Context: an optimization exercise on an open-source flow, tuned for small area, a short achievable clock period and few clock cycles. The choices shown serve that exercise and are no tape-out recipe. Not every run is shown, and edits may drop behaviour that the tests do not exercise. No functional check of the RTL was part of any run shown here.

### flow/constraint.sdc
create_clock -name core_clock -period 10.0 [get_ports {Clk}]
set_input_delay 2.0000 -clock core_clock [delete_from_list [all_inputs] [get_ports {Clk}]]
set_output_delay 2.0000 -clock core_clock [all_outputs]
set_load 0.01 [all_outputs]
### flow/config.mk
export PLATFORM = sky130hd
export DESIGN_NAME = fullyconnect_4
export DESIGN_NICKNAME = fullyconnect_4
export VERILOG_FILES = /design/flow/design.v
export SDC_FILE = /design/flow/constraint.sdc
export NUM_CORES = 4
export LEC_CHECK = 0
export CAP_MARGIN = 20
export CORE_MARGIN = 2
export CORE_UTILIZATION = 40
export PLACE_DENSITY = 0.6
export SLEW_MARGIN = 20
### flow/design.v
module Mult #(
	Bitwidth = 32
)(
    input signed [31:0] a, b,
    output signed [31:0] c
);
	 logic signed [63:0] ab;  
	 assign ab = a * b;
	 assign c = ab[55:24];
endmodule
module fullyconnect_4(
	input logic 				  Clk, Reset, start,
	input logic signed [31:0] curdata,
	input logic signed [31:0] curweight,
	input logic signed [31:0] curbias,
	output logic 		 [13:0] data_addr,
	output logic 		 [13:0] weight_addr,
	output logic 		 [9:0]  bias_addr,
	output logic 		 [13:0] temp_addr,
	output logic signed[31:0] temp_data,
	output logic     			  temp_wren,
	output logic 				  ready
);
	logic signed [31:0] data;  
	logic signed [31:0] weight;
	logic signed [31:0] bias;
	logic signed [31:0] result;
	logic signed [31:0] accumulator;
	logic 		 [13:0] data_base_addr;
	integer counter_step, counter_neuron;
	Mult kernel(.a(data), .b(weight), .c(result));  
	assign data_addr = counter_step;
	assign weight_addr = counter_neuron * 60 + counter_step;
	assign temp_addr = counter_neuron;
	assign temp_data = accumulator;  
	enum logic [4:0] {IDLE, CHECK_NEURON, LOAD_BIAS, LOAD, CHECK_STEP, 
							ACCUMULATE, RELU, SAVE_RESULT, DONE} state;
	always_ff@(posedge Clk)
	begin
		if(Reset)begin
			state 			<= IDLE;
			accumulator    <= 0;
			bias_addr 		<= 0;
			counter_step 	<= 0;
			counter_neuron <= 0;
		end else begin
			case(state)
				IDLE:
					if(start)
						state <= CHECK_NEURON;
				CHECK_NEURON:
					if(counter_neuron == 48)  
						state <= DONE;
					else begin
						state <= LOAD_BIAS;
					end
				LOAD_BIAS:begin
					bias 			<= curbias;
					bias_addr 	<= bias_addr + 1;
					state 		<= CHECK_STEP;
				end
				CHECK_STEP:
					if(counter_step == 60)begin
						counter_step <= 0;
						accumulator  <= accumulator + bias;  
						state 		 <= RELU;
					end else
						state <= LOAD;
				LOAD:begin
					state 			<= ACCUMULATE;
					counter_step 	<= counter_step + 1;
					data 				<= curdata;
					weight 			<= curweight;
				end
				ACCUMULATE:begin
					accumulator 	<= accumulator + result;
					state 			<= CHECK_STEP;
				end
				RELU:begin
					if(accumulator < 0)
						accumulator <= 0;
					state <= SAVE_RESULT;
				end
				SAVE_RESULT:begin
					accumulator 	<= 0;  
					counter_neuron <= counter_neuron + 1;
					state 			<= CHECK_NEURON;
				end
				DONE:begin
					counter_neuron <= 0;  
					bias_addr <= 0;  
					state <= IDLE;
				end
			endcase
		end
	end
	always_comb
	begin
		temp_wren = 1'b0;
		ready = 1'b0;
		case(state)
			SAVE_RESULT:
				temp_wren = 1'b1;
			DONE:
				ready = 1'b1;
			default:;
		endcase
	end
endmodule
### flow/run.sh
#!/bin/bash
# synth_recipe.tcl (not shown) runs the flow's synth.tcl, then flattens the netlist and writes it again
# the make line also repeats each setting of config.mk as NAME=value (left out here)
make -C /OpenROAD-flow-scripts/flow DESIGN_CONFIG=/design/flow/config.mk WORK_HOME=/design/flow/orfs CLKGATE_MAP_FILE= SYNTH_SCRIPT=/design/flow/synth_recipe.tcl finish
run_1/io_fan.png
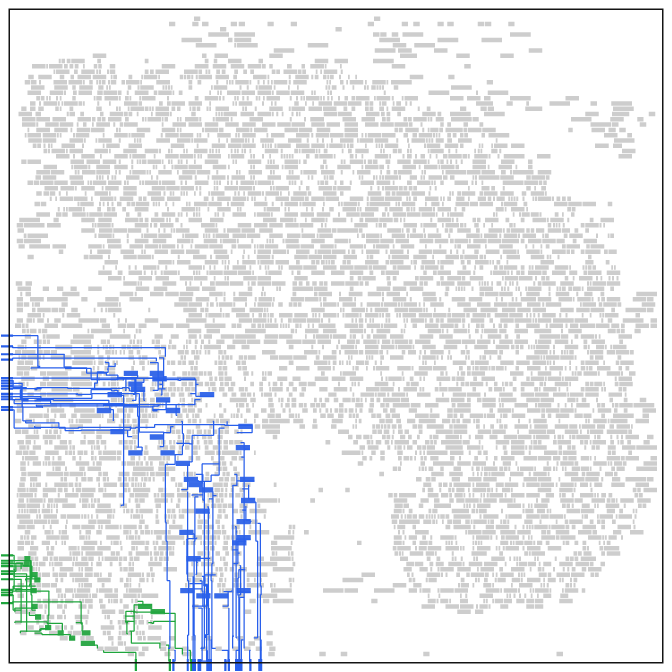
legend:
  blue:
    port: temp_data
    bits: 32
    direction: output
    end_cells: 32
    buffers: 32
    wire: 3220 microns
  green:
    port: weight_addr
    bits: 14
    direction: output
    end_cells: 14
    buffers: 14
    wire: 621 microns
port buffer count: 184
I/O Pins: 185

run_1/cell_density.png
33 x 33 tiles, from white (low) to dark blue (high), 0 to 100% covered.
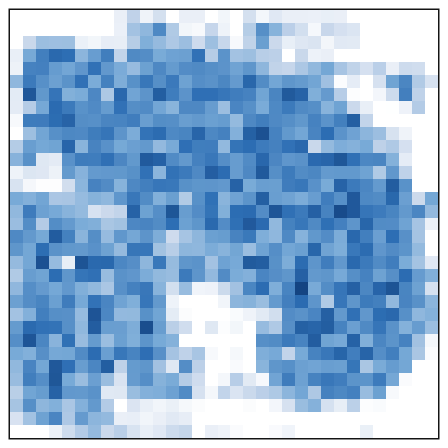
mean over tiles: 43%
nearly empty tiles: 14%
fullest tile: 92%
tiles over 75% full: 8.3%
fin util: 46.4%
Initial Util: 40.3%
CORE AREA: 109000 sq um

run_1/wires.png
The bar under the picture is 100 microns long.
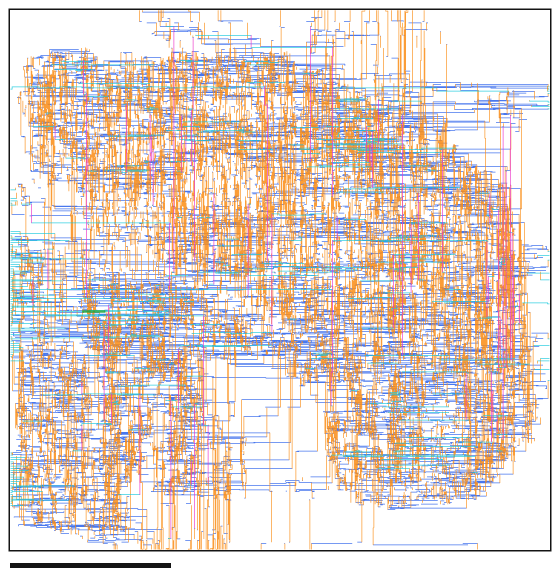
legend:
  green:
    layer: metal 5
    wire_length: 12.9 microns
  magenta:
    layer: metal 4
    wire_length: 3250 microns
  orange:
    layer: metal 2
    wire_length: 60.8 mm
  cyan:
    layer: metal 3
    wire_length: 5860 microns
  blue:
    layer: metal 1
    wire_length: 50.3 mm
detailed-route via count: 31600
gr usage total: 21.8%
Routed WL: 120000 microns
average wire per standard cell: 19.1 microns

run_1/placement_by_type.png
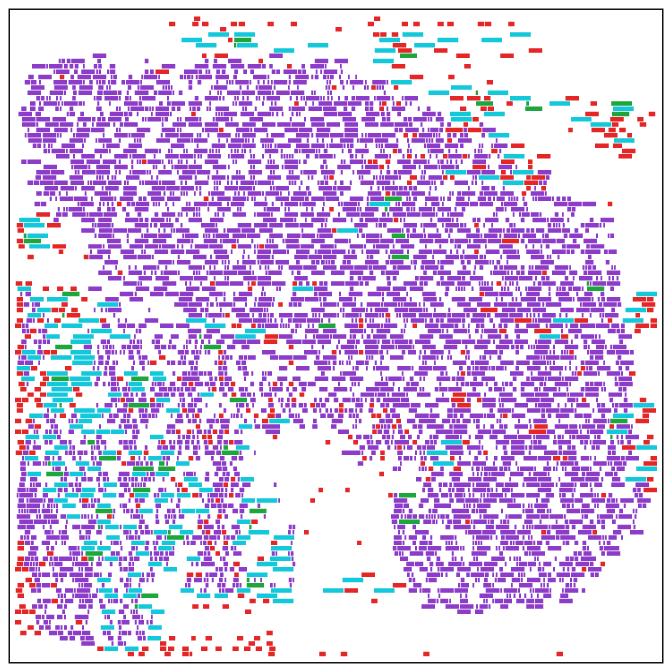
legend:
  cyan:
    class: flops
    cells: 206
  red:
    class: other buffers and delay cells
    cells: 433
  green:
    class: clock drivers and dummy loads
    cells: 54
  purple:
    class: combinational and other logic
    cells: 4184
Design Area, Final: 50400 sq um
row cnt: 121
sequential share of cell area: 10.1%

-- run 1: cell type report --
type                    count  area share [%]
inverters                 956            7.12
well taps                1414            3.51
repair buffers            433            8.87
flip-flops and latches    206            10.1
clock inverters            21           0.456
clock buffers              33            1.47
multi-input cells        3228            68.5
-- run 1: cells in the mapped netlist (all sizes together), types with 6 or more instances --
| library cell | count |
|---|---|
| or4 | 7 |
| dfxtp | 110 |
| nor2b | 22 |
| a211oi | 13 |
| a211o | 6 |
| fa | 1000 |
| nor3 | 31 |
| a21o | 43 |
| nand2 | 584 |
| o31ai | 6 |
| edfxtp | 96 |
| nand3 | 45 |
| or3 | 20 |
| inv | 955 |
| and4 | 9 |
| xnor2 | 83 |
| o21a | 17 |
| clkbuf | 230 |
| nand2b | 23 |
| nand3b | 6 |
| and3 | 21 |
| a21oi | 110 |
| a31oi | 6 |
| buf | 35 |
| o21ai | 79 |
| and2 | 499 |
| nor2 | 155 |
| ha | 239 |
| a22oi | 14 |
| o211ai | 7 |
| o21bai | 11 |
| nor4 | 17 |
| xor2 | 65 |
| nand4 | 32 |
-- run 1: sequential cells by signal, summed over array words and instances, names as in the netlist --
| register | flops |
|---|---|
| counter_step | 32 |
| accumulator | 32 |
| counter_neuron | 32 |
| weight | 32 |
| data | 32 |
| state | 4 |
| bias_addr | 10 |
| bias | 32 |
-- run 1: what timing repair did --
item | CTS | global route
setup buffers | 1 | 32
pin swaps | 4 | 91
setup endpoints to repair | 5 | 17
resized for setup | 10 | 116
gates cloned | 0 | 6
-- run 1: cell usage in the layout, fill, tap and decap left out, types with 97 or more instances in the layout --
master | Yosys | final
clkdlybuf4s50_1 | 0 | 183
inv_1 | 955 | 951
fa_1 | 1000 | 986
nor2_1 | 154 | 153
and2_1 | 499 | 496
buf_4 | 30 | 184
ha_1 | 239 | 222
a21oi_1 | 110 | 97
nand2_1 | 584 | 581
dfxtp_1 | 110 | 110
-- run 1: metrics by stage --
stage	worst slack [ns]	area, sq um
floorplan	0.454	43800
global placement	-0.0749	48500
detailed placement	-0.142	48500
CTS	0.00189	49500
global route	-0.140	50400
finish	0.274	50400
-- run 1: worst register-to-register path, delay by kind of cell (launching register included) --
family | cells | cell delay, ns
compound gates | 12 | 2.61
xor+xnor | 1 | 0.29
simple gates | 6 | 0.71
buf+inv | 7 | 0.78
flops | 1 | 0.43
fa+ha+maj | 10 | 4.74
==> metrics.cfg, run 1 <==
[run_status]
status = complete, no violations

[yosys]
avgSynthCellArea_sq_um = 9.41
synth_area_leader_cell = fa_1
synth_edf_count = 96
synthFlopType = dfxtp_1
synth_top_family_by_area = adder cells
async_flop_share_pct = 0
synth_xor_area_share_pct = 2.96
synth_seq_cells = 206
netlist-cell-type-count = 71
syn_area_sq_um = 43800
yosys-top-cells-area = fa_1 46%, inv_1 8.2%, and2_1 7.1%, ha_1 6.8%, edfxtp_1 6.6%
synth.top_cell.area_share_pct = 45.7
yosys.area_share.simple_pct = 17.0
synth-compound-area-share_pct = 5.15
muxShareOfSynthArea_pct = 0.0685
ys_seq_area_share_pct = 11.6
syn_inst = 4655

[global_routing]
use_met3_pct = 2.69
antenna_found_initial = 5
grtUsageMet1_pct = 28.9
grt_pass1_vias = 34000
use_met2_pct = 38.3
grt_pass1_wl_microns = 191000
grt_max_degree = 65
grt_busiest_layer = met2
grt_remaining_overflow = 0

[setup_path]
critPathCaptureType = flip-flop
crit_path_start = data[15]
criticalPathCategory = reg2reg
critPathRequiredTime_ns = 10.49
r2r-end = accumulator[31]
start_kind = flip-flop
critPathTopFamily = adder cells
crit_end = accumulator[31]
cp_common_cell = fa_1
path_buf_inv = 7
arrival_ns = 10.21

[cells_and_area]
nFillCells = 10400
register_area_sq_um = 5080
drive_gt1_share_pct = 8.12
syn_to_final_growth_pct = 15.1
fin_nets = 6192
final_cells = 6291
multi_input_area_sq_um = 34500

[clock_network]
cts-hold-fix-buffers = 0
clock-root-buffer = clkbuf_16
cts_max_level = 1
clock_sink_count = 206
clock_latency_ns = 0.65
cts_buffers = 29
clk_path_buf_depth = 3

[placed_design]
dpl.cell_count = 6198
dpl.hpwl_microns = 98300
place.gp.congestion = 0.865

[worst_hold_path]
hold_end = counter_neuron[15]
hold_path.class = reg2reg
hold_depth = 2

[route]
first_iter_violations = 1676
routed_via_density = 5.02
wl_met1_microns = 50300
drc_errors = 0
route.met2.wl_microns = 60800
top_layer_used = met5
dr.pass1.iters = 8
met3_length_microns = 5860

[sta]
fin_crit_ns = 9.73
whs_ns = 0.500
finalSetupViolCount = 0
min_period_over_period_pct = 97.3
slew_violations = 0
fin_tns_setup_ns = 0
rsz0062_at_grt = true
slew_headroom_pct = 32.6
worstMarginPinSlew_ns = 1.01
finalHoldViolations = 0
fmax_mhz = 103

[floorplanning]
die_x_microns = 335
die_area_sq_um = 112000

run_1/clocks.png
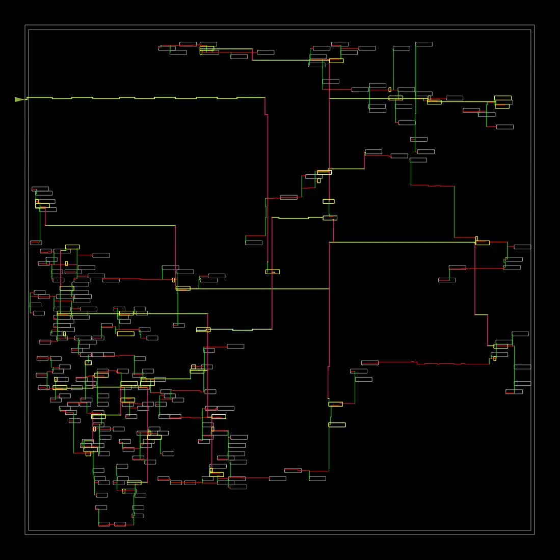

## Run 2: large edit since run 1, in outline
flow/design.v: 109 -> 3140 lines; modules unchanged: 0
  Mult: edited, 10 -> 2489 lines
  fullyconnect_4: edited, 99 -> 651 lines
run_2/clocks.png
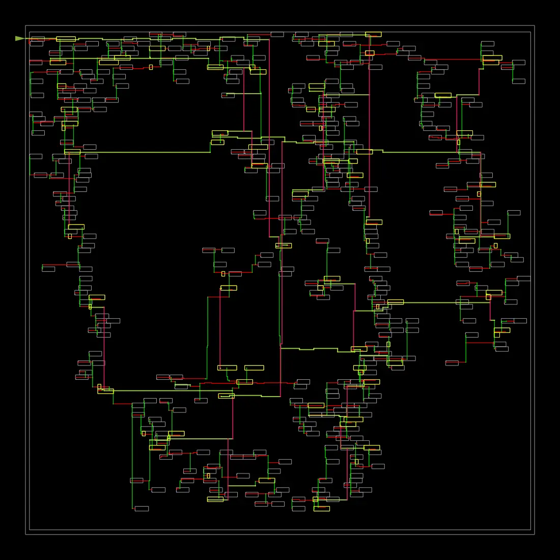
CLK BUF: 58
seq_cells: 384

==> metrics.cfg, run 2 <==
[run_status]
status = complete, no violations

[yosys]
synth-compound-area-share_pct = 15.0  ; +9.8 points
async_flop_share_pct = 0  ; unchanged
avgSynthCellArea_sq_um = 9.61  ; +2.1%
synth_top_family_by_area = adder cells
netlist-cell-type-count = 65  ; -8.5%
synth_seq_cells = 384  ; +86%
ys_seq_area_share_pct = 22.7  ; +11 points
synth_fa_ha_area_share_pct = 30.8
synth.top_cell.area_share_pct = 26.3  ; -19 points
synth_edf_count = 0  ; -100%
synth_area_leader_cell = fa_1
ys_top_cells_by_count = 594 x inv_1, 453 x a22oi_1, 444 x fa_1, 384 x dfxtp_1, 317 x xnor2_1
yosys-top-cells-area = fa_1 26%, dfxtp_1 23%, a22oi_1 10%, xnor2_1 8.2%, inv_1 6.6%
yosysMostFrequentCell = inv_1
synth_xor_area_share_pct = 14.8  ; +12 points
syn_inst = 3522  ; -24%
syn_area_sq_um = 33800  ; -23%
yosys.area_share.simple_pct = 5.21  ; -12 points
synthFlopType = dfxtp_1
muxShareOfSynthArea_pct = 1.09  ; +1.0 points
yosys_warnings = 2

[clock_network]
post_cts_resized = 0  ; -10
clock-root-buffer = clkbuf_16
cts_max_level = 2  ; +1
cts-hold-fix-buffers = 0  ; unchanged
clk_path_buf_depth = 3  ; unchanged
path_clk_slew_ns = 0.06
clock_sink_count = 384  ; +86%
cts_tree = built
clock_latency_ns = 0.63  ; -0.02 ns
cts_setup_buffers = 0  ; -1
cts_buffers = 47  ; +62%

[setup_path]
critPathCaptureType = flip-flop
rr_worst_depth = 14
critPathSlowestCell = dfxtp_2
path_cells = mux2i_1 -> fa_1 -> fa_1 -> inv_1 -> ha_1 -> a21oi_1 -> o21ai_1 -> a2111oi_2 -> nand3_2 -> a21oi_4 -> o22ai_1 -> o41ai_2 -> o31ai_1 -> xor2_1
arrival_ns = 5.41  ; -4.80 ns
cp_max_fo = 32
worstReg2RegStart = f1
r2r-end = acc[29]
critPathRequiredTime_ns = 10.51  ; +0.02 ns
start_kind = flip-flop
crit_path_start = f1
cp_common_cell = fa_1
criticalPathCategory = reg2reg
crit_end = acc[29]

[global_routing]
use_met2_pct = 37.6  ; -0.75 points
grtUsageTotal_pct = 25.7  ; +3.9 points
grt_pass1_vias = 26100  ; -23%
grt_busiest_layer = met2
use_met3_pct = 7.79  ; +5.1 points
grt_max_degree = 65  ; unchanged
antenna_found_initial = 1  ; -4
grt_remaining_overflow = 0  ; unchanged
grtUsageMet1_pct = 35.9  ; +7.1 points
grt_pass1_wl_microns = 167000  ; -13%

[route]
drc_errors = 0  ; unchanged
wire_per_inst_microns = 24.0  ; +26%
first_iter_violations = 2987  ; +78%
routed_wl_microns = 112000  ; -6.6%
routed_via_density = 5.47  ; +9.0%
dr.pass1.iters = 6  ; -2
vias = 25600  ; -19%

[worst_hold_path]
hold_path.class = reg2reg

[cells_and_area]
final_cell_mix = 594 x inv_1, 453 x a22oi_1, 444 x fa_1
fin_nets = 4168  ; -33%
largest_register_ffs = 215
syn_to_final_growth_pct = 12.2
drive_gt1_share_pct = 6.81  ; -1.3 points
top_register = r1
final_common_cell = inv_1
nFillCells = 7941  ; -24%

[sta]
slew_headroom_pct = 23.2  ; -9.4 points
finalClockSkew_ns = 0.0356
slew_violations = 0  ; unchanged
worstMarginPinSlew_ns = 1.15  ; +0.142 ns
fin_crit_ns = 4.90  ; -4.83 ns
rsz0062_at_grt = false
whs_ns = 0.325  ; -0.174 ns
fin_tns_setup_ns = 0  ; unchanged
fin_ws_ns = 5.10  ; +4.83 ns
finalSetupViolCount = 0  ; unchanged
min_period_over_period_pct = 49.0  ; -48 points
fmax_mhz = 204  ; +99%
finalHoldViolations = 0  ; unchanged

[placed_design]
port_buffers = 161  ; -13%
place.gp.congestion = 0.874  ; +1.1%
dpl.hpwl_microns = 72800  ; -26%
dpl_worst_slack_ns = 5.09  ; +5.23 ns

[floorplanning]
die_x_microns = 295  ; -12%
die_h_microns = 295
die_area_sq_um = 86900  ; -23%
ios = 185  ; unchanged
start_util_pct = 40.4  ; +0.12 points

[flow_run]
maxCapViolations = 0

run_2/placement_by_type.png
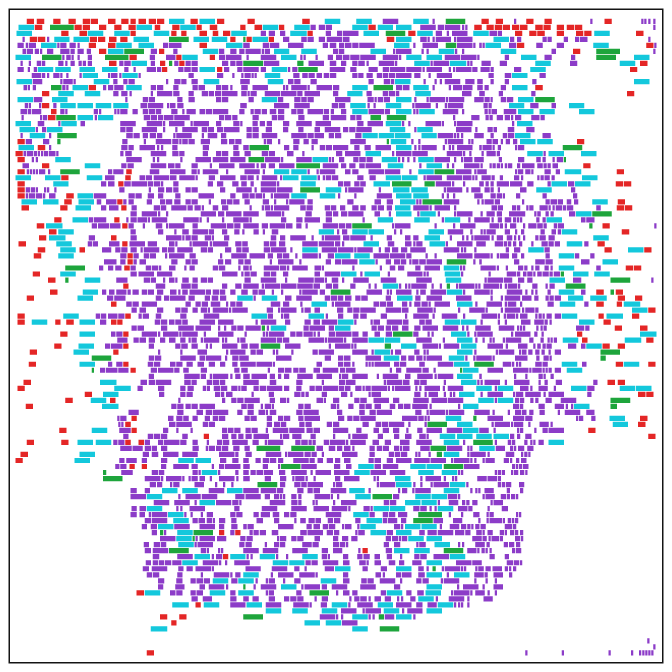
legend:
  red:
    class: other buffers and delay cells
    cells: 225
  green:
    class: clock drivers and dummy loads
    cells: 85
  purple:
    class: combinational and other logic
    cells: 2845
  cyan:
    class: flops
    cells: 384
Design Area, Final: 38000 sq um
sequential share of cell area: 20.3%
row cnt: 106
CORE AREA: 83700 sq um

-- run 2: cell count changes in the layout (fill, tap and decap cells not counted), moves of 120 or more --
cell / previous run / this run
nand2_1: 581 / 105
inv_1: 951 / 594
fa_1: 986 / 444
and2_1: 496 / 9
buf_4: 184 / 64
xor2_1: 64 / 253
a22oi_1: 14 / 453
dfxtp_1: 110 / 365
xnor2_1: 81 / 317
-- run 2: per-stage QoR --
step | area [sq um] | util [%] | std cells
2_1_floorplan | 33900 | - | 3544
3_3_place_gp | 36400 | 43.4 | 4588
3_5_place_dp | 36400 | 43.4 | 4588
4_1_cts | 38000 | 45.4 | 4673
5_1_grt | 38000 | 45.4 | 4673
6_report | 38000 | 45.4 | 4673
-- run 2: per-layer routing --
| metal | vias up | part of all wire (%) |
|---|---|---|
| met1 | 12500 | 42 |
| met4 | 2 | 3.5 |
| li1 | 11200 | - |
| met5 | - | 0.0089 |
| met2 | 1604 | 42 |
| met3 | 306 | 12 |
-- run 2: area by class of cell --
type	count	area [sq um]	area share [%]
Clock inverter	27	359	0.946
Multi-Input combinational cell	2247	22900	60.3
Clock buffer	58	1260	3.31
Tap cell	1134	1420	3.74
Sequential cell	384	7710	20.3
Timing Repair Buffer	225	2090	5.51
Inverter	598	2240	5.91
-- run 2: how the worst min path moves through the flow --
stage,slack (ns),to,cells after the start,from
after global routing,0.33,e1,0,e0
after floorplan,0.31,e1,0,e0
after CTS,0.33,e1,0,e0
after detailed placement,0.31,e1,0,e0
after global placement,0.31,e1,0,e0
final,0.33,l1,0,l0
-- run 2: logic make-up (layout without fill, tap and decap cells) --
logic type / after synthesis / in the layout
XOR/XNOR: 570 / 570
AO/OA/AOI/OAI: 702 / 702
multiplexers: 34 / 34
adder cells (fa/ha/maj): 566 / 566
other: 1 / 23
buffers and inverters: 913 / 908
AND/OR/NAND/NOR: 352 / 352
flip-flops: 384 / 384
-- run 2: critical path, delay by kind of cell, from the launching register on --
kind | cells | cell delay (ns)
xor+xnor | 1 | 0.16
compound gates | 7 | 1.77
mux | 1 | 0.32
flops | 1 | 0.96
fa+ha+maj | 3 | 1.30
buf+inv | 1 | 0.04
simple gates | 1 | 0.16
## Run 3: what changed since run 2
--- a/flow/config.mk
+++ b/flow/config.mk
@@ -5,6 +5,7 @@
 export SDC_FILE = /design/flow/constraint.sdc
 export NUM_CORES = 4
 export LEC_CHECK = 0
+export ABC_CLOCK_PERIOD_IN_PS = 3000
 export CAP_MARGIN = 20
 export CORE_MARGIN = 2
 export CORE_UTILIZATION = 40
run_3/io_fan.png
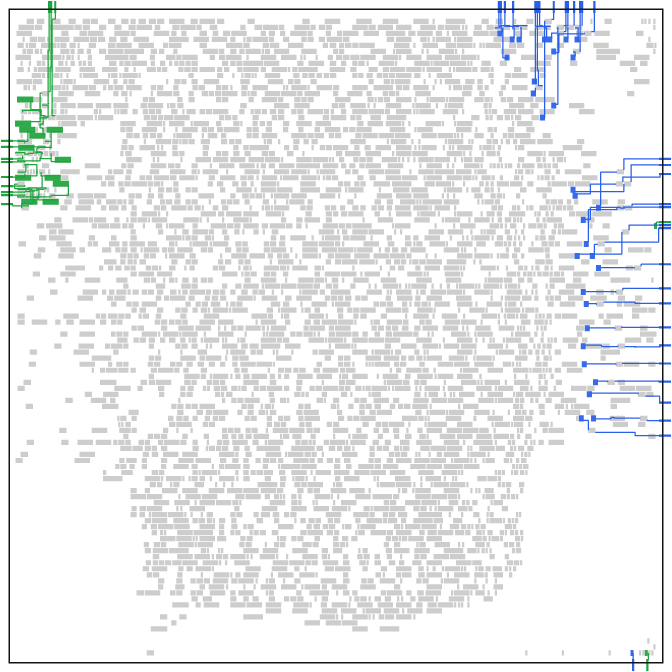
legend:
  blue:
    port: temp_data
    bits: 32
    direction: output
    end_cells: 32
    buffers: 31
    wire: 970 microns
  green:
    port: weight_addr
    bits: 14
    direction: output
    end_cells: 14
    buffers: 12
    wire: 508 microns
port buffer count: 161

run_3/wires.png
The bar under the picture is 100 microns long.
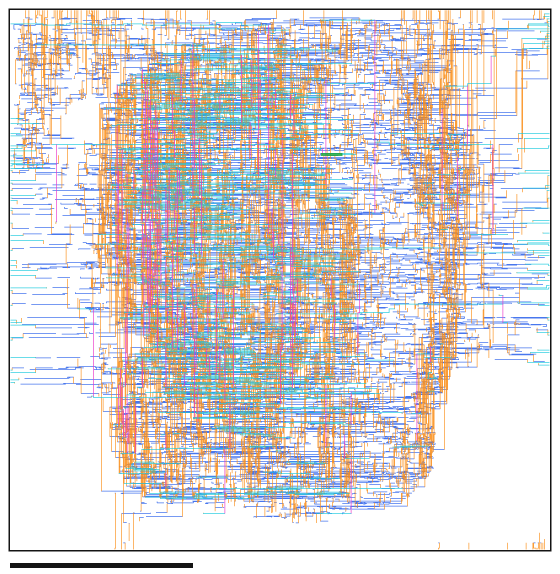
Routed WL: 112000 microns
gr usage total: 25.7%
detailed-route via count: 25600
average wire per standard cell: 24.0 microns

==> metrics.cfg, run 3 <==
[run_status]
status = complete, no violations

[yosys]
syn_inst = 3522  ; unchanged
synth_top_family_by_area = adder cells
async_flop_share_pct = 0  ; unchanged
synth_fa_ha_area_share_pct = 30.8  ; unchanged
ys_seq_area_share_pct = 22.7  ; unchanged
synth-compound-area-share_pct = 15.0  ; unchanged
yosysMostFrequentCell = inv_1
synth_xor_area_share_pct = 14.8  ; unchanged
synth_edf_count = 0  ; unchanged
ys_top_cells_by_count = 594 x inv_1, 453 x a22oi_1, 444 x fa_1, 384 x dfxtp_1, 317 x xnor2_1
synth_area_leader_cell = fa_1

[placed_design]
dpl_worst_slack_ns = 5.09  ; unchanged
dpl.hpwl_microns = 72800  ; unchanged
place.gp.congestion = 0.874  ; unchanged
dpl.cell_count = 4588  ; unchanged

[cells_and_area]
final_cells = 4673  ; unchanged
nFillCells = 7941  ; unchanged
top_register = r1
drive_gt1_share_pct = 6.81  ; unchanged
fin_nets = 4168  ; unchanged

[global_routing]
grt_remaining_overflow = 0  ; unchanged
grt_max_degree = 65  ; unchanged

[sta]
finalClockSkew_ns = 0.0356  ; unchanged
fin_ws_ns = 5.10  ; unchanged

[setup_path]
cp_common_cell = fa_1
cp_max_fo = 32  ; unchanged
arrival_ns = 5.41  ; about the same
critPathCaptureType = flip-flop
path_cells = mux2i_1 -> fa_1 -> fa_1 -> inv_1 -> ha_1 -> a21oi_1 -> o21ai_1 -> a2111oi_2 -> nand3_2 -> a21oi_4 -> o22ai_1 -> o41ai_2 -> o31ai_1 -> xor2_1

[clock_network]
cts_max_level = 2  ; unchanged
cts-hold-fix-buffers = 0  ; unchanged
clock_latency_ns = 0.63  ; about the same
post_cts_resized = 0  ; unchanged
cts_tree = built

[flow_run]
maxCapViolations = 0  ; unchanged

[route]
dr.pass1.iters = 6  ; unchanged

[floorplanning]
die_h_microns = 295  ; unchanged
ios = 185  ; unchanged

[run 3: routing by layer]
metal  routed length, microns  track usage, %  up-vias  part of all wire (%)
li1                         -               -    11200                     -
met1                    47700            35.9    12500                    42
met2                    46700            37.6     1604                    42
met3                    14000            7.79      306                    12
met4                     3950            8.72        2                   3.5
met5                       10               0        -                0.0089
[run 3: cell families after synthesis]
logic type      count (synthesis)
xor+xnor                      570
flops                         384
fa+ha+maj                     566
mux                            34
simple gates                  352
other cells                     1
compound gates                702
buf+inv                       913
[run 3: cell type report]
class / count / area (sq um) / share of cell area [%]
multi-input combinational: 2247 / 22900 / 60.3
sequential: 384 / 7710 / 20.3
inverter: 598 / 2240 / 5.91
timing repair buffer: 225 / 2090 / 5.51
tap: 1134 / 1420 / 3.74
clock buffer: 58 / 1260 / 3.31
clock inverter: 27 / 359 / 0.946
[run 3: path summary, 6_finish.rpt]
check                           start      end  cells after the start
worst max-delay path               f1  acc[29]                     14
worst min-delay path               l0       l1                      0
worst max register to register     f1  acc[29]                     14
worst min register to register     l0       l1                      0
[run 3: through the flow]
step	area (sq um)	hold WS (ns)
final	38000	0.325
after global routing	38000	0.329
after CTS	38000	0.327
after detailed placement	36400	0.313
after global placement	36400	0.310
after floorplan	33900	0.310
--- run 4: outline of the changes from run 3 ---
flow/design.v: 3140 -> 3277 lines; modules unchanged: 0
  Mult: edited, 2489 -> 2571 lines
  fullyconnect_4: edited, 651 -> 706 lines
--- a/flow/config.mk
+++ b/flow/config.mk
@@ -6,5 +6,4 @@
 export NUM_CORES = 4
 export LEC_CHECK = 0
-export ABC_CLOCK_PERIOD_IN_PS = 3000
 export CAP_MARGIN = 20
 export CORE_MARGIN = 2
==> metrics.cfg, run 4 <==
[global_routing]
grtUsageTotal_pct = 23.8  ; -1.9 points
grt_busiest_layer = met2
use_met2_pct = 36.2  ; -1.3 points
grtUsageMet1_pct = 32.8  ; -3.2 points
grt_max_degree = 67  ; +3.1%
use_met3_pct = 6.23  ; -1.6 points
grt_remaining_overflow = 0  ; unchanged

[cells_and_area]
drive_gt1_share_pct = 6.77  ; -0.039 points
top_register = r1
largest_register_ffs = 153
final_cells = 4418  ; -5.5%
fin_nets = 3993  ; -4.2%
nFillCells = 7944  ; +0.038%

[clock_network]
cts_max_level = 2  ; unchanged
clk_path_buf_depth = 3
clock-root-buffer = clkbuf_16
cts_tree = built
post_cts_resized = 0  ; unchanged
cts-hold-fix-buffers = 0  ; unchanged
cts_setup_buffers = 0

[yosys]
yosysMostFrequentCell = a22oi_1
synthFlopType = dfxtp_1
ys_seq_area_share_pct = 24.0  ; +1.3 points
yosys_warnings = 1
async_flop_share_pct = 0  ; unchanged
synth_area_leader_cell = fa_1
syn_inst = 3333  ; -5.4%
synth_edf_count = 0  ; unchanged
synth.top_cell.area_share_pct = 28.3
netlist-cell-type-count = 70
ys_top_cells_by_count = 485 x a22oi_1, 477 x fa_1, 456 x inv_1, 404 x dfxtp_1, 361 x xnor2_1
yosys-top-cells-area = fa_1 28%, dfxtp_1 24%, a22oi_1 11%, xnor2_1 9.4%, xor2_1 5.3%

[setup_path]
rrSetupSlack_ns = 6.12
r2r-end = r1[61]
start_kind = flip-flop
worstReg2RegStart = e_neg[11]
rr_worst_depth = 7  ; -7
arrival_ns = 4.36  ; -1.05 ns
critPathCaptureType = flip-flop
crit_path_start = e_neg[11]
cp_max_fo = 23  ; -28%
crit_end = r1[61]

[placed_design]
dpl.hpwl_microns = 65500  ; -10%
place.gp.congestion = 0.840  ; -3.9%
dpl.cell_count = 4326  ; -5.7%
port_buffers = 161  ; unchanged

[sta]
slew_headroom_pct = 25.9
finalClockSkew_ns = 0.0339  ; -0.00163 ns
finalSetupViolCount = 0
fin_tns_setup_ns = 0
fin_crit_ns = 3.88

[route]
route.met2.wl_microns = 44700  ; -4.3%
routed_via_density = 5.49
vias = 24200  ; -5.2%
dr.pass1.iters = 6  ; unchanged
wire_per_inst_microns = 23.1  ; -3.9%
routed_wl_microns = 102000  ; -9.2%
wl_met1_microns = 42600  ; -11%
top_layer_used = met4
met3_length_microns = 11200  ; -20%

[flow_run]
maxCapViolations = 0  ; unchanged

[run_status]
status = complete, no violations

[floorplanning]
ios = 185  ; unchanged
row_count = 106
die_h_microns = 294  ; -0.17%

[run 4: cell types whose count changed in the layout (fill, tap and decap cells not counted), moves of 21 or more]
cell     before  now
buf_4        64   38
dfxtp_2      19   58
nor2_1       68   89
a21oi_1      71   37
a22oi_1     453  485
o31ai_1      29    1
xor2_1      253  204
fa_1        444  477
inv_1       594  456
xnor2_1     317  361
[run 4: kinds of logic (layout without fill, tap and decap cells)]
kind of cell             after synthesis  count (layout)  share of synthesized area (%)
XOR/XNOR                             565             565                           14.7
other                                  1              23                         0.0111
multiplexers                          34              34                           1.08
flip-flops                           404             404                           24.0
buffers and inverters                770             753                           8.87
AND/OR/NAND/NOR                      324             324                           4.71
AO/OA/AOI/OAI                        639             639                           13.9
adder cells (fa/ha/maj)              596             596                           32.7
[run 4: cell type report]
| cell class | instances | area [sq um] | area share, % |
|---|---|---|---|
| Timing Repair Buffer | 199 | 1900 | 5.04 |
| Clock buffer | 66 | 1400 | 3.72 |
| Clock inverter | 26 | 385 | 1.02 |
| Sequential cell | 404 | 8160 | 21.7 |
| Multi-Input combinational cell | 2181 | 22700 | 60.4 |
| Tap cell | 1080 | 1350 | 3.59 |
| Inverter | 462 | 1730 | 4.61 |
[run 4: worst max-delay path: stages, from the launching register on]
cell     delay (ns)
dfxtp_1        0.85
inv_2          0.60
xnor2_1        0.32
fa_1           0.53
fa_1           0.49
inv_1          0.05
fa_1           0.39
fa_1           0.48
[run 4: stage by stage]
step                      hold WS, ns  worst slack [ns]  instance area, sq um  util (%)
after detailed placement        0.312              6.20                 35900      42.9
after global placement          0.313              6.28                 35900      42.9
after global routing            0.330              6.00                 37700      45.1
after CTS                       0.330              6.18                 37700      45.1
final                           0.328              6.12                 37700      45.1
after floorplan                 0.310              6.49                 33800         -
[run 4: how the worst min path moves through the flow]
stage / from / endpoint / slack (ns) / cells after the start
CTS: f0 / f1 / 0.33 / 0
finish: f0 / f1 / 0.33 / 0
floorplan: e0 / e1 / 0.31 / 0
global placement: l0 / l1 / 0.31 / 0
global route: f0 / f1 / 0.33 / 0
detailed placement: e0 / e1 / 0.31 / 0
run_4/cell_density.png
29 x 29 tiles, from white (low) to dark blue (high), 0 to 100% covered.
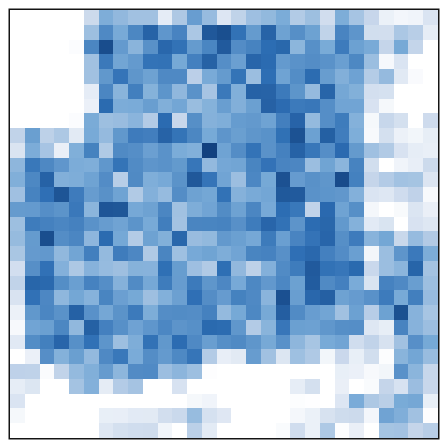
fullest tile: 93%
tiles over 75% full: 7.5%
nearly empty tiles: 14%
emptiest ninth of the die: upper left
mean over tiles: 42%
Initial Util: 40.3%
CORE AREA: 83600 sq um

run_4/clocks.png
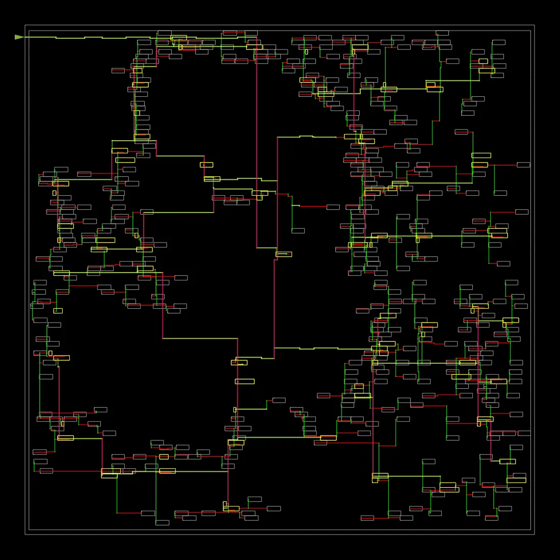
CLK BUF: 66
Worst-Skew Late Latency: 0.63 ns
Inserted Clock Buffers: 50

## Run 5: what changed since run 4
==> flow/flow/run.sh (new file) <==
#!/bin/bash
# Layout flow: the standard ORFS flow (standard.sh) with two changes:
#  - synthesis runs the standard script with yosys's early generic ABC pass
#    skipped (synth -noabc), so that extract_fa sees the adders as written;
#  - timing repair (floorplan, CTS, global route) aims for SETUP_MARGIN ns of
#    setup slack beyond the design's clock period.
# Every tool's output stays in ORFS's logs under orfs/logs; make's output is
# in standard.log.
set -euo pipefail
SETUP_MARGIN=6.5
NOABC=1
SYN=$PWD/synth_recipe.tcl
if [[ $NOABC == 1 ]]; then
  sed 's/yosys synth -nofsm -noshare /yosys synth -nofsm -noshare -noabc /' synth_recipe.tcl > synth_recipe_noabc.tcl
  grep -q -- '-noabc' synth_recipe_noabc.tcl
  SYN=$PWD/synth_recipe_noabc.tcl
fi
bash standard.sh SYNTH_SCRIPT=$SYN SETUP_SLACK_MARGIN=$SETUP_MARGIN finish > standard.log 2>&1
==> flow/standard.sh (new file) <==
#!/bin/bash
# synth_recipe.tcl (not shown) runs the flow's synth.tcl, then flattens the netlist and writes it again
# the make line also repeats each setting of config.mk as NAME=value (left out here)
make -C /OpenROAD-flow-scripts/flow DESIGN_CONFIG=/design/flow/config.mk WORK_HOME=/design/flow/orfs CLKGATE_MAP_FILE= SYNTH_SCRIPT=/design/flow/synth_recipe.tcl "${@:-finish}"
removed: flow/run.sh
run_5/wires.png
The bar under the picture is 100 microns long.
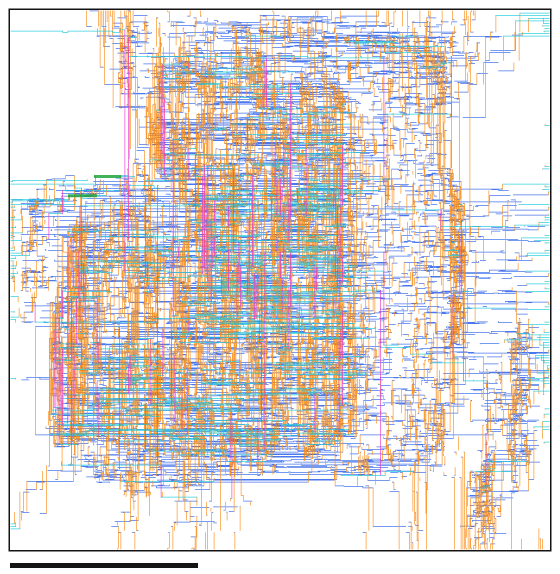
average wire per standard cell: 24.9 microns
detailed-route via count: 23100
Routed WL: 99400 microns
gr usage total: 24.0%

run_5/clocks.png
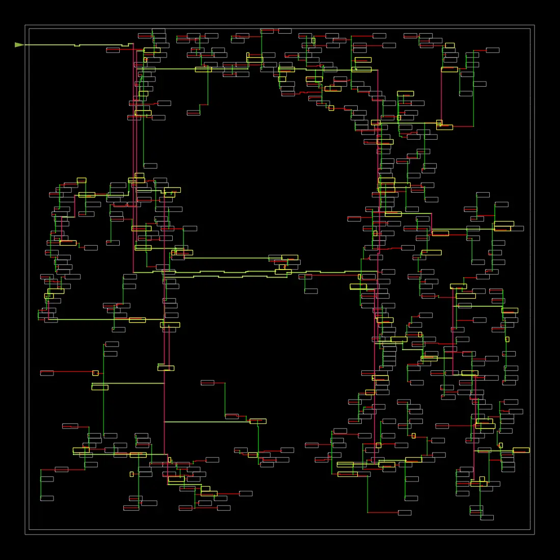
CLK BUF: 62

==> metrics.cfg, run 5 <==
[run_status]
status = complete, no violations

[setup_path]
critPathCaptureType = output port
slowest_delay_ns = 0.53  ; -0.32 ns
criticalPathCategory = reg2out
cp_max_fo = 1  ; -96%
path_buf_inv = 1  ; -1
arrival_ns = 1.44  ; -2.92 ns
critPathRequiredTime_ns = 8.00
rr_worst_depth = 6  ; -1
critPathTopFamily = buffers and inverters
worstReg2RegStart = e_neg[4]
start_kind = flip-flop
critPathSlowestCell = clkdlybuf4s50_1
r2r-end = r1[81]
rrSetupSlack_ns = 6.57  ; +0.45 ns
path_cells = clkdlybuf4s50_1

[route]
first_iter_violations = 2333
drc_errors = 0
dr.pass1.iters = 6  ; unchanged
ant_nets = 0
routed_via_density = 5.80  ; +5.7%

[sta]
fin_tns_setup_ns = 0  ; unchanged
min_period_over_period_pct = 34.4
whs_ns = 0.326  ; -0.00185 ns
rsz0062_at_grt = false
finalClockSkew_ns = 0.0209  ; -0.0131 ns
slew_violations = 0
slew_headroom_pct = 38.6  ; +13 points
finalSetupViolCount = 0  ; unchanged
fmax_mhz = 291
worstMarginPinSlew_ns = 0.914
finalHoldViolations = 0
fin_crit_ns = 3.44  ; -0.441 ns

[cells_and_area]
fin_nets = 3592  ; -10%
final_cell_mix = 490 x xnor2_1, 484 x a22oi_1, 478 x fa_1
syn_to_final_growth_pct = 12.5
largest_register_ffs = 153  ; unchanged
diodes = 0
drive_gt1_share_pct = 8.87  ; +2.1 points
final_cells = 3990  ; -9.7%
final_util_pct = 45.3  ; +0.19 points
top_register = r1
final_common_cell = xnor2_1

[clock_network]
cts_setup_buffers = 0  ; unchanged
clock_sink_count = 404
clk_path_buf_depth = 3  ; unchanged
clock_latency_ns = 0.60  ; -0.03 ns
cts_max_level = 2  ; unchanged
cts-hold-fix-buffers = 0  ; unchanged
clock-root-buffer = clkbuf_16
cts_tree = built
path_clk_slew_ns = 0.06
cts_buffers = 48  ; -4.0%

[yosys]
async_flop_share_pct = 0  ; unchanged
yosys_warnings = 1  ; unchanged
syn_area_sq_um = 32200
ys_seq_area_share_pct = 25.1  ; +1.1 points
yosysMostFrequentCell = xnor2_1
synthFlopType = dfxtp_1
synth_seq_cells = 404
synth.top_cell.area_share_pct = 29.7  ; +1.4 points
synth_area_leader_cell = fa_1
yosys-top-cells-area = fa_1 30%, dfxtp_1 25%, xnor2_1 13%, a22oi_1 11%, ha_1 4.7%
syn_inst = 2909  ; -13%
netlist-cell-type-count = 65  ; -7.1%
synth_edf_count = 0  ; unchanged
ys_top_cells_by_count = 490 x xnor2_1, 484 x a22oi_1, 478 x fa_1, 404 x dfxtp_1, 236 x clkbuf_1
avgSynthCellArea_sq_um = 11.1

[flow_run]
maxCapViolations = 0  ; unchanged

[floorplanning]
die_area_sq_um = 82700
start_util_pct = 40.2  ; -0.14 points
core_area_sq_um = 80000  ; -4.2%
row_count = 104  ; -1.9%
die_h_microns = 288  ; -2.3%
ios = 185  ; unchanged
die_x_microns = 288

[global_routing]
grt_max_degree = 66  ; -1.5%
grt_remaining_overflow = 0  ; unchanged
grt_pass1_vias = 25000
antenna_found_initial = 2
grt_pass1_wl_microns = 152000

[worst_hold_path]
hold_end = l1
hold_depth = 0  ; unchanged
hold_start = l0
hold_path.class = reg2reg

[placed_design]
place.gp.congestion = 0.872  ; +3.9%
port_buffers = 161  ; unchanged
dpl.hpwl_microns = 63700  ; -2.9%
dpl.cell_count = 3903  ; -9.8%

-- run 5: cell count changes after synthesis, moves of 12 or more --
cell,change
xor2_1,-127
nand2_1,-12
mux2_2,+13
xnor2_1,+129
inv_1,-396
nor2_2,+24
nor2b_1,+13
nor2_1,-34
mux2i_1,-13
-- run 5: layer usage --
layer | share of wire, % | up-vias | GRT usage (%)
met5 | 0.026 | - | 0
met1 | 41 | 11600 | 31.5
met4 | 4.2 | 4 | 9.84
li1 | - | 9781 | -
met2 | 45 | 1435 | 37.8
met3 | 10 | 334 | 5.72
-- run 5: stage by stage --
stage	cell area [sq um]	worst slack [ns]
floorplan	32300	6.52
global placement	34400	6.34
detailed placement	34400	6.27
CTS	36200	6.39
global route	36200	6.50
finish	36200	6.56
-- run 5: cells by family (layout without fill, tap and decap cells) --
group	count (synthesis)	in the layout	synth area share [%]
compound gates	630	630	14.2
fa+ha+maj	600	600	34.5
xor+xnor	568	568	15.5
flops	404	404	25.1
buf+inv	374	373	4.73
simple gates	298	298	4.72
mux	34	34	1.18
other cells	1	23	0.0117
-- run 5: final cells by class --
cell class | count | area [sq um]
Clock inverter | 25 | 362
Clock buffer | 62 | 1370
Timing Repair Buffer | 225 | 2080
Fill cell | 7389 | 43800
Sequential cell | 404 | 8180
Inverter | 61 | 229
Multi-Input combinational cell | 2153 | 22700
Tap cell | 1060 | 1330
-- run 5: worst max path at each step --
stage               from            end  cells past startpoint
3_3_place_gp       Reset       waddr[9]                      3
4_1_cts              wr2      temp_wren                      1
3_5_place_dp       start      neuron[5]                      4
5_1_grt        tdata[29]  temp_data[29]                      1
6_report        tdata[8]   temp_data[8]                      1
2_1_floorplan  e_neg[14]        r1[108]                      7
-- run 5: what timing repair did --
action | 4_1_cts | 5_1_grt
pin swaps | 0 | 0
endpoints found under the setup margin | 95 | 13
gates resized for setup | 74 | 15
## Run 6: what changed since run 5
--- a/flow/flow/run.sh
+++ b/flow/flow/run.sh
@@ -7,7 +7,7 @@
 # Every tool's output stays in ORFS's logs under orfs/logs; make's output is
 # in standard.log.
 set -euo pipefail
-SETUP_MARGIN=6.5
+SETUP_MARGIN=0
 NOABC=1
 SYN=$PWD/synth_recipe.tcl
 if [[ $NOABC == 1 ]]; then
run_6/io_fan.png
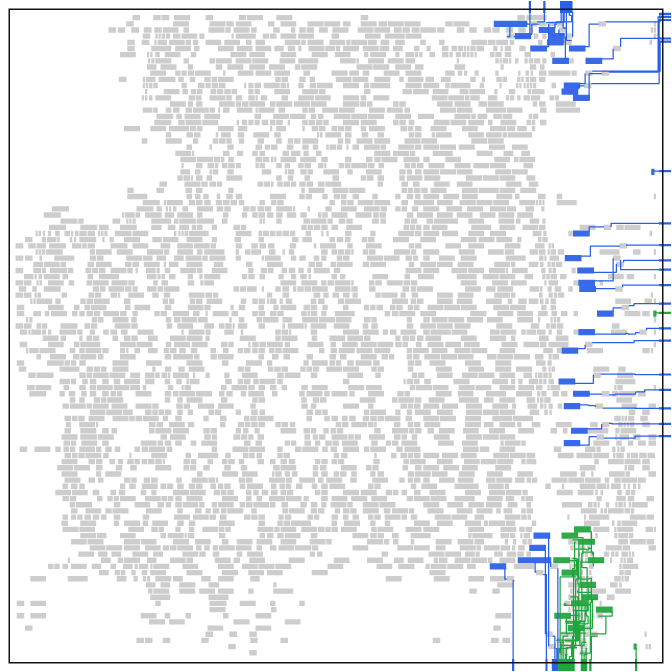
legend:
  green:
    port: weight_addr
    bits: 14
    direction: output
    end_cells: 14
    buffers: 12
    wire: 692 microns
  blue:
    port: temp_data
    bits: 32
    direction: output
    end_cells: 32
    buffers: 31
    wire: 1060 microns

==> metrics.cfg, run 6 <==
[cells_and_area]
final_cells = 3992  ; +0.050%
syn_to_final_growth_pct = 12.0
fin_nets = 3593  ; +0.028%
top_register = r1
nFillCells = 7410  ; +0.28%
largest_register_ffs = 153  ; unchanged
final_common_cell = xnor2_1
multi_input_area_sq_um = 22700  ; about the same
register_area_sq_um = 8130  ; -0.69%

[route]
routed_wl_microns = 100000  ; +0.65%
dr.pass1.iters = 6  ; unchanged
first_iter_violations = 2394  ; +2.6%
drc_errors = 0  ; unchanged
routed_via_density = 5.82  ; +0.33%
ant_nets = 0  ; unchanged

[yosys]
yosys_warnings = 1  ; unchanged
synth.top_cell.area_share_pct = 29.7  ; unchanged
async_flop_share_pct = 0  ; unchanged
avgSynthCellArea_sq_um = 11.1  ; unchanged
syn_area_sq_um = 32200  ; unchanged
syn_inst = 2909  ; unchanged
synthFlopType = dfxtp_1
synth_edf_count = 0  ; unchanged
ys_seq_area_share_pct = 25.1  ; unchanged
yosysMostFrequentCell = xnor2_1
synth_area_leader_cell = fa_1
ys_top_cells_by_count = 490 x xnor2_1, 484 x a22oi_1, 478 x fa_1, 404 x dfxtp_1, 236 x clkbuf_1
yosys-top-cells-area = fa_1 30%, dfxtp_1 25%, xnor2_1 13%, a22oi_1 11%, ha_1 4.7%

[run_status]
status = complete, no violations

[worst_hold_path]
hold_path.class = reg2reg

[setup_path]
cp_max_fo = 32  ; +31
arrival_ns = 4.21  ; +2.77 ns
rr_worst_depth = 6  ; unchanged
start_kind = flip-flop

[clock_network]
post_cts_resized = 0  ; -100%
cts_setup_buffers = 0  ; unchanged
cts-hold-fix-buffers = 0  ; unchanged
path_clk_slew_ns = 0.07  ; about the same
cts_max_level = 2  ; unchanged
clock_latency_ns = 0.63  ; +0.03 ns

[global_routing]
grt_pass1_vias = 25100  ; +0.40%
grt_max_degree = 66  ; unchanged
grt_pass1_wl_microns = 154000  ; +1.7%
grtUsageTotal_pct = 24.3  ; +0.37 points
antenna_found_initial = 1  ; -1
grt_remaining_overflow = 0  ; unchanged

[sta]
worstMarginPinSlew_ns = 1.17  ; +0.257 ns
fmax_mhz = 266  ; -8.5%
finalClockSkew_ns = 0.0526  ; +0.0317 ns
fin_tns_setup_ns = 0  ; unchanged
fin_crit_ns = 3.76  ; +0.321 ns
slew_violations = 0  ; unchanged
finalHoldViolations = 0  ; unchanged

[placed_design]
dpl.cell_count = 3904  ; +0.026%
dpl.hpwl_microns = 63700  ; about the same
place.gp.congestion = 0.875  ; +0.37%

[floorplanning]
die_h_microns = 288  ; unchanged
die_x_microns = 288  ; unchanged
start_util_pct = 40.2  ; unchanged
die_area_sq_um = 82700  ; unchanged
ios = 185  ; unchanged
row_count = 104  ; unchanged

[flow_run]
maxCapViolations = 0  ; unchanged

run_6/clocks.png
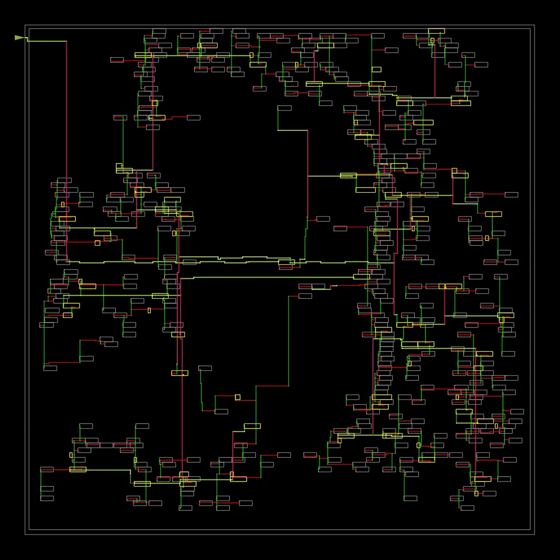
CLK BUF: 63
clock sink total: 404

-- run 6: cell counts after synthesis --
Identical to the previous run, type by type.
-- run 6: cell type report --
class / instances / area share [%]
Multi-Input combinational cell: 2153 / 62.9
Sequential cell: 404 / 22.5
Timing Repair Buffer: 226 / 5.83
Clock buffer: 63 / 3.69
Tap cell: 1060 / 3.68
Clock inverter: 25 / 0.767
Inverter: 61 / 0.635
-- run 6: kinds of logic (layout without fill, tap and decap cells) --
logic type	after synthesis	count (layout)	synth area share, %
xor+xnor	568	568	15.5
fa+ha+maj	600	600	34.5
other cells	1	23	0.0117
flops	404	404	25.1
buf+inv	374	375	4.73
simple gates	298	298	4.72
compound gates	630	630	14.2
mux	34	34	1.18
-- run 6: worst max-delay path, cell delays in order (launching register included) --
cell and delay, ns:
dfxtp_2 1.10, a22oi_1 0.19, xnor2_1 0.22, fa_1 0.50
fa_1 0.58, fa_1 0.46, fa_1 0.53
-- run 6: stage by stage --
stage	worst slack, ns	hold slack (ns)	area [sq um]
2_1_floorplan	6.38	0.310	32300
3_3_place_gp	6.34	0.316	34400
3_5_place_dp	6.31	0.315	34400
4_1_cts	6.32	0.331	36000
5_1_grt	6.19	0.339	36000
6_report	6.24	0.330	36000
-- run 6: final timing paths --
kind / startpoint / endpoint
worst max-delay path: d[9] / r1[81]
worst min-delay path: f0 / f1
worst max register to register: d[9] / r1[81]
worst min register to register: f0 / f1
-- run 6: layer usage --
layer	global-route usage [%]	share of wire, %	up-vias
met5	0	0.012	-
met3	5.44	9.9	310
li1	-	-	9777
met2	38.1	45	1409
met4	10.5	4.1	2
met1	32.3	41	11700
run_6/placement_by_type.png
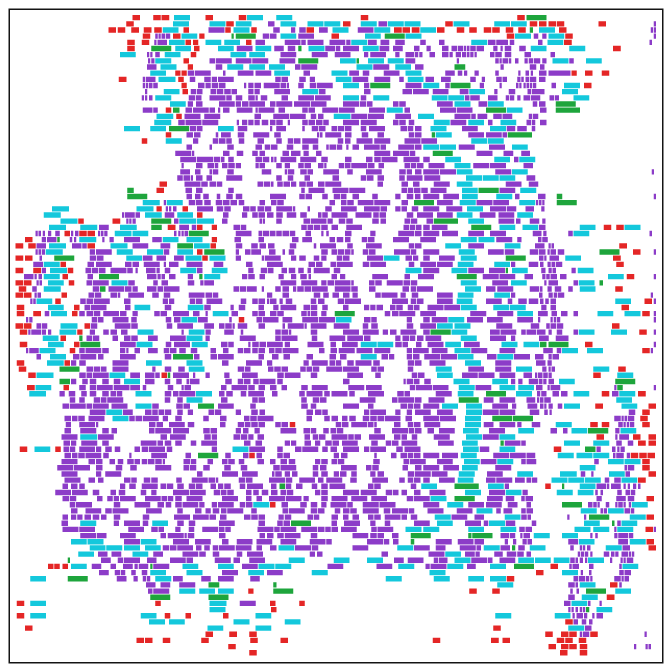

## Run 7: what changed since run 6
--- a/flow/design.v
+++ b/flow/design.v
@@ -2590,7 +2590,7 @@
 	assign data_addr   = {8'd0, step};
 	assign weight_addr = {2'd0, waddr};
 	assign bias_addr   = {4'd0, neuron};
-	assign go = running | start;
+	assign go = running;
 	assign step_last  = (step == 6'd59);
 	assign layer_last = step_last & (neuron == 6'd47);
 	always_ff @(posedge Clk) begin
@@ -2611,6 +2611,8 @@
 				neuron  <= neuron + {5'd0, step_last};
 				waddr   <= waddr + 12'd1;
 			end
+		end else if (start) begin
+			running <= 1'b1;
 		end
 	end
 	logic v0, f0, l0, e0, v1, f1, l1, e1, wr, rdy, wr2, rdy2;
--- a/flow/flow/run.sh
+++ b/flow/flow/run.sh
@@ -7,7 +7,7 @@
 # Every tool's output stays in ORFS's logs under orfs/logs; make's output is
 # in standard.log.
 set -euo pipefail
-SETUP_MARGIN=0
+SETUP_MARGIN=7.0
 NOABC=1
 SYN=$PWD/synth_recipe.tcl
 if [[ $NOABC == 1 ]]; then
run_7/placement_by_type.png
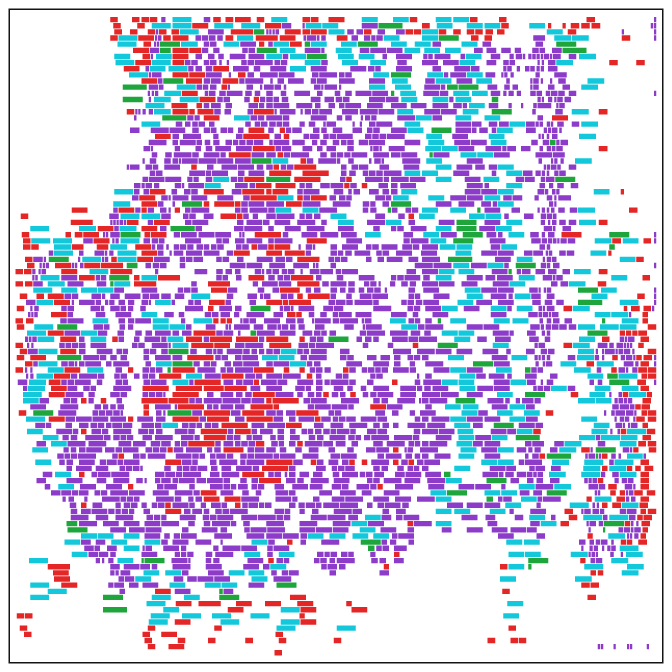
fin util: 53.3%
Design Area, Final: 42800 sq um
sequential share of cell area: 19.7%

==> metrics.cfg, run 7 <==
[clock_network]
path_clk_slew_ns = 0.06  ; about the same
cts_max_level = 2  ; unchanged
clock_latency_ns = 0.63  ; about the same
cts_buffers = 50
cts-hold-fix-buffers = 0  ; unchanged
clk_path_buf_depth = 3
clock_sink_count = 404  ; unchanged
clock-root-buffer = clkbuf_16
cts_tree = built

[setup_path]
start_kind = flip-flop
critPathCaptureType = flip-flop
criticalPathCategory = reg2reg
cp_max_fo = 8  ; -75%
critPathRequiredTime_ns = 10.50
arrival_ns = 3.61  ; -0.60 ns

[cells_and_area]
top_register = r1
fin_nets = 3838  ; +6.8%
nFillCells = 6626  ; -11%
multi_input_area_sq_um = 24200  ; +7.1%
final_cell_mix = 454 x xnor2_1, 348 x fa_1, 343 x a22oi_1
final_common_cell = xnor2_1
drive_gt1_share_pct = 30.5
syn_to_final_growth_pct = 32.2
register_area_sq_um = 8420  ; +3.6%
largest_register_ffs = 153  ; unchanged

[route]
drc_errors = 0  ; unchanged
first_iter_violations = 3874  ; +62%
vias = 26500
routed_wl_microns = 133000  ; +33%
dr.pass1.iters = 9  ; +3
ant_nets = 0  ; unchanged
wire_per_inst_microns = 31.3
routed_via_density = 6.24  ; +7.3%

[yosys]
syn_area_sq_um = 32400  ; +0.60%
synth_edf_count = 0  ; unchanged
ys_seq_area_share_pct = 25.0  ; -0.15 points
synth_seq_cells = 404
synth_area_leader_cell = fa_1
yosys_warnings = 1  ; unchanged
yosys-top-cells-area = fa_1 30%, dfxtp_1 25%, xnor2_1 13%, a22oi_1 11%, ha_1 4.7%
avgSynthCellArea_sq_um = 11.1  ; +0.12%
ys_top_cells_by_count = 491 x xnor2_1, 484 x a22oi_1, 478 x fa_1, 404 x dfxtp_1, 249 x clkbuf_1
async_flop_share_pct = 0  ; unchanged
yosysMostFrequentCell = xnor2_1
netlist-cell-type-count = 54
synth.top_cell.area_share_pct = 29.6  ; -0.18 points
syn_inst = 2923  ; +0.48%
synthFlopType = dfxtp_1

[sta]
fmax_mhz = 322  ; +21%
finalHoldViolations = 0  ; unchanged
worstMarginPinSlew_ns = 0.856  ; -0.316 ns
slew_violations = 0  ; unchanged
fin_tns_setup_ns = 0  ; unchanged
fin_crit_ns = 3.11  ; -0.656 ns
rsz0062_at_grt = true
slew_headroom_pct = 42.6
finalSetupViolCount = 0
fin_ws_ns = 6.89  ; +0.656 ns
min_period_over_period_pct = 31.1
finalClockSkew_ns = 0.0392  ; -0.0134 ns

[global_routing]
grt_pass1_vias = 27500  ; +9.7%
grt_max_degree = 66  ; unchanged
antenna_found_initial = 2  ; +1
grt_pass1_wl_microns = 185000  ; +20%
grtUsageTotal_pct = 30.5  ; +6.2 points
grt_remaining_overflow = 0  ; unchanged

[floorplanning]
ios = 185  ; unchanged
die_x_microns = 288  ; +0.29%
die_h_microns = 288  ; +0.29%
die_area_sq_um = 83200  ; +0.59%
row_count = 104  ; unchanged

[placed_design]
dpl_worst_slack_ns = 6.30  ; -0.0153 ns
dpl.hpwl_microns = 64700  ; +1.6%
place.gp.congestion = 0.870  ; -0.58%
port_buffers = 161
placed_area_sq_um = 34600  ; +0.55%

[flow_run]
maxCapViolations = 0  ; unchanged

[worst_hold_path]
hold_path.class = reg2reg

[run_status]
status = complete, no violations

run_7/cell_density.png
29 x 29 tiles, from white (low) to dark blue (high), 0 to 100% covered.
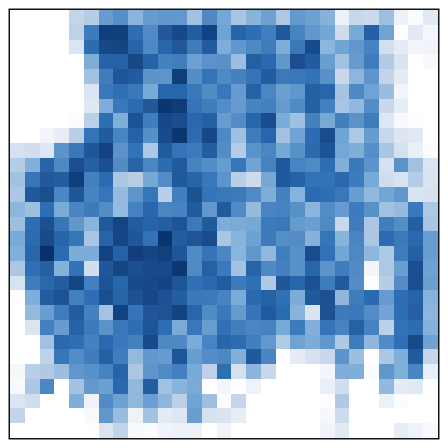
CORE AREA: 80300 sq um
Initial Util: 40.3%

[run 7: kinds of logic (layout without fill, tap and decap cells)]
family | after synthesis | after routing | synth area share [%]
flops | 404 | 404 | 25.0
fa+ha+maj | 600 | 600 | 34.3
compound gates | 648 | 648 | 14.5
mux | 35 | 35 | 1.20
other cells | 1 | 27 | 0.0116
xor+xnor | 571 | 571 | 15.4
buf+inv | 375 | 609 | 4.74
simple gates | 289 | 290 | 4.86
[run 7: area by class of cell]
cell class | instances | area share (%)
Multi-Input combinational cell | 2167 | 56.7
Sequential cell | 404 | 19.7
Timing Repair Buffer | 458 | 15.6
Clock buffer | 60 | 3.20
Tap cell | 1060 | 3.10
Clock inverter | 33 | 1.21
Inverter | 58 | 0.509
Antenna cell | 4 | 0.0234
[run 7: repair_timing]
action                                 CTS  global route
setup endpoints to repair              228           180
gates resized for setup                769           262
endpoints found under the hold margin    0             0
gates cloned                            49            14
buffers inserted                       123            47
pin swaps                              112           174
[run 7: path summary, 6_finish.rpt]
| path | slack, ns | endpoint | startpoint | depth (start not counted) |
|---|---|---|---|---|
| worst min register to register | 0.33 | l1 | l0 | 0 |
| worst max register to register | 6.89 | r1[33] | d[17] | 7 |
| worst min-delay path | 0.33 | l1 | l0 | 0 |
| worst max-delay path | 6.89 | r1[33] | d[17] | 7 |
[run 7: worst max-delay path: stages, from the launching register on]
cell and delay, ns:
dfxtp_4 0.46, buf_12 0.23, a22oi_2 0.13, xnor2_2 0.17, fa_1 0.58, fa_1 0.44, fa_1 0.53, fa_1 0.42
[run 7: per-layer routing]
metal | wire (microns) | vias to the layer above | track usage, %
li1 | - | 10400 | -
met1 | 46200 | 13000 | 37.0
met2 | 54600 | 2323 | 44.6
met3 | 20600 | 831 | 12.7
met4 | 11300 | 8 | 19.7
met5 | 149 | - | 0.966
[run 7: per-stage QoR]
step	util, %	std cells	hold WS, ns
after CTS	51.1	4179	0.332
final	53.3	4244	0.328
after floorplan	-	2945	0.310
after detailed placement	43.1	3914	0.317
after global routing	53.3	4241	0.349
after global placement	43.1	3914	0.314
==> run 8: too many edits to list; what changed since run 7 <==
flow/design.v: 3279 -> 3373 lines; modules unchanged: 0
  Mult: edited, 2571 -> 2699 lines
  fullyconnect_4: edited, 708 -> 674 lines
==> flow/run.sh (new file) <==
#!/bin/bash
# synth_recipe.tcl (not shown) runs the flow's synth.tcl, then flattens the netlist and writes it again
# the make line also repeats each setting of config.mk as NAME=value (left out here)
make -C /OpenROAD-flow-scripts/flow DESIGN_CONFIG=/design/flow/config.mk WORK_HOME=/design/flow/orfs CLKGATE_MAP_FILE= SYNTH_SCRIPT=/design/flow/synth_recipe.tcl finish
removed: flow/flow/run.sh
removed: flow/standard.sh
run_8/cell_density.png
29 x 29 tiles, from white (low) to dark blue (high), 0 to 100% covered.
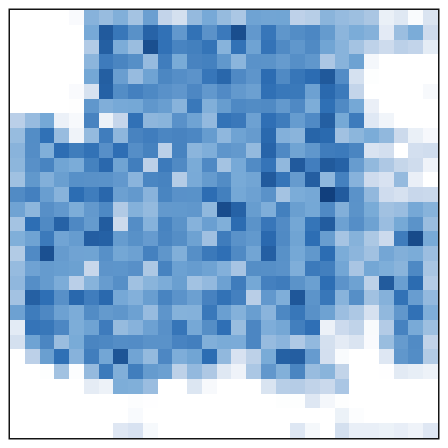
CORE AREA: 82000 sq um
fin util: 45.0%
Initial Util: 40.4%

run_8/io_fan.png
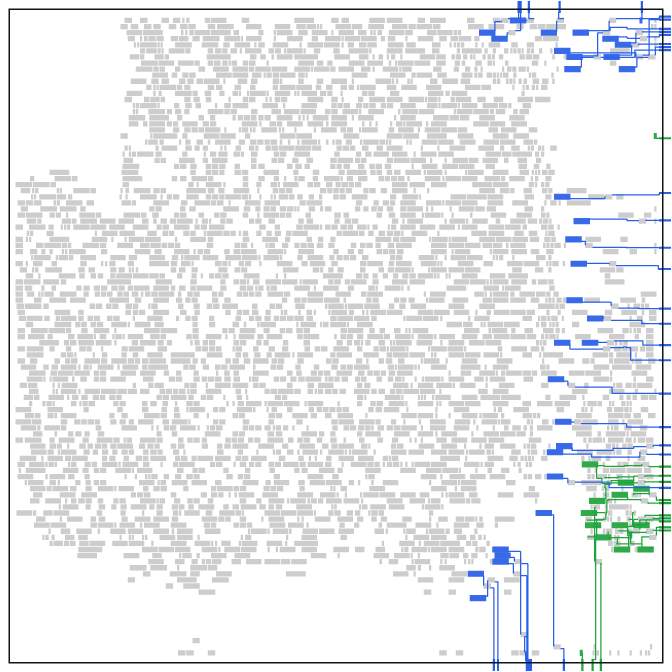
legend:
  green:
    port: weight_addr
    bits: 14
    direction: output
    end_cells: 14
    buffers: 12
    wire: 454 microns
  blue:
    port: temp_data
    bits: 32
    direction: output
    end_cells: 32
    buffers: 31
    wire: 1080 microns

==> metrics.cfg, run 8 <==
[setup_path]
critPathRequiredTime_ns = 10.50  ; about the same
cp_common_cell = fa_1
critPathTopFamily = adder cells
slowest_delay_ns = 0.82  ; +0.24 ns
start_kind = flip-flop
cp_max_fo = 13  ; +5
path_buf_inv = 5  ; +4
criticalPathCategory = reg2reg
critPathCaptureType = flip-flop
critPathSlowestCell = dfxtp_1
arrival_ns = 5.31  ; +1.70 ns
path_cells = clkinv_1 -> buf_4 -> xnor2_1 -> fa_1 -> inv_1 -> fa_1 -> inv_1 -> fa_1 -> fa_1 -> inv_1 -> fa_1

[worst_hold_path]
hold_path.class = reg2reg

[cells_and_area]
register_area_sq_um = 7500  ; -11%
diodes = 0  ; -4
multi_input_area_sq_um = 22700  ; -6.2%
top_register = r1
nFillCells = 7915  ; +19%
largest_register_ffs = 120  ; -22%
final_cell_mix = 485 x a22oi_1, 477 x fa_1, 462 x inv_1
final_common_cell = a22oi_1
syn_to_final_growth_pct = 11.6
fin_nets = 3990  ; +4.0%
drive_gt1_share_pct = 6.80  ; -24 points

[clock_network]
cts-hold-fix-buffers = 0  ; unchanged
clock_sink_count = 371  ; -8.2%
cts_setup_buffers = 0  ; -100%
clk_path_buf_depth = 3  ; unchanged
cts_max_level = 2  ; unchanged
post_cts_resized = 0  ; -100%
cts_buffers = 45  ; -10%
clock-root-buffer = clkbuf_16
cts_tree = built
path_clk_slew_ns = 0.08  ; +0.02 ns
clock_latency_ns = 0.61  ; -0.02 ns

[sta]
finalHoldViolations = 0  ; unchanged
fin_crit_ns = 4.81  ; +1.70 ns
worstMarginPinSlew_ns = 1.22  ; +0.367 ns
slew_violations = 0  ; unchanged
slew_headroom_pct = 18.4  ; -24 points
finalSetupViolCount = 0  ; unchanged
fmax_mhz = 208  ; -35%
fin_tns_setup_ns = 0  ; unchanged
rsz0062_at_grt = false
min_period_over_period_pct = 48.1  ; +17 points
finalClockSkew_ns = 0.0380  ; -0.00113 ns

[global_routing]
grt_pass1_vias = 25100  ; -8.8%
antenna_found_initial = 1  ; -1
grt_max_degree = 66  ; unchanged
grt_pass1_wl_microns = 155000  ; -16%
grt_remaining_overflow = 0  ; unchanged
grtUsageTotal_pct = 23.7  ; -6.8 points

[route]
wire_per_inst_microns = 23.0  ; -27%
routed_wl_microns = 101000  ; -24%
ant_nets = 0  ; unchanged
drc_errors = 0  ; unchanged
dr.pass1.iters = 9  ; unchanged
first_iter_violations = 2612  ; -33%
vias = 24300  ; -8.5%
routed_via_density = 5.54  ; -11%

[floorplanning]
ios = 185  ; unchanged
row_count = 105  ; +0.96%
die_area_sq_um = 85100  ; +2.2%
die_h_microns = 292  ; +1.1%
die_x_microns = 292  ; +1.1%

[run_status]
status = complete, no violations

[placed_design]
port_buffers = 161  ; unchanged
dpl.hpwl_microns = 63800  ; -1.4%
place.gp.congestion = 0.887  ; +1.9%

[yosys]
ys_seq_area_share_pct = 22.4  ; -2.5 points
synth_area_leader_cell = fa_1
yosysMostFrequentCell = a22oi_1
async_flop_share_pct = 0  ; unchanged
syn_inst = 3303  ; +13%
synth_edf_count = 0  ; unchanged
netlist-cell-type-count = 57  ; +5.6%
avgSynthCellArea_sq_um = 10.0  ; -9.5%
synth_seq_cells = 371  ; -8.2%
syn_area_sq_um = 33100  ; +2.2%
ys_top_cells_by_count = 485 x a22oi_1, 477 x fa_1, 462 x inv_1, 371 x dfxtp_1, 328 x xnor2_1
synthFlopType = dfxtp_1
yosys-top-cells-area = fa_1 29%, dfxtp_1 22%, a22oi_1 11%, xnor2_1 8.7%, xor2_1 6.2%
yosys_warnings = 1  ; unchanged
synth.top_cell.area_share_pct = 28.9  ; -0.71 points

[flow_run]
maxCapViolations = 0  ; unchanged

[run 8: layout make-up]
| cell class | instances | share of cell area [%] |
|---|---|---|
| Timing Repair Buffer | 207 | 5.30 |
| Clock inverter | 21 | 0.901 |
| Multi-Input combinational cell | 2179 | 61.6 |
| Sequential cell | 371 | 20.3 |
| Clock buffer | 62 | 3.52 |
| Tap cell | 1070 | 3.63 |
| Inverter | 468 | 4.76 |
[run 8: worst paths after layout]
kind	from	end	slack, ns	cells after the start
setup / recovery	e_neg[11]	r1[77]	5.19	11
hold / removal	f0	f1	0.33	0
setup reg to reg	e_neg[11]	r1[77]	5.19	11
hold reg to reg	f0	f1	0.33	0
[run 8: cell families after synthesis]
family,share of synthesized area (%)
xor gates and xnor gates,14.9
and+or+nand+nor,4.30
buffers and inverters,9.11
DFF,22.4
other,0.0113
adders and majority gates,34.2
AOI/OAI and AO/OA,13.9
muxes,1.10
[run 8: routing by layer]
layer,routed length [microns],global-route usage [%],up-vias
met5,13,0,-
met4,4030,8.74,2
met3,12200,7.74,348
met2,42900,35.1,1524
met1,41500,32.2,11900
li1,-,-,10500
[run 8: through the flow]
stage / cell area [sq um] / worst slack (ns) / cells / hold WS (ns)
final: 36900 / 5.19 / 4378 / 0.329
after global placement: 35300 / 5.36 / 4295 / 0.313
after floorplan: 33200 / 6.01 / 3325 / 0.310
after global routing: 36900 / 5.02 / 4378 / 0.347
after detailed placement: 35300 / 5.28 / 4295 / 0.315
after CTS: 36900 / 5.27 / 4378 / 0.330

==> gallery <==
Cell area per tile.
29 x 29 tiles, from white (low) to dark blue (high), 0 to 100% covered.
shot_01.png
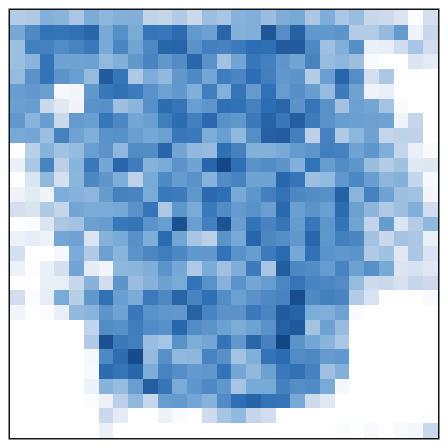
shot_02.png
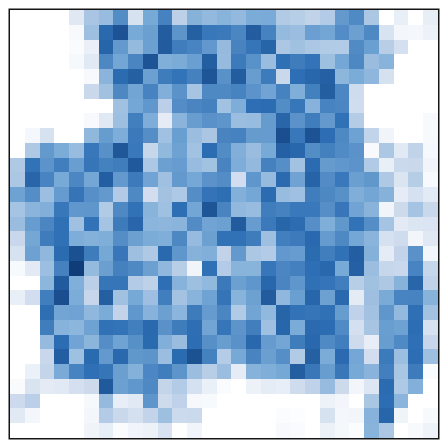
shot_02.png is run 6.
shot_01.png is run 3.

Key to shot_01.png:
tiles over 75% full: 6.8%
nearly empty tiles: 17%
fullest tile: 91%
emptiest ninth of the die: lower right
mean over tiles: 42%

==> afterwards: timing with drivers on the ports <==
No port has a modelled driver above. Below, the same layouts with a new extraction and two added sets of constraints.
Step 1 sets driving cells, clkbuf_16 on the clock port and buf_2 on the other inputs (assumed; they add their load-dependent delay and slew).
Step 2 adds t to the input delays and takes it off the output delays; t is the mean of the earliest and latest rising clock arrival at the registers after step 1. Input paths then give back, and output paths get back, about the clock's delay inside the block.
Three values: ideal ports, drivers, drivers and shift; two values: the first two.
run | t (ns) | setup WS [ns] | worst setup path at the end | cell pins on the clock port's net
run 1 | 0.695 | 0.274 / 0.274 / 0.274 | register to register | 1
run 2 | 0.686 | 5.102 / 5.102 / 5.102 | register to register | 1
run 3 | 0.686 | 5.102 / 5.102 / 5.102 | register to register | 1
run 4 | 0.679 | 6.119 / 6.119 / 6.119 | register to register | 1
run 5 | 0.663 | 6.560 / 6.491 / 6.272 | input to register | 1
run 6 | 0.672 | 6.239 / 6.239 / 6.239 | register to register | 1
run 7 | 0.678 | 6.895 / 6.848 / 6.582 | input to register | 1
run 8 | 0.656 | 5.195 / 5.195 / 5.195 | register to register | 1
After both steps setup and hold are still met in every run listed. For run 7, which loses most, drivers alone change the setup slack by -0.047 ns; drivers and shift together by -0.313 ns.
